What follows belongs to an exercise in optimizing a design on an open flow for small area; a production flow would make more cautious choices.
At most, simulation tests tie the RTL to the original design; equivalence was not proved.
Not every run is shown, and edits may drop behaviour that the tests do not exercise.
For runs 8 and 9, only the layout was checked, not whether the RTL still works.
The clock port is modelled as an ideal driver; clocking choices that lean on that would not hold on a real chip.

`flow/design.v`:
```
`timescale 1ns / 1ps
module fifo(
    input               clk,
    input               rstn,
    input               input_valid,
    input               output_enable,
    output reg          input_enable,
    output              output_valid,
    input       [15: 0] data_in,
    output reg  [ 7: 0] data_out
);
    reg [15: 0] mem [0:15];
    reg         half;        
    reg [ 3: 0] cnt;         
    wire wr    = input_valid & input_enable;
    wire rd    = output_enable & ~input_enable;
    wire shift = wr | (rd & half);
    assign output_valid = ~input_enable;
    integer k;
    always @(posedge clk) begin
        if (shift) begin
            for (k = 0; k < 15; k = k + 1)
                mem[k] <= mem[k + 1];
            mem[15] <= data_in;
        end
    end
    always @(posedge clk) begin
        if (rd)
            data_out <= half ? mem[0][15: 8] : mem[0][ 7: 0];
    end
    always @(posedge clk or negedge rstn) begin
        if (!rstn) begin
            input_enable <= 1'b1;
            half         <= 1'b0;
            cnt          <= 4'd0;
        end else begin
            if (rd)
                half <= ~half;
            if (shift) begin
                cnt <= cnt + 4'd1;
                if (cnt == 4'd15)
                    input_enable <= ~input_enable;
            end
        end
    end
endmodule
```
`flow/constraint.sdc`:
```
create_clock -name core_clock -period 5.0 [get_ports {clk}]
set_input_delay 1.0000 -clock core_clock [delete_from_list [all_inputs] [get_ports {clk}]]
set_output_delay 1.0000 -clock core_clock [all_outputs]
set_load 0.01 [all_outputs]
```
`flow/config.mk`:
```
export PLATFORM = sky130hd
export DESIGN_NAME = fifo
export DESIGN_NICKNAME = fifo
export VERILOG_FILES = /design/flow/design.v
export SDC_FILE = /design/flow/constraint.sdc
export NUM_CORES = 4
export LEC_CHECK = 0
export CAP_MARGIN = 20
export CORE_MARGIN = 2
export CORE_UTILIZATION = 40
export SLEW_MARGIN = 20
```
`flow/run.sh`:
```
#!/bin/bash
# synth_recipe.tcl (not shown) runs the flow's synth.tcl, then flattens the netlist and writes it again
# the make line also repeats each setting of config.mk as NAME=value (left out here)
make -C /OpenROAD-flow-scripts/flow DESIGN_CONFIG=/design/flow/config.mk WORK_HOME=/design/flow/orfs CLKGATE_MAP_FILE= SYNTH_SCRIPT=/design/flow/synth_recipe.tcl finish
```
Run 1, sequential cells colored by netlist name:
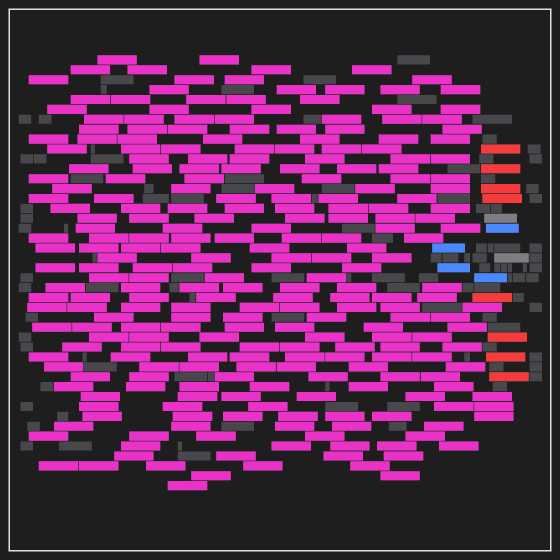
Key: `data_out` = red [sequential cells 8]; `cnt` = blue [sequential cells 4, where right middle]; `mem` = magenta [sequential cells 256]
Another 2 sequential cells are not colored.

Run 1, logic cells by family:
Bar = 50 um.
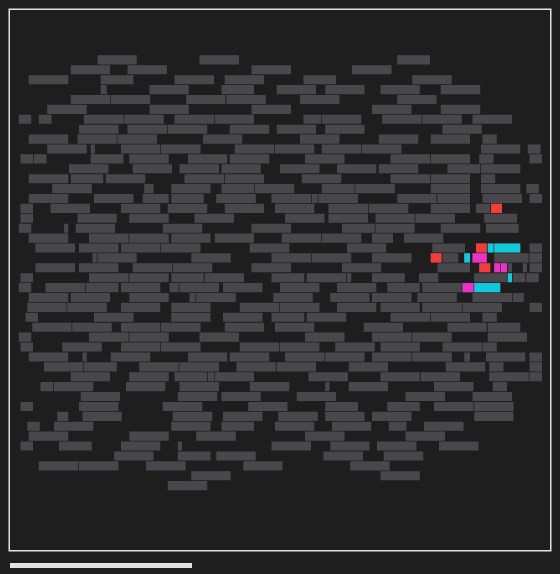
Key: XOR/XNOR gates = red [cells 4, where right middle]; NAND gates = cyan [cells 5, where right middle]; inverting AOI/OAI gates = magenta [cells 4, where right middle]

Run 1, signal wires on met2:
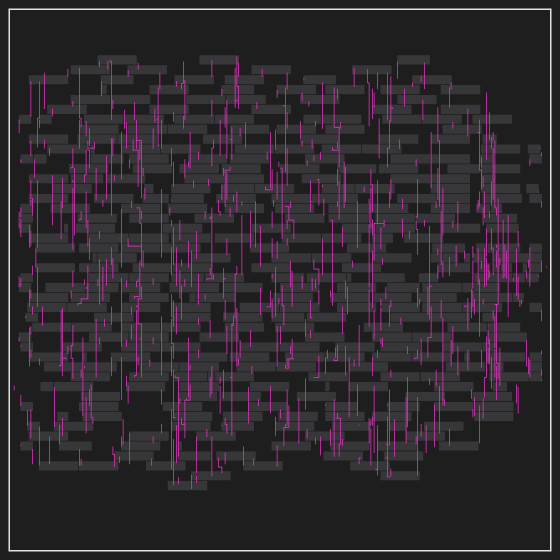
The layer carries 3,690 um of wire. The wires run mostly vertical. The layer holds 46% of the routed length. 340 nets have wire on it.

run 1: worst max-delay path, stage by stage:
cell and delay (ns):
clkdlybuf4s50_1 0.49, nand2_1 0.20, nand2_8 0.71, buf_4 0.51
run 1: metrics by stage:
stage | cell area [um2] | util
2_1_floorplan | 8330 | -
3_3_place_gp | 8990 | 0.442
3_5_place_dp | 8990 | 0.442
4_1_cts | 9870 | 0.485
5_1_grt | 9870 | 0.485
6_report | 9870 | 0.485
run 1: state kept, by name (all words and copies together), names as in the netlist:
name and flops:
mem 256, data_out 8, cnt 4, half 1, input_enable 1
run 1: cell families after synthesis:
family / synth area share
mux: 0.0126
fa+ha+maj: 0.00150
xor+xnor: 0.00420
compound gates: 0.00360
simple gates: 0.00646
flops: 0.969
buf+inv: 0.00225
run 1: metal layers:
| metal | wire length, um | vias to the layer above | share of wire | GRT usage |
|---|---|---|---|---|
| met4 | 267 | 0 | 0.033 | 0.0348 |
| met3 | 403 | 24 | 0.050 | 0.0255 |
| met5 | 0 | - | 0 | 0 |
| li1 | - | 1313 | - | - |
| met2 | 3690 | 62 | 0.46 | 0.108 |
| met1 | 3630 | 1366 | 0.45 | 0.104 |
run 1: path summary, 6_finish.rpt:
path / start / endpoint / slack [ns] / cells after the start
worst min-delay path: mem[5][10] / mem[4][10] / 0.41 / 0
worst max register to register: half / mem[12][12] / 2.58 / 3
min in group asynchronous: rstn / cnt[1] / 0.73 / 1
worst max-delay path: input_valid / mem[12][12] / 2.18 / 4
max in group asynchronous: rstn / input_enable / 4.00 / 1
worst min register to register: mem[5][10] / mem[4][10] / 0.41 / 0
run 1: cells in the final DEF, fill, tap and decap left out:
cell / netlist / routed
a21oi_2: 1 / 1
mux2_4: 1 / 1
mux2_2: 6 / 6
dfstp_2: 1 / 1
nand3_1: 2 / 2
nand3b_4: 1 / 1
edfxtp_1: 264 / 264
clkbuf_16: 0 / 26
and2b_2: 1 / 1
clkinv_1: 0 / 4
nand2_8: 0 / 1
clkbuf_1: 0 / 3
dfrtp_1: 5 / 5
clkinv_8: 0 / 1
mux2_1: 2 / 2
clkbuf_8: 0 / 2
ha_1: 1 / 1
bufinv_16: 0 / 4
o21ai_0: 2 / 2
nand2_1: 1 / 1
buf_4: 0 / 2
a21boi_2: 1 / 1
clkinv_2: 0 / 5
inv_1: 2 / 2
buf_12: 0 / 1
xor2_1: 4 / 4
inv_6: 0 / 1
clkdlybuf4s50_1: 0 / 29
run 1: area by class of cell:
cell class	count	area, um2	area share
Clock buffer	31	689	0.0699
Clock inverter	15	185	0.0188
Tap cell	270	338	0.0342
Timing Repair Buffer	32	325	0.0330
Inverter	2	7.51	0.000761
Sequential cell	270	8080	0.819
Multi-Input combinational cell	24	245	0.0248
==> results by group, run 1 <==
Status
  – Outcome: finished clean

Routing
  – Routed WL: 7990 um
  – Antenna Nets Post-Route: 0
  – Via-to-Cell Ratio: 4.29
  – Initial DRC Count: 309
  – Vias: 2,765

Yosys
  – Synth area leader: edfxtp_1
  – Cells after Synth: 297
  – Most frequent cell after synthesis: edfxtp_1
  – Dominant cells by area after synthesis: edfxtp_1, dfrtp_1, mux2_2
  – Register area share after synthesis: 0.969

Clock network
  – Insertion delay to the later sink of the worst-skew pair: 0.52 ns
  – TritonCTS clock tree: done
  – CTS clk-pin slew, worst paths: 0.06 ns
  – Bufs on Longest Clock Path: 3

Cells and area
  – Fillcell total: 1,625
  – Final cell count without fillers: 644

Global route
  – Pin count of the biggest net entering global routing: 129
  – Vias in the first global route: 2,732
  – Initial antenna violation count: 0

Setup path
  – Setup CP Type: input port to flop
  – Crit Path Max Fanout: 128
  – Worst Path Required: 5.17 ns

Hold path
  – Hold Path Class: flop to flop

STA
  – Fmax: 354 MHz
  – Fin worst setup slack: 2.18 ns
  – Setup TNS Final: 0 ns
  – Slew Viols, Final: 0
  – Fin crit share: 0.564

Floorplanning
  – Die Y: 148 um
  – Boundary pin count: 30
  – Chip width: 148 um
  – Die ar.: 22,000 um2

Placement
  – IO buf count: 29
  – Gp weighted congestion: 0.640
==> run 1 -> run 2 <==
--- a/flow/config.mk
+++ b/flow/config.mk
@@ -6,6 +6,9 @@
 export NUM_CORES = 4
 export LEC_CHECK = 0
-export CAP_MARGIN = 20
+export CAP_MARGIN = 0
 export CORE_MARGIN = 2
-export CORE_UTILIZATION = 40
-export SLEW_MARGIN = 20
+export CORE_UTILIZATION = 60
+export CTS_BUF_LIST = sky130_fd_sc_hd__clkbuf_8
+export CTS_CLUSTER_DIAMETER = 100
+export CTS_CLUSTER_SIZE = 20
+export SLEW_MARGIN = 0
==> run 2 against run 1 <==
- still clean on timing, DRC and antenna
- cell count down 17%
- critical path depth unchanged
- via count decreased by 2.3%
- setup slack improved by 0.012 ns
- synthesized cell count is the same
- clock skew decreased by 0.0083 ns
- design area fell by 7.3%
- first-iteration DRC count fell by 22%
- sequential cell count stayed put
- worst hold slack improved by 0.0021 ns
- largest cell class unchanged
- highest routed layer unchanged
==> results by group, run 2 <==
Yosys
  – Cells after Synth: 297
  – Most frequent cells after synthesis: edfxtp_1, mux2_2, dfrtp_1, xor2_1
  – Dominant cells by area after synthesis: edfxtp_1, dfrtp_1, mux2_2
  – Synth async-reset ratio: 0.0222
  – Most frequent cell after synthesis: edfxtp_1
  – Synth warnings: 2
  – Synth area leader: edfxtp_1
  – Count of different cell masters after synthesis: 18
  – Syn_area_per_cell: 28.1 um2
  – Register area share after synthesis: 0.969

Cells and area
  – Biggest regs: mem x256, data_out x8, cnt x4
  – Final cell count without fillers: 532
  – Most common cell after layout, fill and taps aside: edfxtp_1
  – Fillcell total: 911
  – Top reg by flops: mem
  – Max FFs per register: 256
  – Most frequent cells in the layout: edfxtp_1, clkdlybuf4s50_1, clkbuf_8, inv_1, mux2_2

Routing
  – Vias: 2,702
  – Antenna Nets Post-Route: 0
  – Via-to-Cell Ratio: 5.08
  – Initial DRC Count: 241

Global route
  – First-pass GRT wire length: 11,900 um
  – Met3 GRT Util: 0.0304
  – Busiest grt layer: met2
  – M2 GR Usage: 0.169
  – Global Route Usage Sum: 0.102
  – Initial antenna violation count: 0
  – Pin count of the biggest net entering global routing: 148
  – M1 GR Usage: 0.129

STA
  – Final setup violation count: 0
  – Setup TNS Final: 0 ns
  – Slew Limit Headroom: 0.279
  – Fin worst setup slack: 2.19 ns
  – Fin crit share: 0.562
  – Slew Viols, Final: 0
  – Fmax: 356 MHz

Placement
  – IO buf count: 29
  – Gp weighted congestion: 0.625

Clock network
  – CTS clk-pin slew, worst paths: 0.11 ns
  – Bufs on Longest Clock Path: 3
  – TritonCTS clock tree: done
  – Insertion delay to the later sink of the worst-skew pair: 0.50 ns
  – Post-CTS Setup Repair Bufs: 0

Setup path
  – Setup CP Type: input port to flop
  – CP Launch Type: input port
  – Critical Path AT: 2.98 ns
  – Worst Path Required: 5.17 ns
  – Crit Path Max Fanout: 147

Hold path
  – Hold Path Class: flop to flop

Status
  – Outcome: finished clean
==> run 2: cell counts after synthesis <==
No cell type changed its count.
==> run 2: final cells by class <==
type,count,area [um2],share of cell area
clock buffers,17,234,0.0256
clock inverters,7,37.5,0.00410
inverters,2,7.51,0.000820
multi-input cells,24,245,0.0268
flip-flops and latches,270,8080,0.883
well taps,180,225,0.0246
repair buffers,32,325,0.0355
==> run 2: cells by family after synthesis <==
family	after synthesis	synth area share
AND/OR/NAND/NOR	6	0.00646
multiplexers	9	0.0126
AO/OA/AOI/OAI	4	0.00360
XOR/XNOR	4	0.00420
buffers and inverters	3	0.00225
flip-flops	270	0.969
adder cells (fa/ha/maj)	1	0.00150
==> run 2: metrics by stage <==
| step | utilization | area, um2 |
|---|---|---|
| finish | 0.667 | 9150 |
| global route | 0.667 | 9150 |
| CTS | 0.667 | 9150 |
| detailed placement | 0.647 | 8880 |
| global placement | 0.647 | 8880 |
| floorplan | - | 8330 |
==> run 2: worst paths after layout <==
| kind | from | endpoint | slack [ns] | cells past startpoint |
|---|---|---|---|---|
| setup / recovery | input_valid | mem[9][7] | 2.19 | 4 |
| hold / removal | mem[12][13] | mem[11][13] | 0.41 | 0 |
| setup reg to reg | half | mem[9][7] | 2.54 | 3 |
| hold reg to reg | mem[12][13] | mem[11][13] | 0.41 | 0 |
| max in group asynchronous | rstn | input_enable | 3.99 | 1 |
| min in group asynchronous | rstn | half | 0.73 | 1 |
==> run 2: critical path: stages <==
cell             delay [ns]
clkdlybuf4s50_1        0.48
nand2_1                0.18
nand2_8                0.71
buf_12                 0.40
==> run 2: metal layers <==
metal  vias up  part of all wire
li1       1278                 -
met1      1360              0.45
met2        53              0.48
met3        11             0.056
met4         0             0.015
met5         -                 0
Run 2, logic cells by family:
Bar = 20 um.
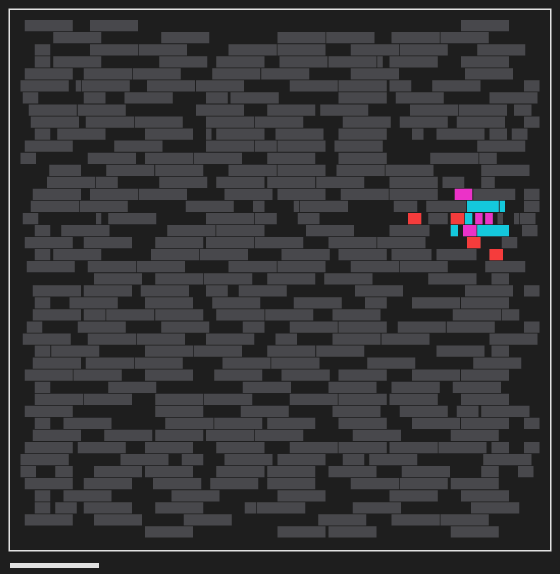
Key: XOR/XNOR gates = red [cells 4, where right middle]; inverting AOI/OAI gates = magenta [cells 4, where right middle]; NAND gates = cyan [cells 5, where right middle]

Run 2, final layout:
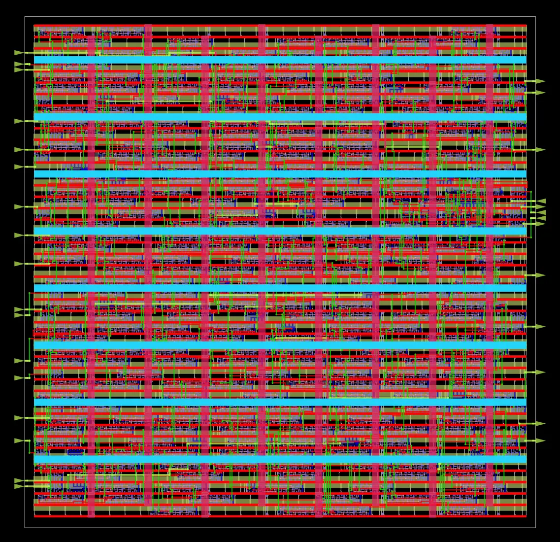
chip width: 122 um
Die ar.: 14,800 um2
num rows: 43
boundary pin count: 30

Run 2, sequential cells colored by netlist name:
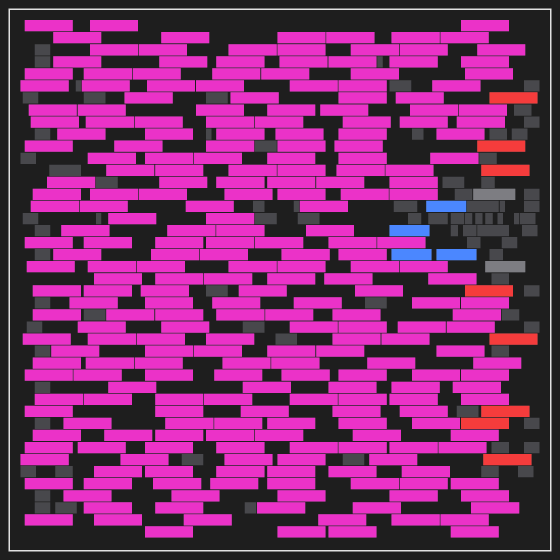
Key: `mem` = magenta [sequential cells 256, where all over the die]; `data_out` = red [sequential cells 8]; `cnt` = blue [sequential cells 4, where right middle]

Run 2, the metal 3 layer:
Bar = 20 um.
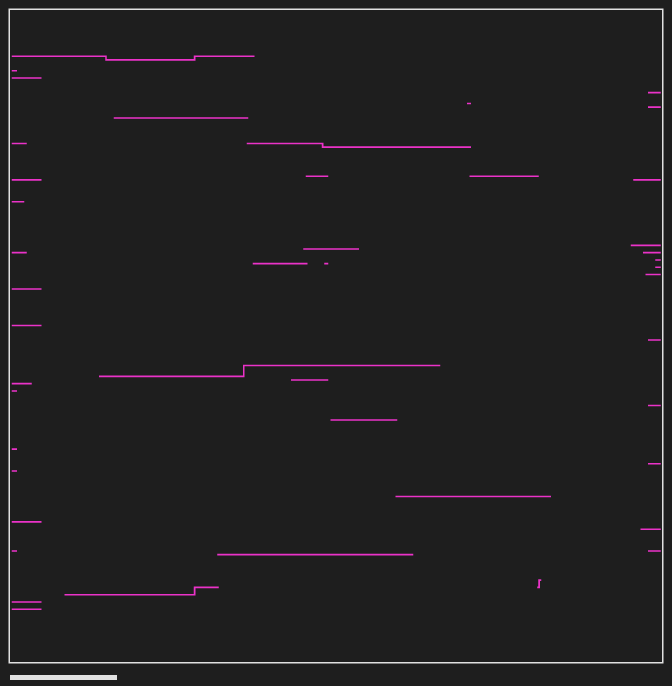
The wires run mostly horizontal. The layer carries 416 um of wire. The layer holds 5.6% of the routed length. The longest straight run is 36.6 um.

==> run 2 -> run 3 <==
--- a/flow/design.v
+++ b/flow/design.v
@@ -1,3 +1,13 @@
 `timescale 1ns / 1ps
+module fifo_word(
+    input               clk,
+    input               shift,
+    input               hold,
+    input       [15: 0] d,
+    output reg  [15: 0] q
+);
+    always @(posedge clk)
+        q <= ({16{shift}} & d) | ({16{hold}} & q);
+endmodule
 module fifo(
     input               clk,
@@ -10,22 +20,27 @@
     output reg  [ 7: 0] data_out
 );
-    reg [15: 0] mem [0:15];
-    reg         half;        
-    reg [ 3: 0] cnt;         
+    wire [15: 0] w [0:16];   
+    reg          half;       
+    reg  [ 3: 0] cnt;        
     wire wr    = input_valid & input_enable;
     wire rd    = output_enable & ~input_enable;
     wire shift = wr | (rd & half);
     assign output_valid = ~input_enable;
-    integer k;
-    always @(posedge clk) begin
-        if (shift) begin
-            for (k = 0; k < 15; k = k + 1)
-                mem[k] <= mem[k + 1];
-            mem[15] <= data_in;
+    assign w[16] = data_in;
+    genvar k;
+    generate
+        for (k = 0; k < 16; k = k + 1) begin : g_word
+            fifo_word u_word (
+                .clk   (clk),
+                .shift (shift),
+                .hold  (~shift),
+                .d     (w[k + 1]),
+                .q     (w[k])
+            );
         end
-    end
+    endgenerate
     always @(posedge clk) begin
         if (rd)
-            data_out <= half ? mem[0][15: 8] : mem[0][ 7: 0];
+            data_out <= half ? w[0][15: 8] : w[0][ 7: 0];
     end
     always @(posedge clk or negedge rstn) begin
--- a/flow/config.mk
+++ b/flow/config.mk
@@ -13,2 +13,3 @@
 export CTS_CLUSTER_SIZE = 20
 export SLEW_MARGIN = 0
+export SYNTH_HIERARCHICAL = 1
Run 3, sequential cells colored by netlist name:
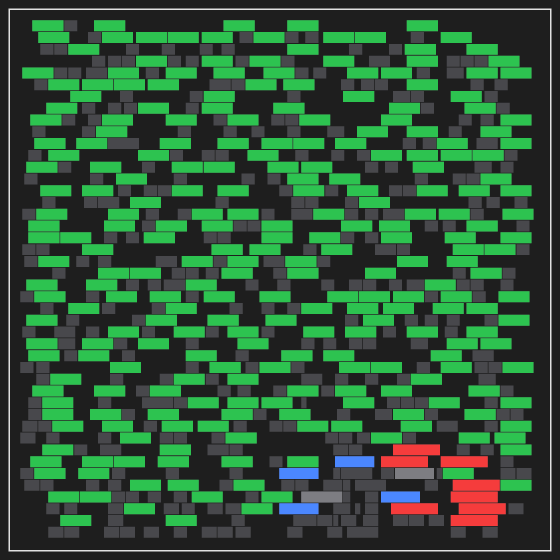
Key: `g_word.u_word.q` = green [sequential cells 256, where all over the die]; `cnt` = blue [sequential cells 4, where bottom middle]; `data_out` = red [sequential cells 8, where bottom right]
Another 2 sequential cells are not colored.

Run 3, logic cells by family:
Bar = 20 um.
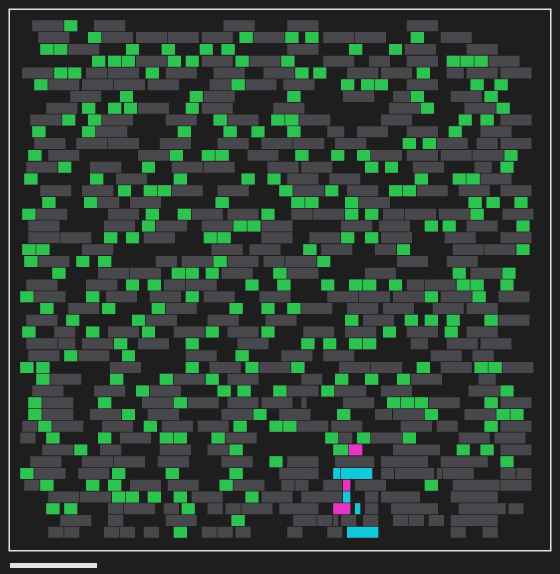
Key: AND-OR and OR-AND gates = green [cells 257, where all over the die]; inverting AOI/OAI gates = magenta [cells 3]; NAND gates = cyan [cells 5]

Run 3, final layout:
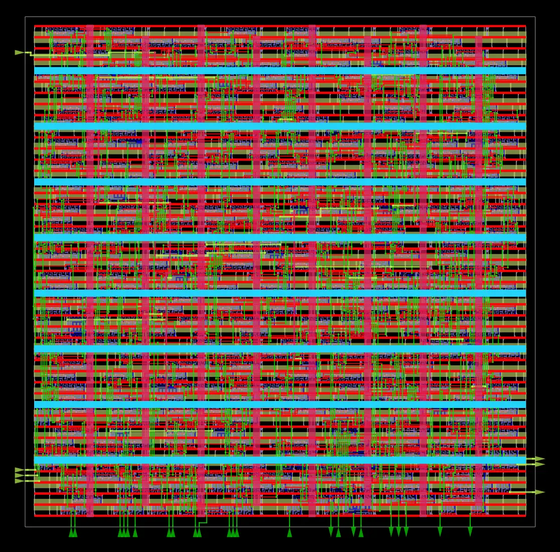
Finished Cell Area: 8850 um2
chip width: 125 um
Die Y: 125 um
Die ar.: 15,500 um2

Run 3, signal wires on met2:
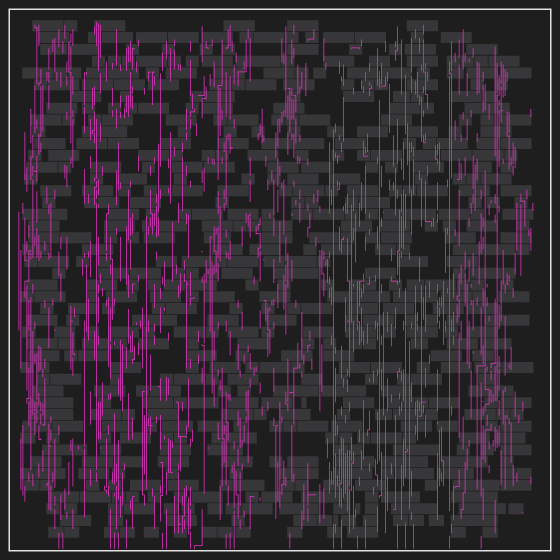
560 nets have wire on it. The layer carries 5,940 um of wire. The longest straight run is 100 um. The wires run mostly vertical.

==> run 3 against run 2 <==
- critical path type is now flop to primary output
- critical endpoint is now input_enable
- global-route usage increased by 6.1 points
- still clean on timing, DRC and antenna
- critical path depth decreased by 3
- clock skew increased by 0.0079 ns
- highest routed layer unchanged
- wire length increased by 74%
==> results by group, run 3 <==
Setup path
  – CP Launch Type: flop
  – Critical-path cell list: clkdlybuf4s50_1
  – Worst Path Required: 4.00 ns
  – Critical Path AT: 1.64 ns
  – CP max-delay cell: dfstp_2
  – Flop2flop setup slack: 2.62 ns
  – Worst path depth: 1
  – Buf+Inv Stages, Crit Path: 1
  – RR Endpoint: cnt[1]
  – Worst r2r src: half
  – Critical Path Start: input_enable
  – Setup CP Type: flop to primary output

Yosys
  – Register area share after synthesis: 0.631
  – Synth async-reset ratio: 0.0222
  – Synth area leader: dfxtp_1
  – Synth warnings: 8
  – Dominant cells by area after synthesis: dfxtp_1, a22o_1, buf_6
  – Cells after Synth: 617
  – Most frequent cells after synthesis: a22o_1, dfxtp_1, buf_6, edfxtp_1, mux2_2
  – Syn_area_per_cell: 14.2 um2

Clock network
  – Bufs on Longest Clock Path: 3
  – Post-CTS Setup Repair Bufs: 0
  – Insertion delay to the later sink of the worst-skew pair: 0.50 ns

Floorplanning
  – Boundary pin count: 30
  – Num rows: 44

Cells and area
  – Most frequent cells in the layout: a22o_1, dfxtp_1, clkdlybuf4s50_1, clkbuf_8
  – Biggest regs: g_word.u_word.q x256, data_out x8, cnt x4
  – Max FFs per register: 256
  – Post-layout util: 0.616

Status
  – Outcome: finished clean

Global route
  – Global Route Usage Sum: 0.163
  – Vias in the first global route: 4,550
  – Pin count of the biggest net entering global routing: 259

Routing
  – Met1 wire length: 6430 um
  – Initial DRC Count: 339
  – Met2 wire length: 5940 um
  – Highest Signal Layer: met4
  – Met3 wire len: 315 um

STA
  – Fmax: 379 MHz
  – Slew Viols, Final: 0
-- run 3: final cells by class --
class	count	area, um2
multi-input cells	280	2490
fillers	1111	5510
clock buffers	17	234
inverters	2	12.5
repair buffers	32	350
well taps	184	230
clock inverters	3	18.8
flip-flops and latches	270	5520
-- run 3: logic make-up (layout without fill, tap and decap cells) --
group | after synthesis | count (layout) | share of synthesized area
simple gates | 6 | 6 | 0.00616
buf+inv | 67 | 54 | 0.0846
xor+xnor | 4 | 4 | 0.00401
mux | 9 | 9 | 0.0120
flops | 270 | 270 | 0.631
fa+ha+maj | 1 | 1 | 0.00143
compound gates | 260 | 260 | 0.261
-- run 3: metal layers --
layer | track usage | vias up
met5 | 0 | -
met4 | 0.0377 | 0
met3 | 0.0314 | 17
met2 | 0.285 | 34
met1 | 0.211 | 2328
li1 | - | 2344
-- run 3: worst min path at each step --
| stage | start | end | cells past startpoint |
|---|---|---|---|
| detailed placement | g_word[0].u_word.q[11] | g_word[0].u_word.q[11] | 1 |
| floorplan | g_word[0].u_word.q[13] | g_word[0].u_word.q[13] | 1 |
| global route | g_word[0].u_word.q[13] | g_word[0].u_word.q[13] | 1 |
| CTS | g_word[0].u_word.q[0] | g_word[0].u_word.q[0] | 1 |
| finish | g_word[9].u_word.q[7] | g_word[8].u_word.q[7] | 1 |
| global placement | g_word[0].u_word.q[13] | g_word[0].u_word.q[13] | 1 |
-- run 3: Yosys stat by module (local to each module, per instance) --
module,cells inside,cell area [um2],times used
fifo,41,652,1
fifo_word,36,505,16
-- run 3: through the flow --
stage / instance area (um2) / cells / worst slack [ns] / hold slack (ns)
after CTS: 8850 / 788 / 2.32 / 0.485
after detailed placement: 8600 / 768 / 1.93 / 0.454
after global routing: 8850 / 788 / 2.29 / 0.496
after floorplan: 8740 / 617 / 2.59 / 0.433
after global placement: 8600 / 768 / 1.96 / 0.447
final: 8850 / 788 / 2.36 / 0.477
==> run 3 -> run 4 <==
==> flow/flow/run.sh (new file) <==
#!/bin/bash
# Standard ORFS layout with two changes: port buffers use the smallest buffer
# cell, and CTS builds the clock tree from clkbuf_8 clusters without dummy loads.
set -euo pipefail
cd "$(dirname "$0")/.."
bash standard.sh \
  BUFFER_PORTS_ARGS="-buffer_cell sky130_fd_sc_hd__buf_1" \
  CTS_ARGS="-sink_clustering_enable -repair_clock_nets -dont_use_dummy_load -buf_list sky130_fd_sc_hd__clkbuf_8 -sink_clustering_size 20 -sink_clustering_max_diameter 100" \
  finish > orfs_make.log 2>&1
==> flow/standard.sh (new file) <==
#!/bin/bash
# synth_recipe.tcl (not shown) runs the flow's synth.tcl, then flattens the netlist and writes it again
# the make line also repeats each setting of config.mk as NAME=value (left out here)
make -C /OpenROAD-flow-scripts/flow DESIGN_CONFIG=/design/flow/config.mk WORK_HOME=/design/flow/orfs CLKGATE_MAP_FILE= SYNTH_SCRIPT=/design/flow/synth_recipe.tcl "${@:-finish}"
removed: flow/run.sh
Run 4, the metal 3 layer:
Bar = 20 um.
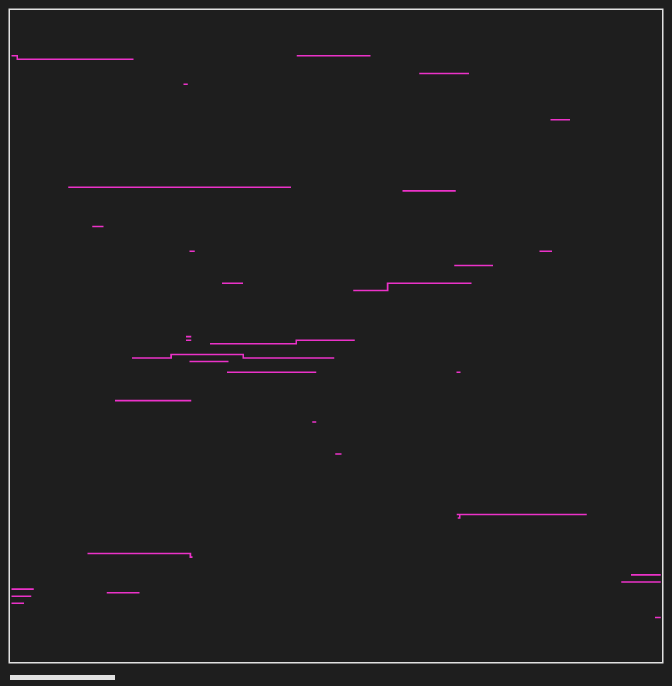
14 nets have wire on it. The longest straight run is 42.3 um. The wires run mostly horizontal.

Run 4, logic cells by family:
Bar = 20 um.
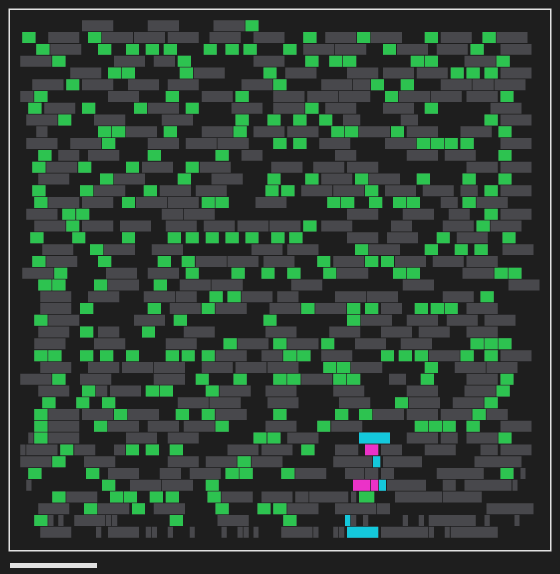
Key: inverting AOI/OAI gates = magenta [cells 3]; NAND gates = cyan [cells 5]; AND-OR and OR-AND gates = green [cells 257, where all over the die]

==> run 4 against run 3 <==
- critical path type is now input port to flop
- critical path depth rose by 5
- fmax fell by 7.1%
- first-iteration DRC count fell by 9.4%
- wire length rose by 1.8%
- synthesized cell count stayed put
- die area stayed put
- register-to-register slack worse by 0.39 ns
- non-clock buffer count rose by 2
- cell count down 0.13%
- setup slack worse by 0.20 ns
- worst hold slack worse by 0.11 ns
==> results by group, run 4 <==
Setup path
  – Worst r2r src: half
  – CP Launch Type: input port
  – Worst path top cell family by delay: buffers and inverters
  – Setup CP Type: input port to flop
  – RR Endpoint: g_word[14].u_word.q[7]
  – Critical-path cell list: buf_1 -> nand2_1 -> nand2_8 -> inv_6 -> buf_4 -> a22o_1
  – Largest stage delay on the critical path: 0.74 ns
  – Buf+Inv Stages, Crit Path: 3
  – Flop2flop setup slack: 2.23 ns

Floorplanning
  – Chip width: 125 um
  – Die ar.: 15,500 um2

STA
  – Final setup violation count: 0
  – Fmax: 352 MHz

Cells and area
  – Most frequent cells in the layout: a22o_1, dfxtp_1, buf_1, clkbuf_8
  – Top reg by flops: g_word.u_word.q

Hold path
  – Hold Path Class: input port to async pin

Global route
  – Pin count of the biggest net entering global routing: 119
  – First-pass GRT wire length: 22,100 um
  – Vias in the first global route: 4,403
  – Initial antenna violation count: 0

Clock network
  – Post-CTS Setup Repair Bufs: 0
  – Bufs on Longest Clock Path: 3
  – Insertion delay to the later sink of the worst-skew pair: 0.52 ns

Yosys
  – Register area share after synthesis: 0.631
  – Synth area leader: dfxtp_1
  – Cells after Synth: 617

Routing
  – Vias: 4,709

Status
  – Outcome: finished clean

Placement
  – Gp weighted congestion: 0.727
Run 4, sequential cells colored by netlist name:
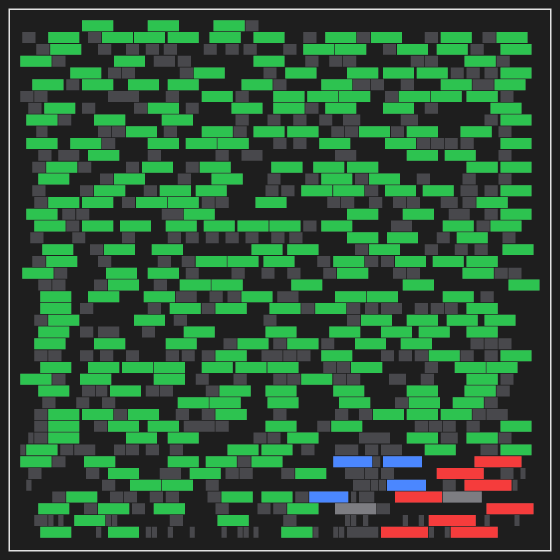
Key: `cnt` = blue [sequential cells 4]; `g_word.u_word.q` = green [sequential cells 256, where all over the die]; `data_out` = red [sequential cells 8, where bottom right]
Another 2 sequential cells are not colored.

Run 4, final layout:
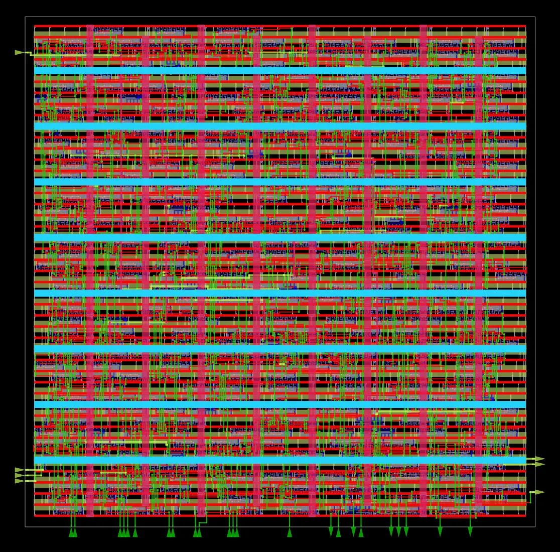
final cell count without fillers: 787
post-layout util: 0.602
num rows: 44

[run 4: cell counts after synthesis]
Identical to the previous run, type by type.
[run 4: stage by stage]
step	hold slack [ns]	cells	worst slack [ns]	cell area [um2]
6_report	0.372	787	2.16	8660
5_1_grt	0.357	787	1.95	8660
2_1_floorplan	0.433	617	2.59	8740
3_5_place_dp	0.453	770	1.64	8420
3_3_place_gp	0.448	770	1.70	8420
4_1_cts	0.353	787	2.16	8660
[run 4: Yosys stat by module (local to each module, per instance)]
module,flops+latches,cell area (um2),cells,times used
fifo,14,652,41,1
fifo_word,16,505,36,16
[run 4: cell type report]
| class | count | area (um2) | share of cell area |
|---|---|---|---|
| Timing Repair Buffer | 34 | 171 | 0.0198 |
| Multi-Input combinational cell | 280 | 2490 | 0.288 |
| Sequential cell | 270 | 5520 | 0.637 |
| Inverter | 2 | 12.5 | 0.00145 |
| Clock buffer | 17 | 234 | 0.0270 |
| Tap cell | 184 | 230 | 0.0266 |
[run 4: per-layer routing]
metal	wire (um)	global-route usage	vias to the layer above
li1	-	-	2326
met1	6610	0.245	2319
met2	5970	0.259	43
met3	324	0.0296	21
met4	254	0.0403	0
met5	0	0	-
[run 4: kinds of logic after synthesis]
| group | synth area share |
|---|---|
| multiplexers | 0.0120 |
| flip-flops | 0.631 |
| adder cells (fa/ha/maj) | 0.00143 |
| AO/OA/AOI/OAI | 0.261 |
| AND/OR/NAND/NOR | 0.00616 |
| buffers and inverters | 0.0846 |
| XOR/XNOR | 0.00401 |
[run 4: worst max path at each step]
| stage | start | end | slack [ns] | cells after the start |
|---|---|---|---|---|
| 6_report | input_valid | g_word[14].u_word.q[7] | 2.16 | 6 |
| 5_1_grt | input_valid | g_word[13].u_word.q[7] | 1.95 | 6 |
| 4_1_cts | input_valid | g_word[14].u_word.q[7] | 2.16 | 6 |
| 3_5_place_dp | input_valid | g_word[12].u_word.q[5] | 1.64 | 6 |
| 3_3_place_gp | input_valid | g_word[13].u_word.q[14] | 1.70 | 6 |
| 2_1_floorplan | input_valid | g_word[15].u_word.q[10] | 2.59 | 6 |
==> run 4 -> run 5 <==
--- a/flow/design.v
+++ b/flow/design.v
@@ -10,4 +10,16 @@
         q <= ({16{shift}} & d) | ({16{hold}} & q);
 endmodule
+module fifo_out(
+    input               clk,
+    input               load_lo,
+    input               load_hi,
+    input               keep,
+    input       [ 7: 0] lo,
+    input       [ 7: 0] hi,
+    output reg  [ 7: 0] q
+);
+    always @(posedge clk)
+        q <= ({8{load_lo}} & lo) | ({8{load_hi}} & hi) | ({8{keep}} & q);
+endmodule
 module fifo(
     input               clk,
@@ -18,5 +30,5 @@
     output              output_valid,
     input       [15: 0] data_in,
-    output reg  [ 7: 0] data_out
+    output      [ 7: 0] data_out
 );
     wire [15: 0] w [0:16];   
@@ -40,8 +52,13 @@
         end
     endgenerate
-    always @(posedge clk) begin
-        if (rd)
-            data_out <= half ? w[0][15: 8] : w[0][ 7: 0];
-    end
+    fifo_out u_out (
+        .clk     (clk),
+        .load_lo (rd & ~half),
+        .load_hi (rd & half),
+        .keep    (~rd),
+        .lo      (w[0][ 7: 0]),
+        .hi      (w[0][15: 8]),
+        .q       (data_out)
+    );
     always @(posedge clk or negedge rstn) begin
         if (!rstn) begin
Run 5, sequential cells colored by netlist name:
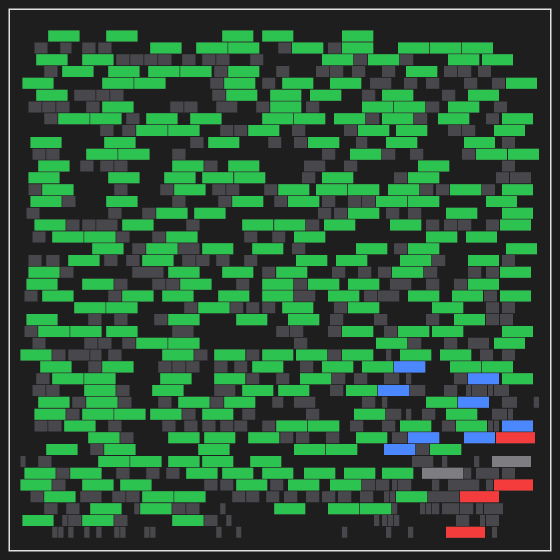
Key: `g_word.u_word.q` = green [sequential cells 256, where all over the die]; `u_out.q` = blue [sequential cells 8, where bottom right]; `cnt` = red [sequential cells 4, where bottom right]
Another 2 sequential cells are not colored.

Run 5, signal wires on met2:
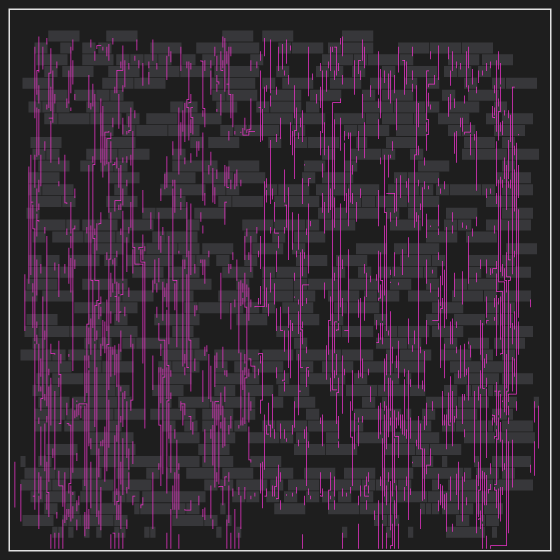
565 nets have wire on it. The wires run mostly vertical.

==> run 5 against run 4 <==
- global-route usage rose by 0.40 points
- via count rose by 1.0%
- setup slack improved by 0.086 ns
- clock-buffer cell count did not move
- synthesized cell count rose by 2.1%
- still clean on timing, DRC and antenna
==> results by group, run 5 <==
Global route
  – Initial antenna violation count: 0
  – First-pass GRT wire length: 22,600 um
  – Pin count of the biggest net entering global routing: 121
  – Global Route Usage Sum: 0.171
  – Vias in the first global route: 4,489

Setup path
  – Worst path depth: 6
  – Worst path top cell family by delay: buffers and inverters
  – Worst Path Required: 5.41 ns
  – CP Launch Type: input port
  – Setup CP Type: input port to flop
  – Flop2flop setup slack: 2.32 ns
  – Buf+Inv Stages, Crit Path: 3
  – Critical-path cell list: buf_1 -> nand2_1 -> nand2_8 -> inv_6 -> buf_4 -> a22o_1
  – CP max-delay cell: inv_6
  – Critical Path AT: 3.16 ns
  – Largest stage delay on the critical path: 0.74 ns

Yosys
  – Register area share after synthesis: 0.626
  – Synth area leader: dfxtp_1
  – Synth async-reset ratio: 0.0222
  – Dominant cells by area after synthesis: dfxtp_1, a22o_1, buf_6
  – Cells after Synth: 630
  – Most frequent cell after synthesis: dfxtp_1
  – Syn_area_per_cell: 13.8 um2

Routing
  – Initial DRC Count: 370
  – Met1 wire length: 6670 um
  – Routed WL: 13,500 um
  – Antenna Nets Post-Route: 0
  – Met3 wire len: 320 um
  – Met2 wire length: 6230 um

Status
  – Outcome: finished clean

Cells and area
  – Biggest regs: g_word.u_word.q x256, u_out.q x8, cnt x4
  – Most frequent cells in the layout: dfxtp_1, a22o_1, buf_1, clkbuf_8, inv_1
  – Fillcell total: 1,116
  – Max FFs per register: 256
  – Most common cell after layout, fill and taps aside: dfxtp_1
  – Top reg by flops: g_word.u_word.q

Clock network
  – CTS clk-pin slew, worst paths: 0.12 ns
  – TritonCTS clock tree: done
  – Post-CTS Setup Repair Bufs: 0
  – Bufs on Longest Clock Path: 3

Floorplanning
  – Num rows: 43

STA
  – Slew Limit Headroom: 0.438
  – Slew Viols, Final: 0
  – Final setup violation count: 0

Placement
  – Gp weighted congestion: 0.711
Run 5, final layout:
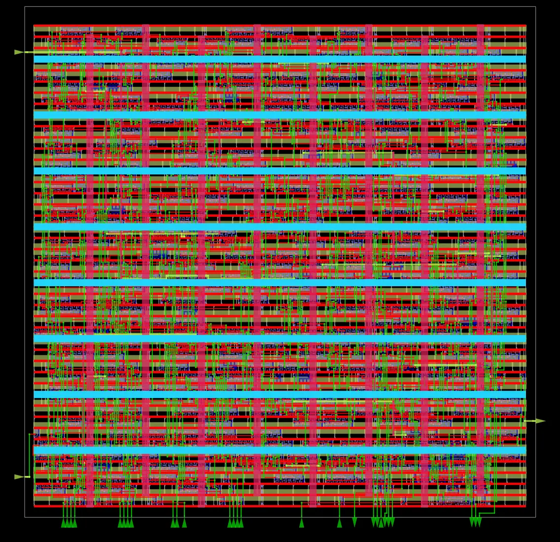
chip width: 124 um
post-layout util: 0.613
Finished Cell Area: 8580 um2
Die ar.: 15,500 um2

Run 5, the metal 3 layer:
Bar = 20 um.
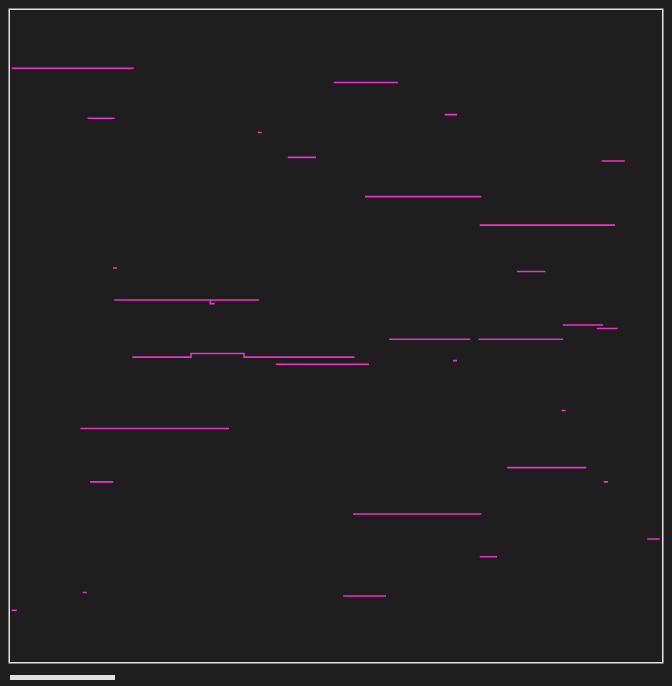
The layer holds 2.4% of the routed length. The layer carries 321 um of wire.

run 5: stage by stage:
step / std cells / area (um2) / setup WS (ns) / hold slack [ns]
finish: 794 / 8580 / 2.25 / 0.333
CTS: 794 / 8580 / 2.27 / 0.331
global route: 794 / 8580 / 2.07 / 0.324
detailed placement: 777 / 8340 / 1.77 / 0.454
global placement: 777 / 8340 / 1.85 / 0.452
floorplan: 630 / 8690 / 2.63 / 0.434
run 5: worst register-to-register path, delay by kind of cell, from the launching register on:
family | cells | cell delay (ns)
buffers and inverters | 2 | 1.27
flip-flops | 1 | 0.58
AND/OR/NAND/NOR | 2 | 0.54
AO/OA/AOI/OAI | 1 | 0.19
run 5: Yosys stat by module, one instance, submodules excluded:
| module | flip-flops and latches | times used |
|---|---|---|
| fifo | 6 | 1 |
| fifo_out | 8 | 1 |
| fifo_word | 16 | 16 |
run 5: layer usage:
layer	GRT usage	up-vias
met3	0.0288	21
met5	0	-
li1	-	2360
met2	0.262	42
met1	0.250	2333
met4	0.0516	0
run 5: layout make-up:
| class | instances | area, um2 | share of cell area |
|---|---|---|---|
| well taps | 180 | 225 | 0.0263 |
| flip-flops and latches | 270 | 5440 | 0.634 |
| repair buffers | 34 | 159 | 0.0185 |
| clock buffers | 17 | 234 | 0.0273 |
| multi-input cells | 281 | 2470 | 0.288 |
| inverters | 12 | 50.0 | 0.00584 |
run 5: cells by family (layout without fill, tap and decap cells):
kind of cell | count (synthesis) | in the layout | share of synthesized area
AND/OR/NAND/NOR | 7 | 7 | 0.00605
multiplexers | 1 | 1 | 0.00173
adder cells (fa/ha/maj) | 1 | 1 | 0.00144
flip-flops | 270 | 270 | 0.626
buffers and inverters | 79 | 63 | 0.0906
XOR/XNOR | 4 | 4 | 0.00403
AO/OA/AOI/OAI | 268 | 268 | 0.270
run 5: path summary, 6_finish.rpt:
kind | end | startpoint
min reg2reg | g_word[12].u_word.q[0] | g_word[13].u_word.q[0]
max | g_word[14].u_word.q[5] | input_valid
min in group core_clock | g_word[12].u_word.q[0] | g_word[13].u_word.q[0]
min | cnt[3] | rstn
max in group asynchronous | input_enable | rstn
max reg2reg | g_word[14].u_word.q[5] | input_enable
Run 5, logic cells by family:
Bar = 20 um.
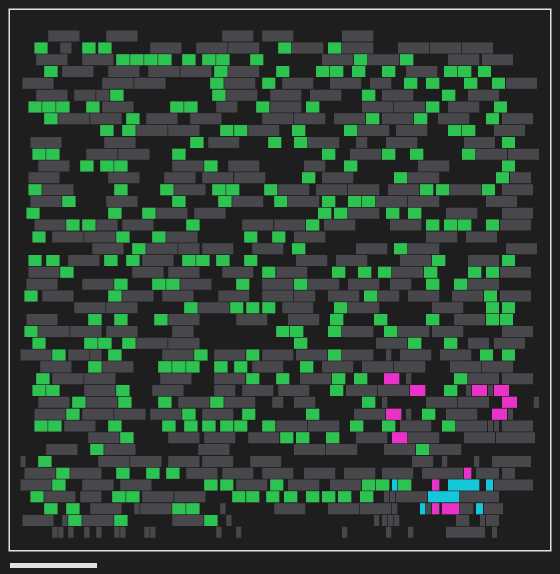

==> run 5 -> run 6 <==
==> flow/flow/run.sh (replaced) <==
#!/bin/bash
# Standard ORFS layout with these changes: port buffers use the smallest buffer
# cell, CTS builds the clock tree from clkbuf_8 clusters without dummy loads,
# and cells with spare slack are downsized after CTS.
set -euo pipefail
cd "$(dirname "$0")/.."
bash standard.sh \
  BUFFER_PORTS_ARGS="-buffer_cell sky130_fd_sc_hd__buf_1" \
  CTS_ARGS="-sink_clustering_enable -repair_clock_nets -dont_use_dummy_load -buf_list sky130_fd_sc_hd__clkbuf_8 -sink_clustering_size 20 -sink_clustering_max_diameter 100" \
  POST_CTS_TCL="$PWD/flow/recover.tcl" \
  finish > orfs_make.log 2>&1
==> flow/flow/recover.tcl (new file) <==
# Downsize cells on paths with spare setup slack, to save area.
log_cmd repair_timing -recover_power 100
--- a/flow/config.mk
+++ b/flow/config.mk
@@ -8,8 +8,9 @@
 export CAP_MARGIN = 0
 export CORE_MARGIN = 2
-export CORE_UTILIZATION = 60
+export CORE_UTILIZATION = 75
 export CTS_BUF_LIST = sky130_fd_sc_hd__clkbuf_8
 export CTS_CLUSTER_DIAMETER = 100
 export CTS_CLUSTER_SIZE = 20
+export PLACE_DENSITY = 0.85
 export SLEW_MARGIN = 0
 export SYNTH_HIERARCHICAL = 1
Run 6, logic cells by family:
Bar = 20 um.
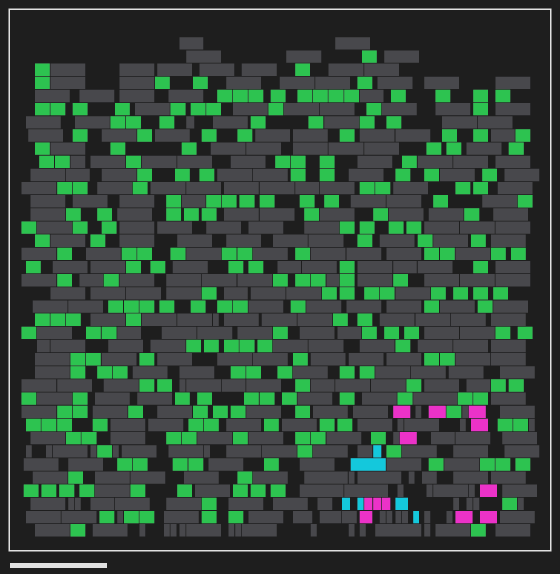
Key: NAND gates = cyan [cells 6]; inverting AOI/OAI gates = magenta [cells 12, where bottom right]; AND-OR and OR-AND gates = green [cells 256, where all over the die]

Run 6, sequential cells colored by netlist name:
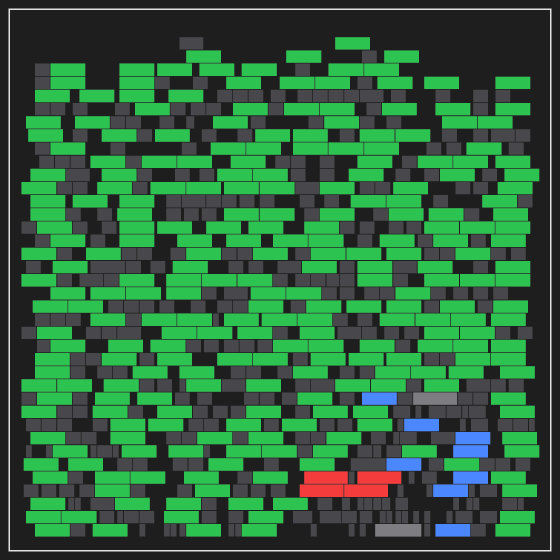
Key: `u_out.q` = blue [sequential cells 8, where bottom right]; `g_word.u_word.q` = green [sequential cells 256, where all over the die]; `cnt` = red [sequential cells 4]
Another 2 sequential cells are not colored.

Run 6, the metal 3 layer:
Bar = 20 um.
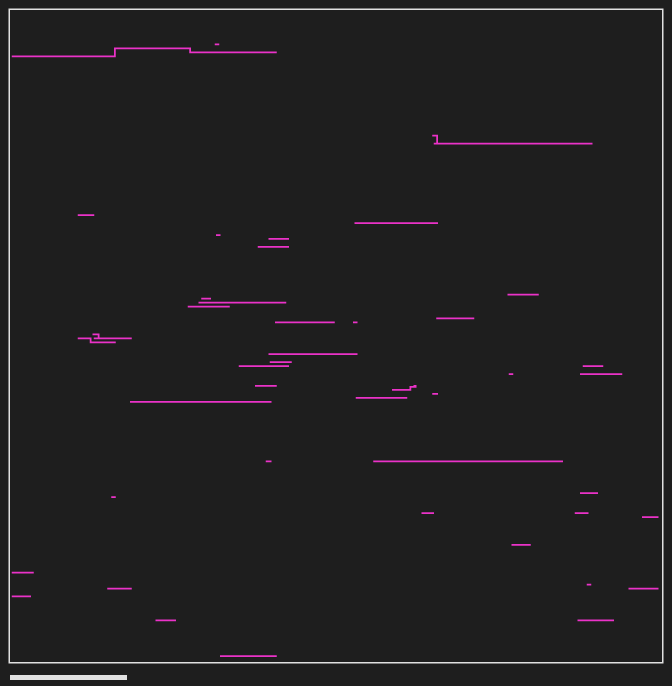
The longest straight run is 32.2 um. The layer carries 318 um of wire. The layer holds 2.4% of the routed length. The wires run mostly horizontal. 25 nets have wire on it.

Run 6, signal wires on met2:
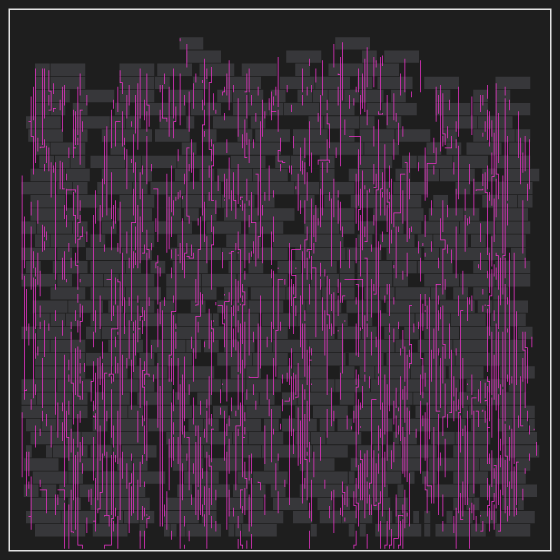
The longest straight run is 49.1 um. The layer holds 48% of the routed length. The layer carries 6,500 um of wire.

==> run 6 against run 5 <==
- sequential cell count is the same
- first-iteration DRC count grew 28%
- setup slack lost 0.30 ns
- highest routed layer unchanged
==> results by group, run 6 <==
Status
  – Outcome: finished clean

Routing
  – Routed WL: 13,500 um
  – Vias: 4,860
  – Antenna Nets Post-Route: 0
  – Via-to-Cell Ratio: 6.43

Global route
  – Pin count of the biggest net entering global routing: 114
  – Vias in the first global route: 4,576
  – Global Route Usage Sum: 0.211
  – First-pass GRT wire length: 22,500 um

Cells and area
  – Top reg by flops: g_word.u_word.q
  – Post-layout util: 0.748
  – Most common cell after layout, fill and taps aside: dfxtp_1
  – Biggest regs: g_word.u_word.q x256, u_out.q x8, cnt x4
  – Share of layout cells above drive strength 1: 0.0375
  – Most frequent cells in the layout: dfxtp_1, a22o_1, buf_1, clkbuf_8, inv_1
  – Max FFs per register: 256

STA
  – Fin crit share: 0.611
  – Slew Limit Headroom: 0.456
  – Final setup violation count: 0
  – Fin worst setup slack: 1.94 ns
  – Fmax: 327 MHz
  – Slew Viols, Final: 0

Yosys
  – Register area share after synthesis: 0.626
  – Dominant cells by area after synthesis: dfxtp_1, a22o_1, buf_6
  – Count of different cell masters after synthesis: 20
  – Cells after Synth: 630
  – Syn_area_per_cell: 13.8 um2
  – Synth warnings: 9

Clock network
  – Insertion delay to the later sink of the worst-skew pair: 0.50 ns
  – TritonCTS clock tree: done
  – CTS clk-pin slew, worst paths: 0.11 ns

Setup path
  – Flop2flop setup slack: 1.94 ns
  – Critical Path AT: 3.48 ns
  – CP Launch Type: flop
  – Worst r2r src: input_enable
  – CP max-delay cell: clkbuf_2
  – Setup CP Type: flop to flop
  – Critical-path cell list: nand3b_1 -> nand2_8 -> inv_6 -> clkbuf_2 -> a22o_1
  – Reg2Reg Depth: 5

Placement
  – Gp weighted congestion: 0.756
  – Post-Place Worst Slack: 1.88 ns

Floorplanning
  – Die Y: 112 um
  – Chip width: 112 um
  – Boundary pin count: 30
## run 6: cell counts after synthesis
Identical to the previous run, type by type.
## run 6: critical path, delay by kind of cell (launching register included)
family / cells / cell delay [ns]
flip-flops: 1 / 0.60
AND/OR/NAND/NOR: 2 / 0.70
AO/OA/AOI/OAI: 1 / 0.23
buffers and inverters: 2 / 1.42
## run 6: metal layers
layer,vias up,routed length (um),track usage
met1,2399,6280,0.302
met5,-,0,0
met2,64,6500,0.340
met4,0,370,0.0650
met3,29,317,0.0278
li1,2368,-,-
## run 6: logic make-up (layout without fill, tap and decap cells)
group,Yosys count,in the layout,synth area share
AO/OA/AOI/OAI,268,268,0.270
XOR/XNOR,4,4,0.00403
adder cells (fa/ha/maj),1,1,0.00144
buffers and inverters,79,62,0.0906
flip-flops,270,270,0.626
multiplexers,1,1,0.00173
AND/OR/NAND/NOR,7,7,0.00605
## run 6: cell type report
type	instances	area, um2
flip-flops and latches	270	5440
repair buffers	33	149
inverters	12	50.0
well taps	143	179
clock buffers	17	234
multi-input cells	281	2450
fillers	759	2870
## run 6: modules after synthesis (local to each module, per instance)
module	area [um2]	cells
fifo	308	27
fifo_out	292	27
fifo_word	505	36
## run 6: metrics by stage
step / cells / hold slack [ns] / area, um2
floorplan: 630 / 0.434 / 8690
global placement: 739 / 0.452 / 8290
detailed placement: 739 / 0.455 / 8290
global route: 756 / 0.384 / 8500
finish: 756 / 0.381 / 8500
## run 6: how the worst max path moves through the flow
stage | startpoint | to | slack, ns | cells past startpoint
final | input_enable | g_word[6].u_word.q[13] | 1.94 | 5
after global routing | input_enable | g_word[10].u_word.q[7] | 1.68 | 5
after detailed placement | input_valid | g_word[9].u_word.q[3] | 1.88 | 6
after global placement | input_valid | g_word[0].u_word.q[2] | 1.97 | 6
after floorplan | input_valid | g_word[15].u_word.q[10] | 2.63 | 6
==> run 6 -> run 7 <==
--- a/flow/config.mk
+++ b/flow/config.mk
@@ -8,9 +8,8 @@
 export CAP_MARGIN = 0
 export CORE_MARGIN = 2
-export CORE_UTILIZATION = 75
+export CORE_UTILIZATION = 60
 export CTS_BUF_LIST = sky130_fd_sc_hd__clkbuf_8
 export CTS_CLUSTER_DIAMETER = 100
 export CTS_CLUSTER_SIZE = 20
-export PLACE_DENSITY = 0.85
 export SLEW_MARGIN = 0
 export SYNTH_HIERARCHICAL = 1
Run 7, signal wires on met2:
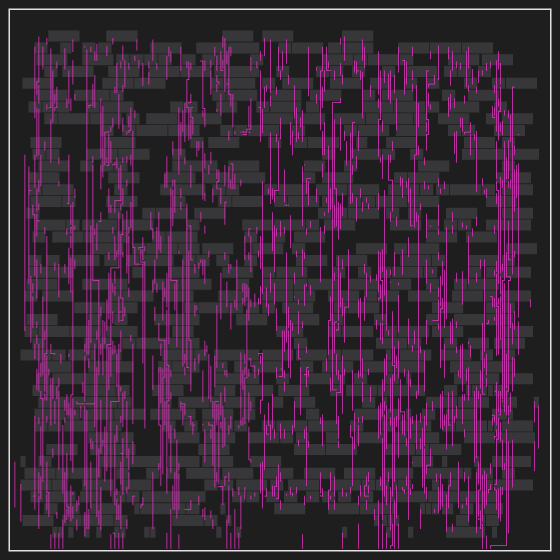
The layer holds 46% of the routed length. The wires run mostly vertical. The layer carries 6,200 um of wire. The longest straight run is 70.0 um.

Run 7, final layout:
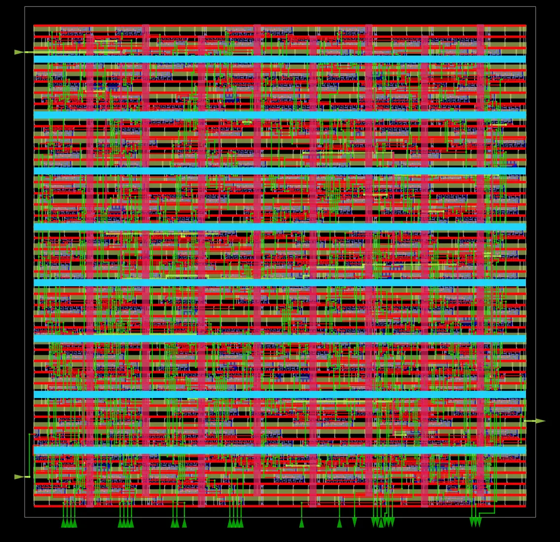
final cell count without fillers: 794
Routed WL: 13,600 um
post-layout util: 0.611
Die Y: 124 um

==> run 7 against run 6 <==
- still clean on timing, DRC and antenna
- register-to-register slack got worse by 0.43 ns
- synthesized cell count did not move
- sequential share of layout area fell by 0.30 points
- critical path depth did not move
- worst hold slack got worse by 0.047 ns
- setup slack got worse by 0.43 ns
- critical path type unchanged
- largest cell class unchanged
==> results by group, run 7 <==
Global route
  – Global Route Usage Sum: 0.171
  – Vias in the first global route: 4,491
  – First-pass GRT wire length: 22,600 um
  – Pin count of the biggest net entering global routing: 121

Yosys
  – Cells after Synth: 630
  – Synth area leader: dfxtp_1
  – Most frequent cell after synthesis: dfxtp_1
  – Synth async-reset ratio: 0.0222
  – Dominant cells by area after synthesis: dfxtp_1, a22o_1, buf_6
  – Synth warnings: 9

STA
  – Setup TNS Final: 0 ns
  – Fin crit share: 0.696
  – Fmax: 287 MHz
  – Slew Viols, Final: 0
  – Slew Limit Headroom: 0.190
  – Final setup violation count: 0

Cells and area
  – Most common cell after layout, fill and taps aside: dfxtp_1
  – Biggest regs: g_word.u_word.q x256, u_out.q x8, cnt x4
  – Top reg by flops: g_word.u_word.q
  – Max FFs per register: 256

Routing
  – Antenna Nets Post-Route: 0
  – Vias: 4,768
  – Via-to-Cell Ratio: 6.01
  – Initial DRC Count: 353

Floorplanning
  – Num rows: 43
  – Die ar.: 15,500 um2
  – Boundary pin count: 30
  – Chip width: 124 um

Setup path
  – Buf+Inv Stages, Crit Path: 2
  – Largest stage delay on the critical path: 0.96 ns
  – Flop2flop setup slack: 1.52 ns
  – CP max-delay cell: clkbuf_1
  – Crit Path Max Fanout: 120
  – Critical Path AT: 3.89 ns
  – Setup CP Type: flop to flop
  – RR Endpoint: g_word[14].u_word.q[5]
  – Worst r2r src: input_enable
  – Critical-path cell list: nand3b_1 -> nand2_8 -> inv_6 -> clkbuf_1 -> a22o_1
  – Worst Path Required: 5.41 ns
  – Reg2Reg Depth: 5
  – CP Launch Type: flop

Clock network
  – CTS clk-pin slew, worst paths: 0.12 ns
  – Insertion delay to the later sink of the worst-skew pair: 0.51 ns
  – TritonCTS clock tree: done

Hold path
  – Hold Path Class: input port to async pin

Placement
  – IO buf count: 29
  – Gp weighted congestion: 0.711

Status
  – Outcome: finished clean
Run 7, sequential cells colored by netlist name:
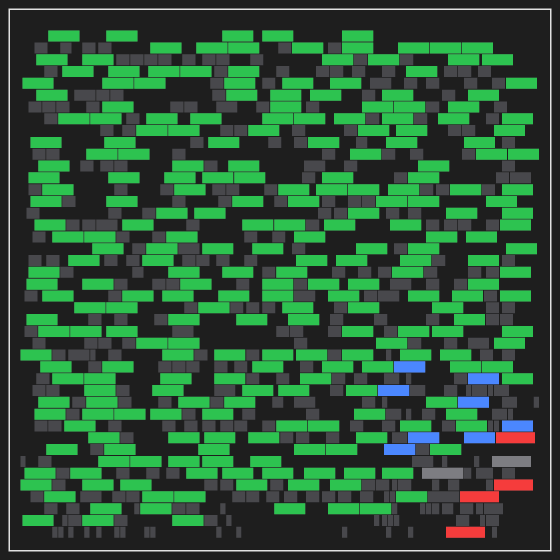
Key: `g_word.u_word.q` = green [sequential cells 256, where all over the die]; `u_out.q` = blue [sequential cells 8, where bottom right]; `cnt` = red [sequential cells 4, where bottom right]
Another 2 sequential cells are not colored.

Run 7, logic cells by family:
Bar = 20 um.
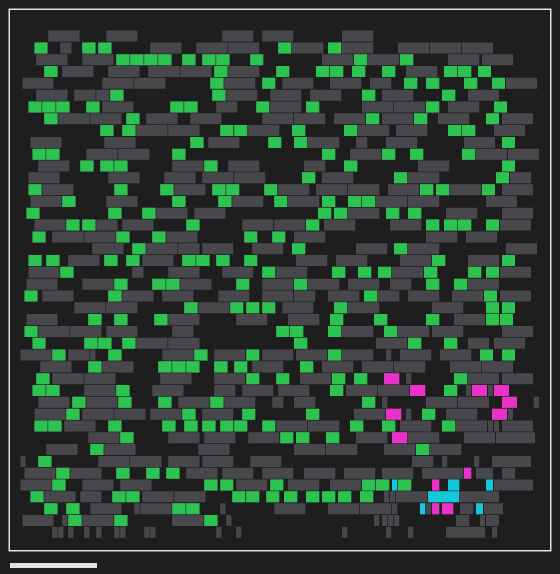
Key: NAND gates = cyan [cells 6, where bottom right]; AND-OR and OR-AND gates = green [cells 256, where all over the die]; inverting AOI/OAI gates = magenta [cells 12, where bottom right]

## run 7: worst register-to-register path, cell delays in order, from the launching register on
cell      delay (ns)
dfstp_1         0.59
nand3b_1        0.31
nand2_8         0.42
inv_6           0.79
clkbuf_1        1.00
a22o_1          0.27
## run 7: worst max-delay path by stage
stage                 start                 endpoint  slack (ns)  cells after the start
2_1_floorplan   input_valid  g_word[15].u_word.q[10]        2.63                      6
3_3_place_gp    input_valid   g_word[12].u_word.q[7]        1.85                      6
3_5_place_dp    input_valid   g_word[14].u_word.q[5]        1.77                      6
5_1_grt        input_enable   g_word[15].u_word.q[2]        1.20                      5
6_report       input_enable   g_word[14].u_word.q[5]        1.52                      5
## run 7: logic make-up (layout without fill, tap and decap cells)
family / after synthesis / count (layout) / synth area share
multiplexers: 1 / 1 / 0.00173
XOR/XNOR: 4 / 4 / 0.00403
flip-flops: 270 / 270 / 0.626
adder cells (fa/ha/maj): 1 / 1 / 0.00144
AND/OR/NAND/NOR: 7 / 7 / 0.00605
AO/OA/AOI/OAI: 268 / 268 / 0.270
buffers and inverters: 79 / 63 / 0.0906
## run 7: per-layer routing
metal	share of wire	GRT usage
met1	0.50	0.250
met2	0.46	0.262
met3	0.022	0.0288
met4	0.022	0.0516
met5	0	0
## run 7: layout make-up
class                           count  area [um2]
Tap cell                          180         225
Inverter                           12        50.0
Multi-Input combinational cell    281        2450
Clock buffer                       17         234
Fill cell                        1122        5450
Sequential cell                   270        5440
Timing Repair Buffer               34         143
## run 7: through the flow
| step | hold slack, ns | setup slack (ns) | instance area, um2 | std cells | util |
|---|---|---|---|---|---|
| 6_report | 0.334 | 1.52 | 8540 | 794 | 0.611 |
| 5_1_grt | 0.325 | 1.20 | 8540 | 794 | 0.611 |
| 3_5_place_dp | 0.454 | 1.77 | 8340 | 777 | 0.596 |
| 3_3_place_gp | 0.452 | 1.85 | 8340 | 777 | 0.596 |
| 2_1_floorplan | 0.434 | 2.63 | 8690 | 630 | - |
## run 7: per-module statistics from Yosys (local to each module, per instance)
module,flip-flops and latches,cells,cell area (um2)
fifo_word,16,36,505
fifo,6,27,308
fifo_out,8,27,292
==> run 7 -> run 8 <==
--- a/flow/design.v
+++ b/flow/design.v
@@ -27,6 +27,6 @@
     input               input_valid,
     input               output_enable,
-    output reg          input_enable,
-    output              output_valid,
+    output              input_enable,
+    output reg          output_valid,
     input       [15: 0] data_in,
     output      [ 7: 0] data_out
@@ -35,8 +35,8 @@
     reg          half;       
     reg  [ 3: 0] cnt;        
-    wire wr    = input_valid & input_enable;
-    wire rd    = output_enable & ~input_enable;
+    wire wr    = input_valid & ~output_valid;
+    wire rd    = output_enable & output_valid;
     wire shift = wr | (rd & half);
-    assign output_valid = ~input_enable;
+    assign input_enable = ~output_valid;
     assign w[16] = data_in;
     genvar k;
@@ -63,5 +63,5 @@
     always @(posedge clk or negedge rstn) begin
         if (!rstn) begin
-            input_enable <= 1'b1;
+            output_valid <= 1'b0;
             half         <= 1'b0;
             cnt          <= 4'd0;
@@ -72,5 +72,5 @@
                 cnt <= cnt + 4'd1;
                 if (cnt == 4'd15)
-                    input_enable <= ~input_enable;
+                    output_valid <= ~output_valid;
             end
         end
Run 8, the metal 3 layer:
Bar = 20 um.
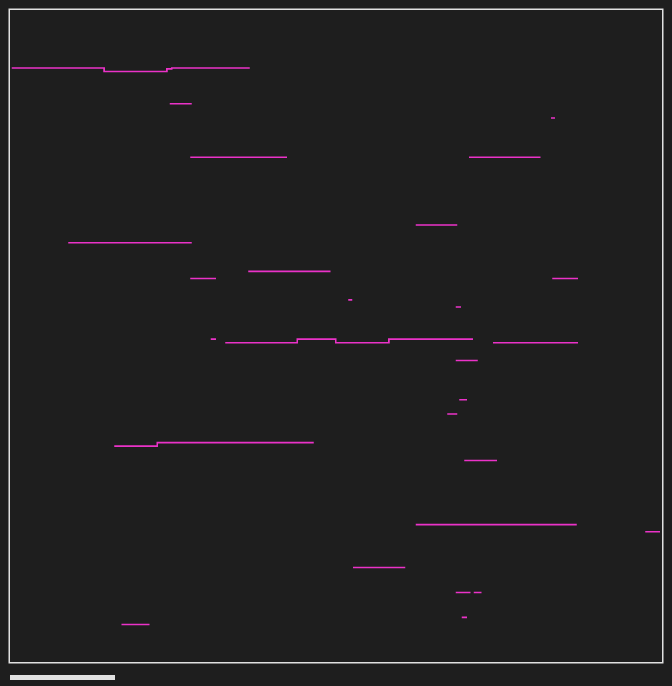
The layer carries 307 um of wire. The wires run mostly horizontal.

Run 8, signal wires on met2:
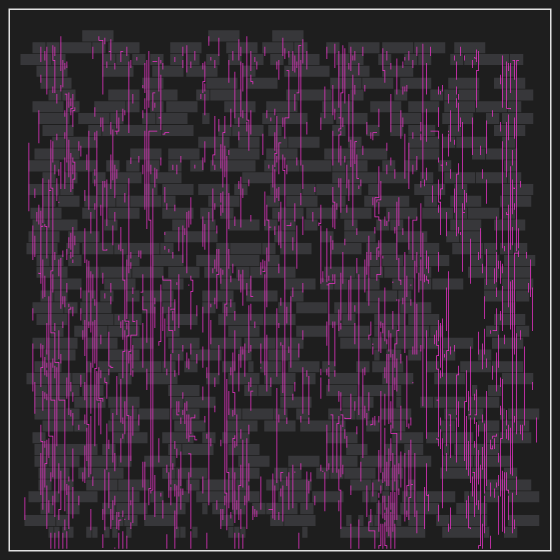
575 nets have wire on it. The longest straight run is 69.3 um. The layer carries 6,240 um of wire.

==> run 8 against run 7 <==
- still clean on timing, DRC and antenna
- critical path type is now input port to flop
- synthesized area about the same
- setup slack got worse by 0.0031 ns
- via count increased by 0.63%
- sequential share of layout area shrank 0.14 points
- clock skew fell by 0.010 ns
- fmax is essentially flat
==> results by group, run 8 <==
Placement
  – Gp weighted congestion: 0.767

Cells and area
  – Finished Cell Area: 8560 um2
  – Share of layout cells above drive strength 1: 0.0391
  – Max FFs per register: 256

Setup path
  – Crit Path Max Fanout: 134
  – Critical Path AT: 3.94 ns

Floorplanning
  – Boundary pin count: 30

STA
  – Slew Limit Headroom: 0.172

Clock network
  – CTS clk-pin slew, worst paths: 0.11 ns
  – TritonCTS clock tree: done

Yosys
  – Largest family of logic cells by synthesized area: compound AO/OA/AOI/OAI gates
  – Register area share after synthesis: 0.626
  – Synth Area in Compound Gates: 0.270
  – Post-synthesis mux area share: 0.00173
  – Count of different cell masters after synthesis: 20
  – Post-synthesis adder-cell area fraction: 0.00144
  – Synth async-reset ratio: 0.0222
  – Synth warnings: 9

Routing
  – Antenna Nets Post-Route: 0

Status
  – Outcome: finished clean

Global route
  – Initial antenna violation count: 0
  – Global Route Usage Sum: 0.170
  – First-pass GRT wire length: 22,400 um
  – Pin count of the biggest net entering global routing: 135

Hold path
  – Hold Path Class: input port to async pin
Run 8, logic cells by family:
Bar = 20 um.
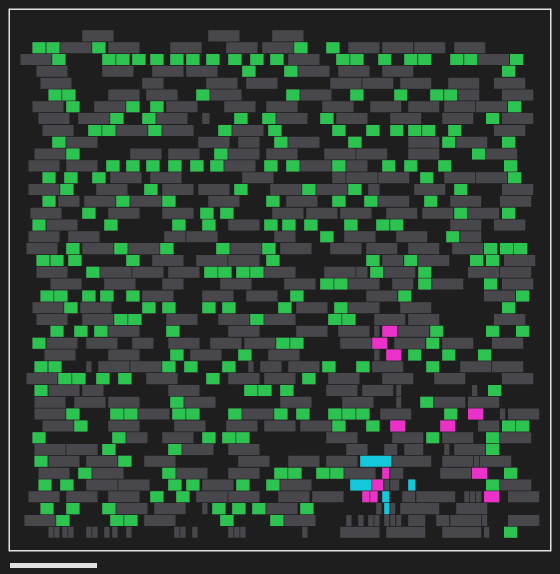
Key: AND-OR and OR-AND gates = green [cells 256, where all over the die]; inverting AOI/OAI gates = magenta [cells 12]; NAND gates = cyan [cells 5]

Run 8, final layout:
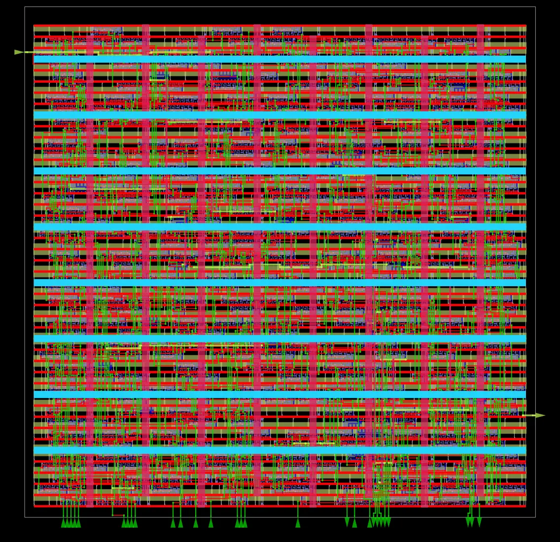
Routed WL: 13,400 um
Die ar.: 15,400 um2
chip width: 124 um
Die Y: 124 um

==> run 8: area by class of cell <==
cell class / count / area [um2] / area share
flip-flops and latches: 270 / 5440 / 0.635
multi-input cells: 281 / 2460 / 0.288
well taps: 180 / 225 / 0.0263
inverters: 11 / 46.3 / 0.00541
clock buffers: 17 / 234 / 0.0273
repair buffers: 35 / 156 / 0.0183
==> run 8: through the flow <==
step / util / std cells / worst slack (ns) / hold WS (ns)
floorplan: - / 629 / 2.64 / 0.434
global placement: 0.596 / 776 / 1.74 / 0.452
detailed placement: 0.596 / 776 / 1.70 / 0.451
global route: 0.612 / 794 / 1.17 / 0.344
finish: 0.612 / 794 / 1.52 / 0.355
==> run 8: worst paths after layout <==
path | end | cells after the start | slack, ns
hold / removal | output_valid | 1 | 0.36
setup / recovery | g_word[10].u_word.q[3] | 6 | 1.52
setup reg to reg | g_word[10].u_word.q[3] | 5 | 1.64
hold reg to reg | g_word[12].u_word.q[2] | 1 | 0.45
max in group asynchronous | cnt[0] | 1 | 4.41
min in group core_clock | g_word[12].u_word.q[2] | 1 | 0.45
==> run 8: cells by family after synthesis <==
kind of cell / count (synthesis)
flip-flops: 270
adder cells (fa/ha/maj): 1
AND/OR/NAND/NOR: 7
multiplexers: 1
AO/OA/AOI/OAI: 268
XOR/XNOR: 4
buffers and inverters: 78
==> run 8: per-module statistics from Yosys (local to each module, per instance) <==
module     cells  times used  flops+latches  cell area (um2)
fifo_word     36          16             16              505
fifo_out      27           1              8              292
fifo          26           1              6              300
==> run 8: critical path, stage by stage <==
cell,delay [ns]
buf_1,0.08
nand3_1,0.23
nand2_8,0.46
inv_6,0.84
clkbuf_1,0.98
a22o_1,0.26
==> run 8: per-layer routing <==
metal	wire length, um	vias up	global-route usage
met3	306	25	0.0292
met1	6560	2366	0.246
met2	6240	36	0.265
met4	295	0	0.0456
li1	-	2371	-
met5	0	-	0
==> run 8 -> run 9 <==
==> flow/design.v (replaced) <==
`timescale 1ns / 1ps
module fifo(
    input               clk,
    input               rstn,
    input               input_valid,
    input               output_enable,
    output reg          input_enable,
    output reg          output_valid,
    input       [15: 0] data_in,
    output reg  [ 7: 0] data_out
);
    reg [ 7: 0] mem [31: 0];
    reg [ 4: 0] write_addr;
    reg [ 4: 0] read_addr;
    always @(posedge clk or negedge rstn) begin
        if (rstn == 0)begin
            write_addr       <= 5'b0;
            read_addr        <= 5'b0;
            input_enable     <= 1'b1;
            output_valid     <= 1'b0;
            data_out[ 7:0]   <= 8'bxxxxxxxx;
        end
        else begin
            if ((input_valid == 1'b1) && (input_enable == 1'b1)) begin
                if (write_addr == 30) begin
                    input_enable   <= 1'b0;
                    output_valid   <= 1'b1;
                    write_addr     <= 5'b0;
                    mem[30][ 7: 0] <= data_in[ 7: 0];
                    mem[31][ 7: 0] <= data_in[15: 8];
                end
                else begin
                    write_addr                 <= write_addr + 2;
                    mem[write_addr][ 7: 0]     <= data_in[ 7: 0];
                    mem[write_addr + 1][ 7: 0] <= data_in[15: 8];
                end
            end
            else if (output_valid == 1'b1 && output_enable == 1'b1) begin
                if (read_addr == 31) begin
                    input_enable    <= 1'b1;
                    output_valid    <= 1'b0;
                    read_addr       <= 5'b0;
                    data_out[ 7: 0] <= mem[31][ 7: 0];
                end
                else begin
                    read_addr       <= read_addr + 1;
                    data_out[ 7: 0] <= mem[read_addr][ 7: 0];
                end
            end
            else begin
            end
        end
    end
endmodule
==> flow/run.sh (new file) <==
#!/bin/bash
# synth_recipe.tcl (not shown) runs the flow's synth.tcl, then flattens the netlist and writes it again
# the make line also repeats each setting of config.mk as NAME=value (left out here)
make -C /OpenROAD-flow-scripts/flow DESIGN_CONFIG=/design/flow/config.mk WORK_HOME=/design/flow/orfs CLKGATE_MAP_FILE= SYNTH_SCRIPT=/design/flow/synth_recipe.tcl finish
==> flow/config.mk (replaced) <==
export PLATFORM = sky130hd
export DESIGN_NAME = fifo
export DESIGN_NICKNAME = fifo
export VERILOG_FILES = /design/flow/design.v
export SDC_FILE = /design/flow/constraint.sdc
export NUM_CORES = 4
export LEC_CHECK = 0
export CAP_MARGIN = 20
export CORE_MARGIN = 2
export CORE_UTILIZATION = 40
export SLEW_MARGIN = 20
removed: flow/flow/run.sh
removed: flow/flow/recover.tcl
removed: flow/standard.sh
Run 9, logic cells by family:
Bar = 50 um.
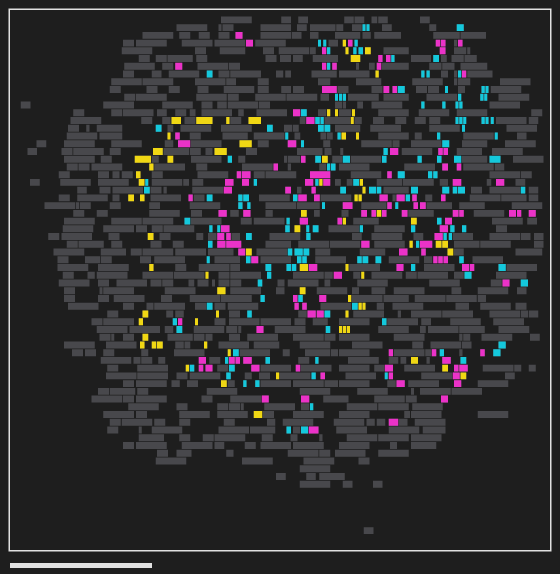
Key: inverting AOI/OAI gates = magenta [cells 123]; NAND gates = cyan [cells 152]; NOR gates = yellow [cells 74]

Run 9, final layout:
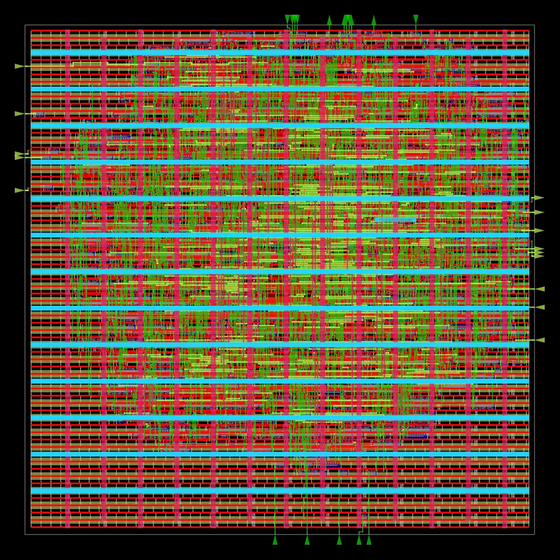
num rows: 68
post-layout util: 0.438

Run 9, signal wires on met2:
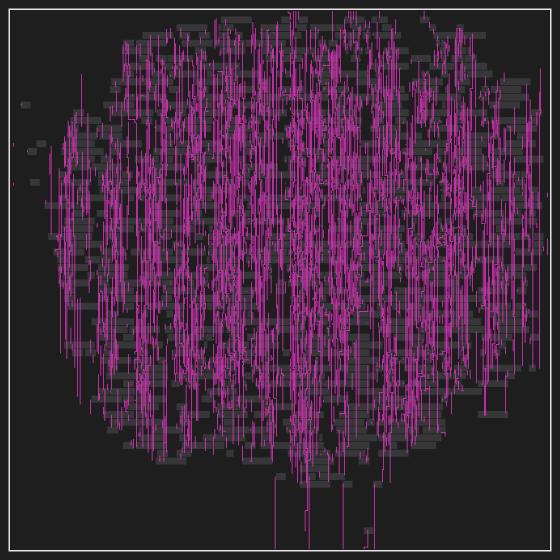
The layer holds 45% of the routed length. The layer carries 20.1 mm of wire. The longest straight run is 89.8 um.

Run 9, the metal 3 layer:
Bar = 50 um.
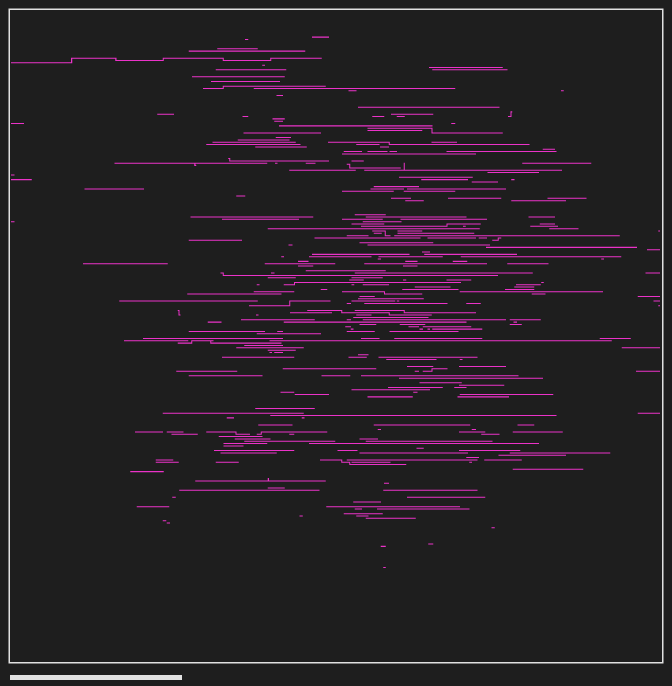
The layer carries 4,580 um of wire. The layer holds 10% of the routed length.

==> run 9 against run 8 <==
- still clean
- clock-buffer cell count grew 27
- clock skew shrank 0.014 ns
- cell count grew 84%
- wire length grew to 3.3 times the previous value
- global-route usage grew 7.6 points
- sequential cell count grew 5
- synthesized cell count grew 74%
- register-to-register slack lost 0.23 ns
- setup slack lost 0.13 ns
- critical path type unchanged
- critical endpoint is now mem[8][6]
==> results by group, run 9 <==
STA
  – Fmax: 277 MHz
  – Final setup violation count: 0
  – Setup TNS Final: 0 ns
  – Fin crit share: 0.723
  – Slew Limit Headroom: 0.244
  – Slew Viols, Final: 0

Cells and area
  – Fillcell total: 3,059
  – Share of layout cells above drive strength 1: 0.270
  – N_diodes: 0
  – Biggest regs: mem x256, data_out x8, read_addr x5
  – Max FFs per register: 256
  – Top reg by flops: mem
  – Final cell count without fillers: 1,461
  – Multi-input gate area: 4700 um2
  – Sequential Area: 8170 um2

Floorplanning
  – Die Y: 190 um
  – Die ar.: 36,000 um2
  – Boundary pin count: 30
  – Chip width: 190 um

Global route
  – Global Route Usage Sum: 0.246
  – First-pass GRT wire length: 63,800 um
  – Pin count of the biggest net entering global routing: 72
  – Vias in the first global route: 8,722
  – Initial antenna violation count: 1

Clock network
  – CTS clk-pin slew, worst paths: 0.06 ns
  – Insertion delay to the later sink of the worst-skew pair: 0.57 ns
  – Hold-fix buffer count after cts: 0
  – TritonCTS clock tree: done
  – Post-CTS Setup Repair Bufs: 0
  – Bufs on Longest Clock Path: 3

Hold path
  – Hold path depth: 2
  – Hold Path Class: flop to flop
  – Hold worst-path end: data_out[5]

Yosys
  – Most frequent cells after synthesis: edfxtp_1, clkbuf_1, mux2_2, nand2_1, nand3_1
  – Most frequent cell after synthesis: edfxtp_1
  – Syn_area_per_cell: 12.6 um2
  – Synth area leader: edfxtp_1
  – Dominant cells by area after synthesis: edfxtp_1, mux2_2, clkbuf_1
  – Synth async-reset ratio: 0.0691
  – Count of different cell masters after synthesis: 80
  – Synth warnings: 2

Setup path
  – Setup CP Type: input port to flop
  – Worst r2r src: read_addr[3]
  – Flop2flop setup slack: 1.41 ns
  – Crit Path Max Fanout: 13
  – Critical Path AT: 3.81 ns
  – Reg2Reg Depth: 6
  – CP Launch Type: input port
  – Worst Path Required: 5.20 ns

Placement
  – Gp weighted congestion: 0.999
  – IO buf count: 29
  – Placed insts: 1,404
  – DP Area: 14,100 um2

Routing
  – Initial DRC Count: 1,449
  – Antenna Nets Post-Route: 0
  – Routed WL: 44,500 um

Status
  – Outcome: finished clean
run 9: worst max-delay path by stage:
stage / cells after the start / to / start
final: 5 / mem[8][6] / input_valid
after floorplan: 4 / mem[9][0] / input_valid
after CTS: 5 / mem[8][6] / input_valid
after detailed placement: 5 / mem[8][3] / input_valid
after global routing: 5 / mem[8][4] / input_valid
after global placement: 5 / mem[8][2] / input_valid
run 9: routing by layer:
metal  GRT usage  vias up  wire, um
met5           0        -        13
met4      0.0713        2      1520
met3      0.0546       91      4580
met2       0.379      564     20100
met1       0.351     4629     18300
li1            -     3785         -
run 9: worst max-delay path, cell delays in order:
cell and delay, ns:
clkdlybuf4s50_1 0.49, and2_0 0.66, nand2_1 0.46, or3_1 0.52
nor2_1 0.68
run 9: logic make-up after synthesis:
kind of cell / after synthesis / share of synthesized area
buffers and inverters: 222 / 0.0703
muxes: 177 / 0.146
other: 1 / 0.000272
adders and majority gates: 9 / 0.00816
xor gates and xnor gates: 2 / 0.00127
and+or+nand+nor: 262 / 0.104
DFF: 275 / 0.591
AOI/OAI and AO/OA: 146 / 0.0787
run 9: metrics by stage:
stage	setup WS (ns)	util	hold slack, ns
detailed placement	0.874	0.411	0.548
finish	1.38	0.438	0.555
global placement	1.08	0.410	0.542
global route	1.35	0.438	0.572
CTS	1.45	0.438	0.556
floorplan	2.20	-	0.514
run 9: final cells by class:
cell class | instances | share of cell area
Clock inverter | 13 | 0.00600
Multi-Input combinational cell | 598 | 0.313
Tap cell | 455 | 0.0379
Sequential cell | 275 | 0.544
Inverter | 7 | 0.00175
Timing Repair Buffer | 69 | 0.0410
Clock buffer | 44 | 0.0569

## static timing again, ports no longer ideal
No port has a modelled driver above. Below, the same layouts with a new extraction and two added sets of constraints. Step 1 assumes that a clkbuf_16 drives the clock port and a buf_2 every other input. Step 2, shift: input delay + t, output delay - t, t = (earliest + latest rising clock arrival at the registers) / 2. This alone moves slack from input paths to output paths. Slacks: ideal ports / drivers / drivers and shift; pairs: ideal ports / drivers.
run	shift t [ns]	slack for setup (ns)	worst setup path after step 2
run 1	0.546	2.179 / 2.188 / 1.642	input to register
run 2	0.530	2.191 / 2.200 / 1.670	input to register
run 3	0.528	2.362 / 2.326 / 1.927	input to register
run 4	0.534	2.161 / 2.180 / 1.645	input to register
run 5	0.530	2.247 / 2.267 / 1.737	input to register
run 6	0.516	1.945 / 1.945 / 1.480	input to register
run 7	0.529	1.519 / 1.519 / 1.050	input to register
run 8	0.529	1.516 / 1.528 / 0.999	input to register
run 9	0.612	1.383 / 1.408 / 0.800	input to register
After both steps every run listed still meets setup and hold. For run 9, which loses most, drivers alone change the setup slack by +0.025 ns; drivers and shift together by -0.583 ns.
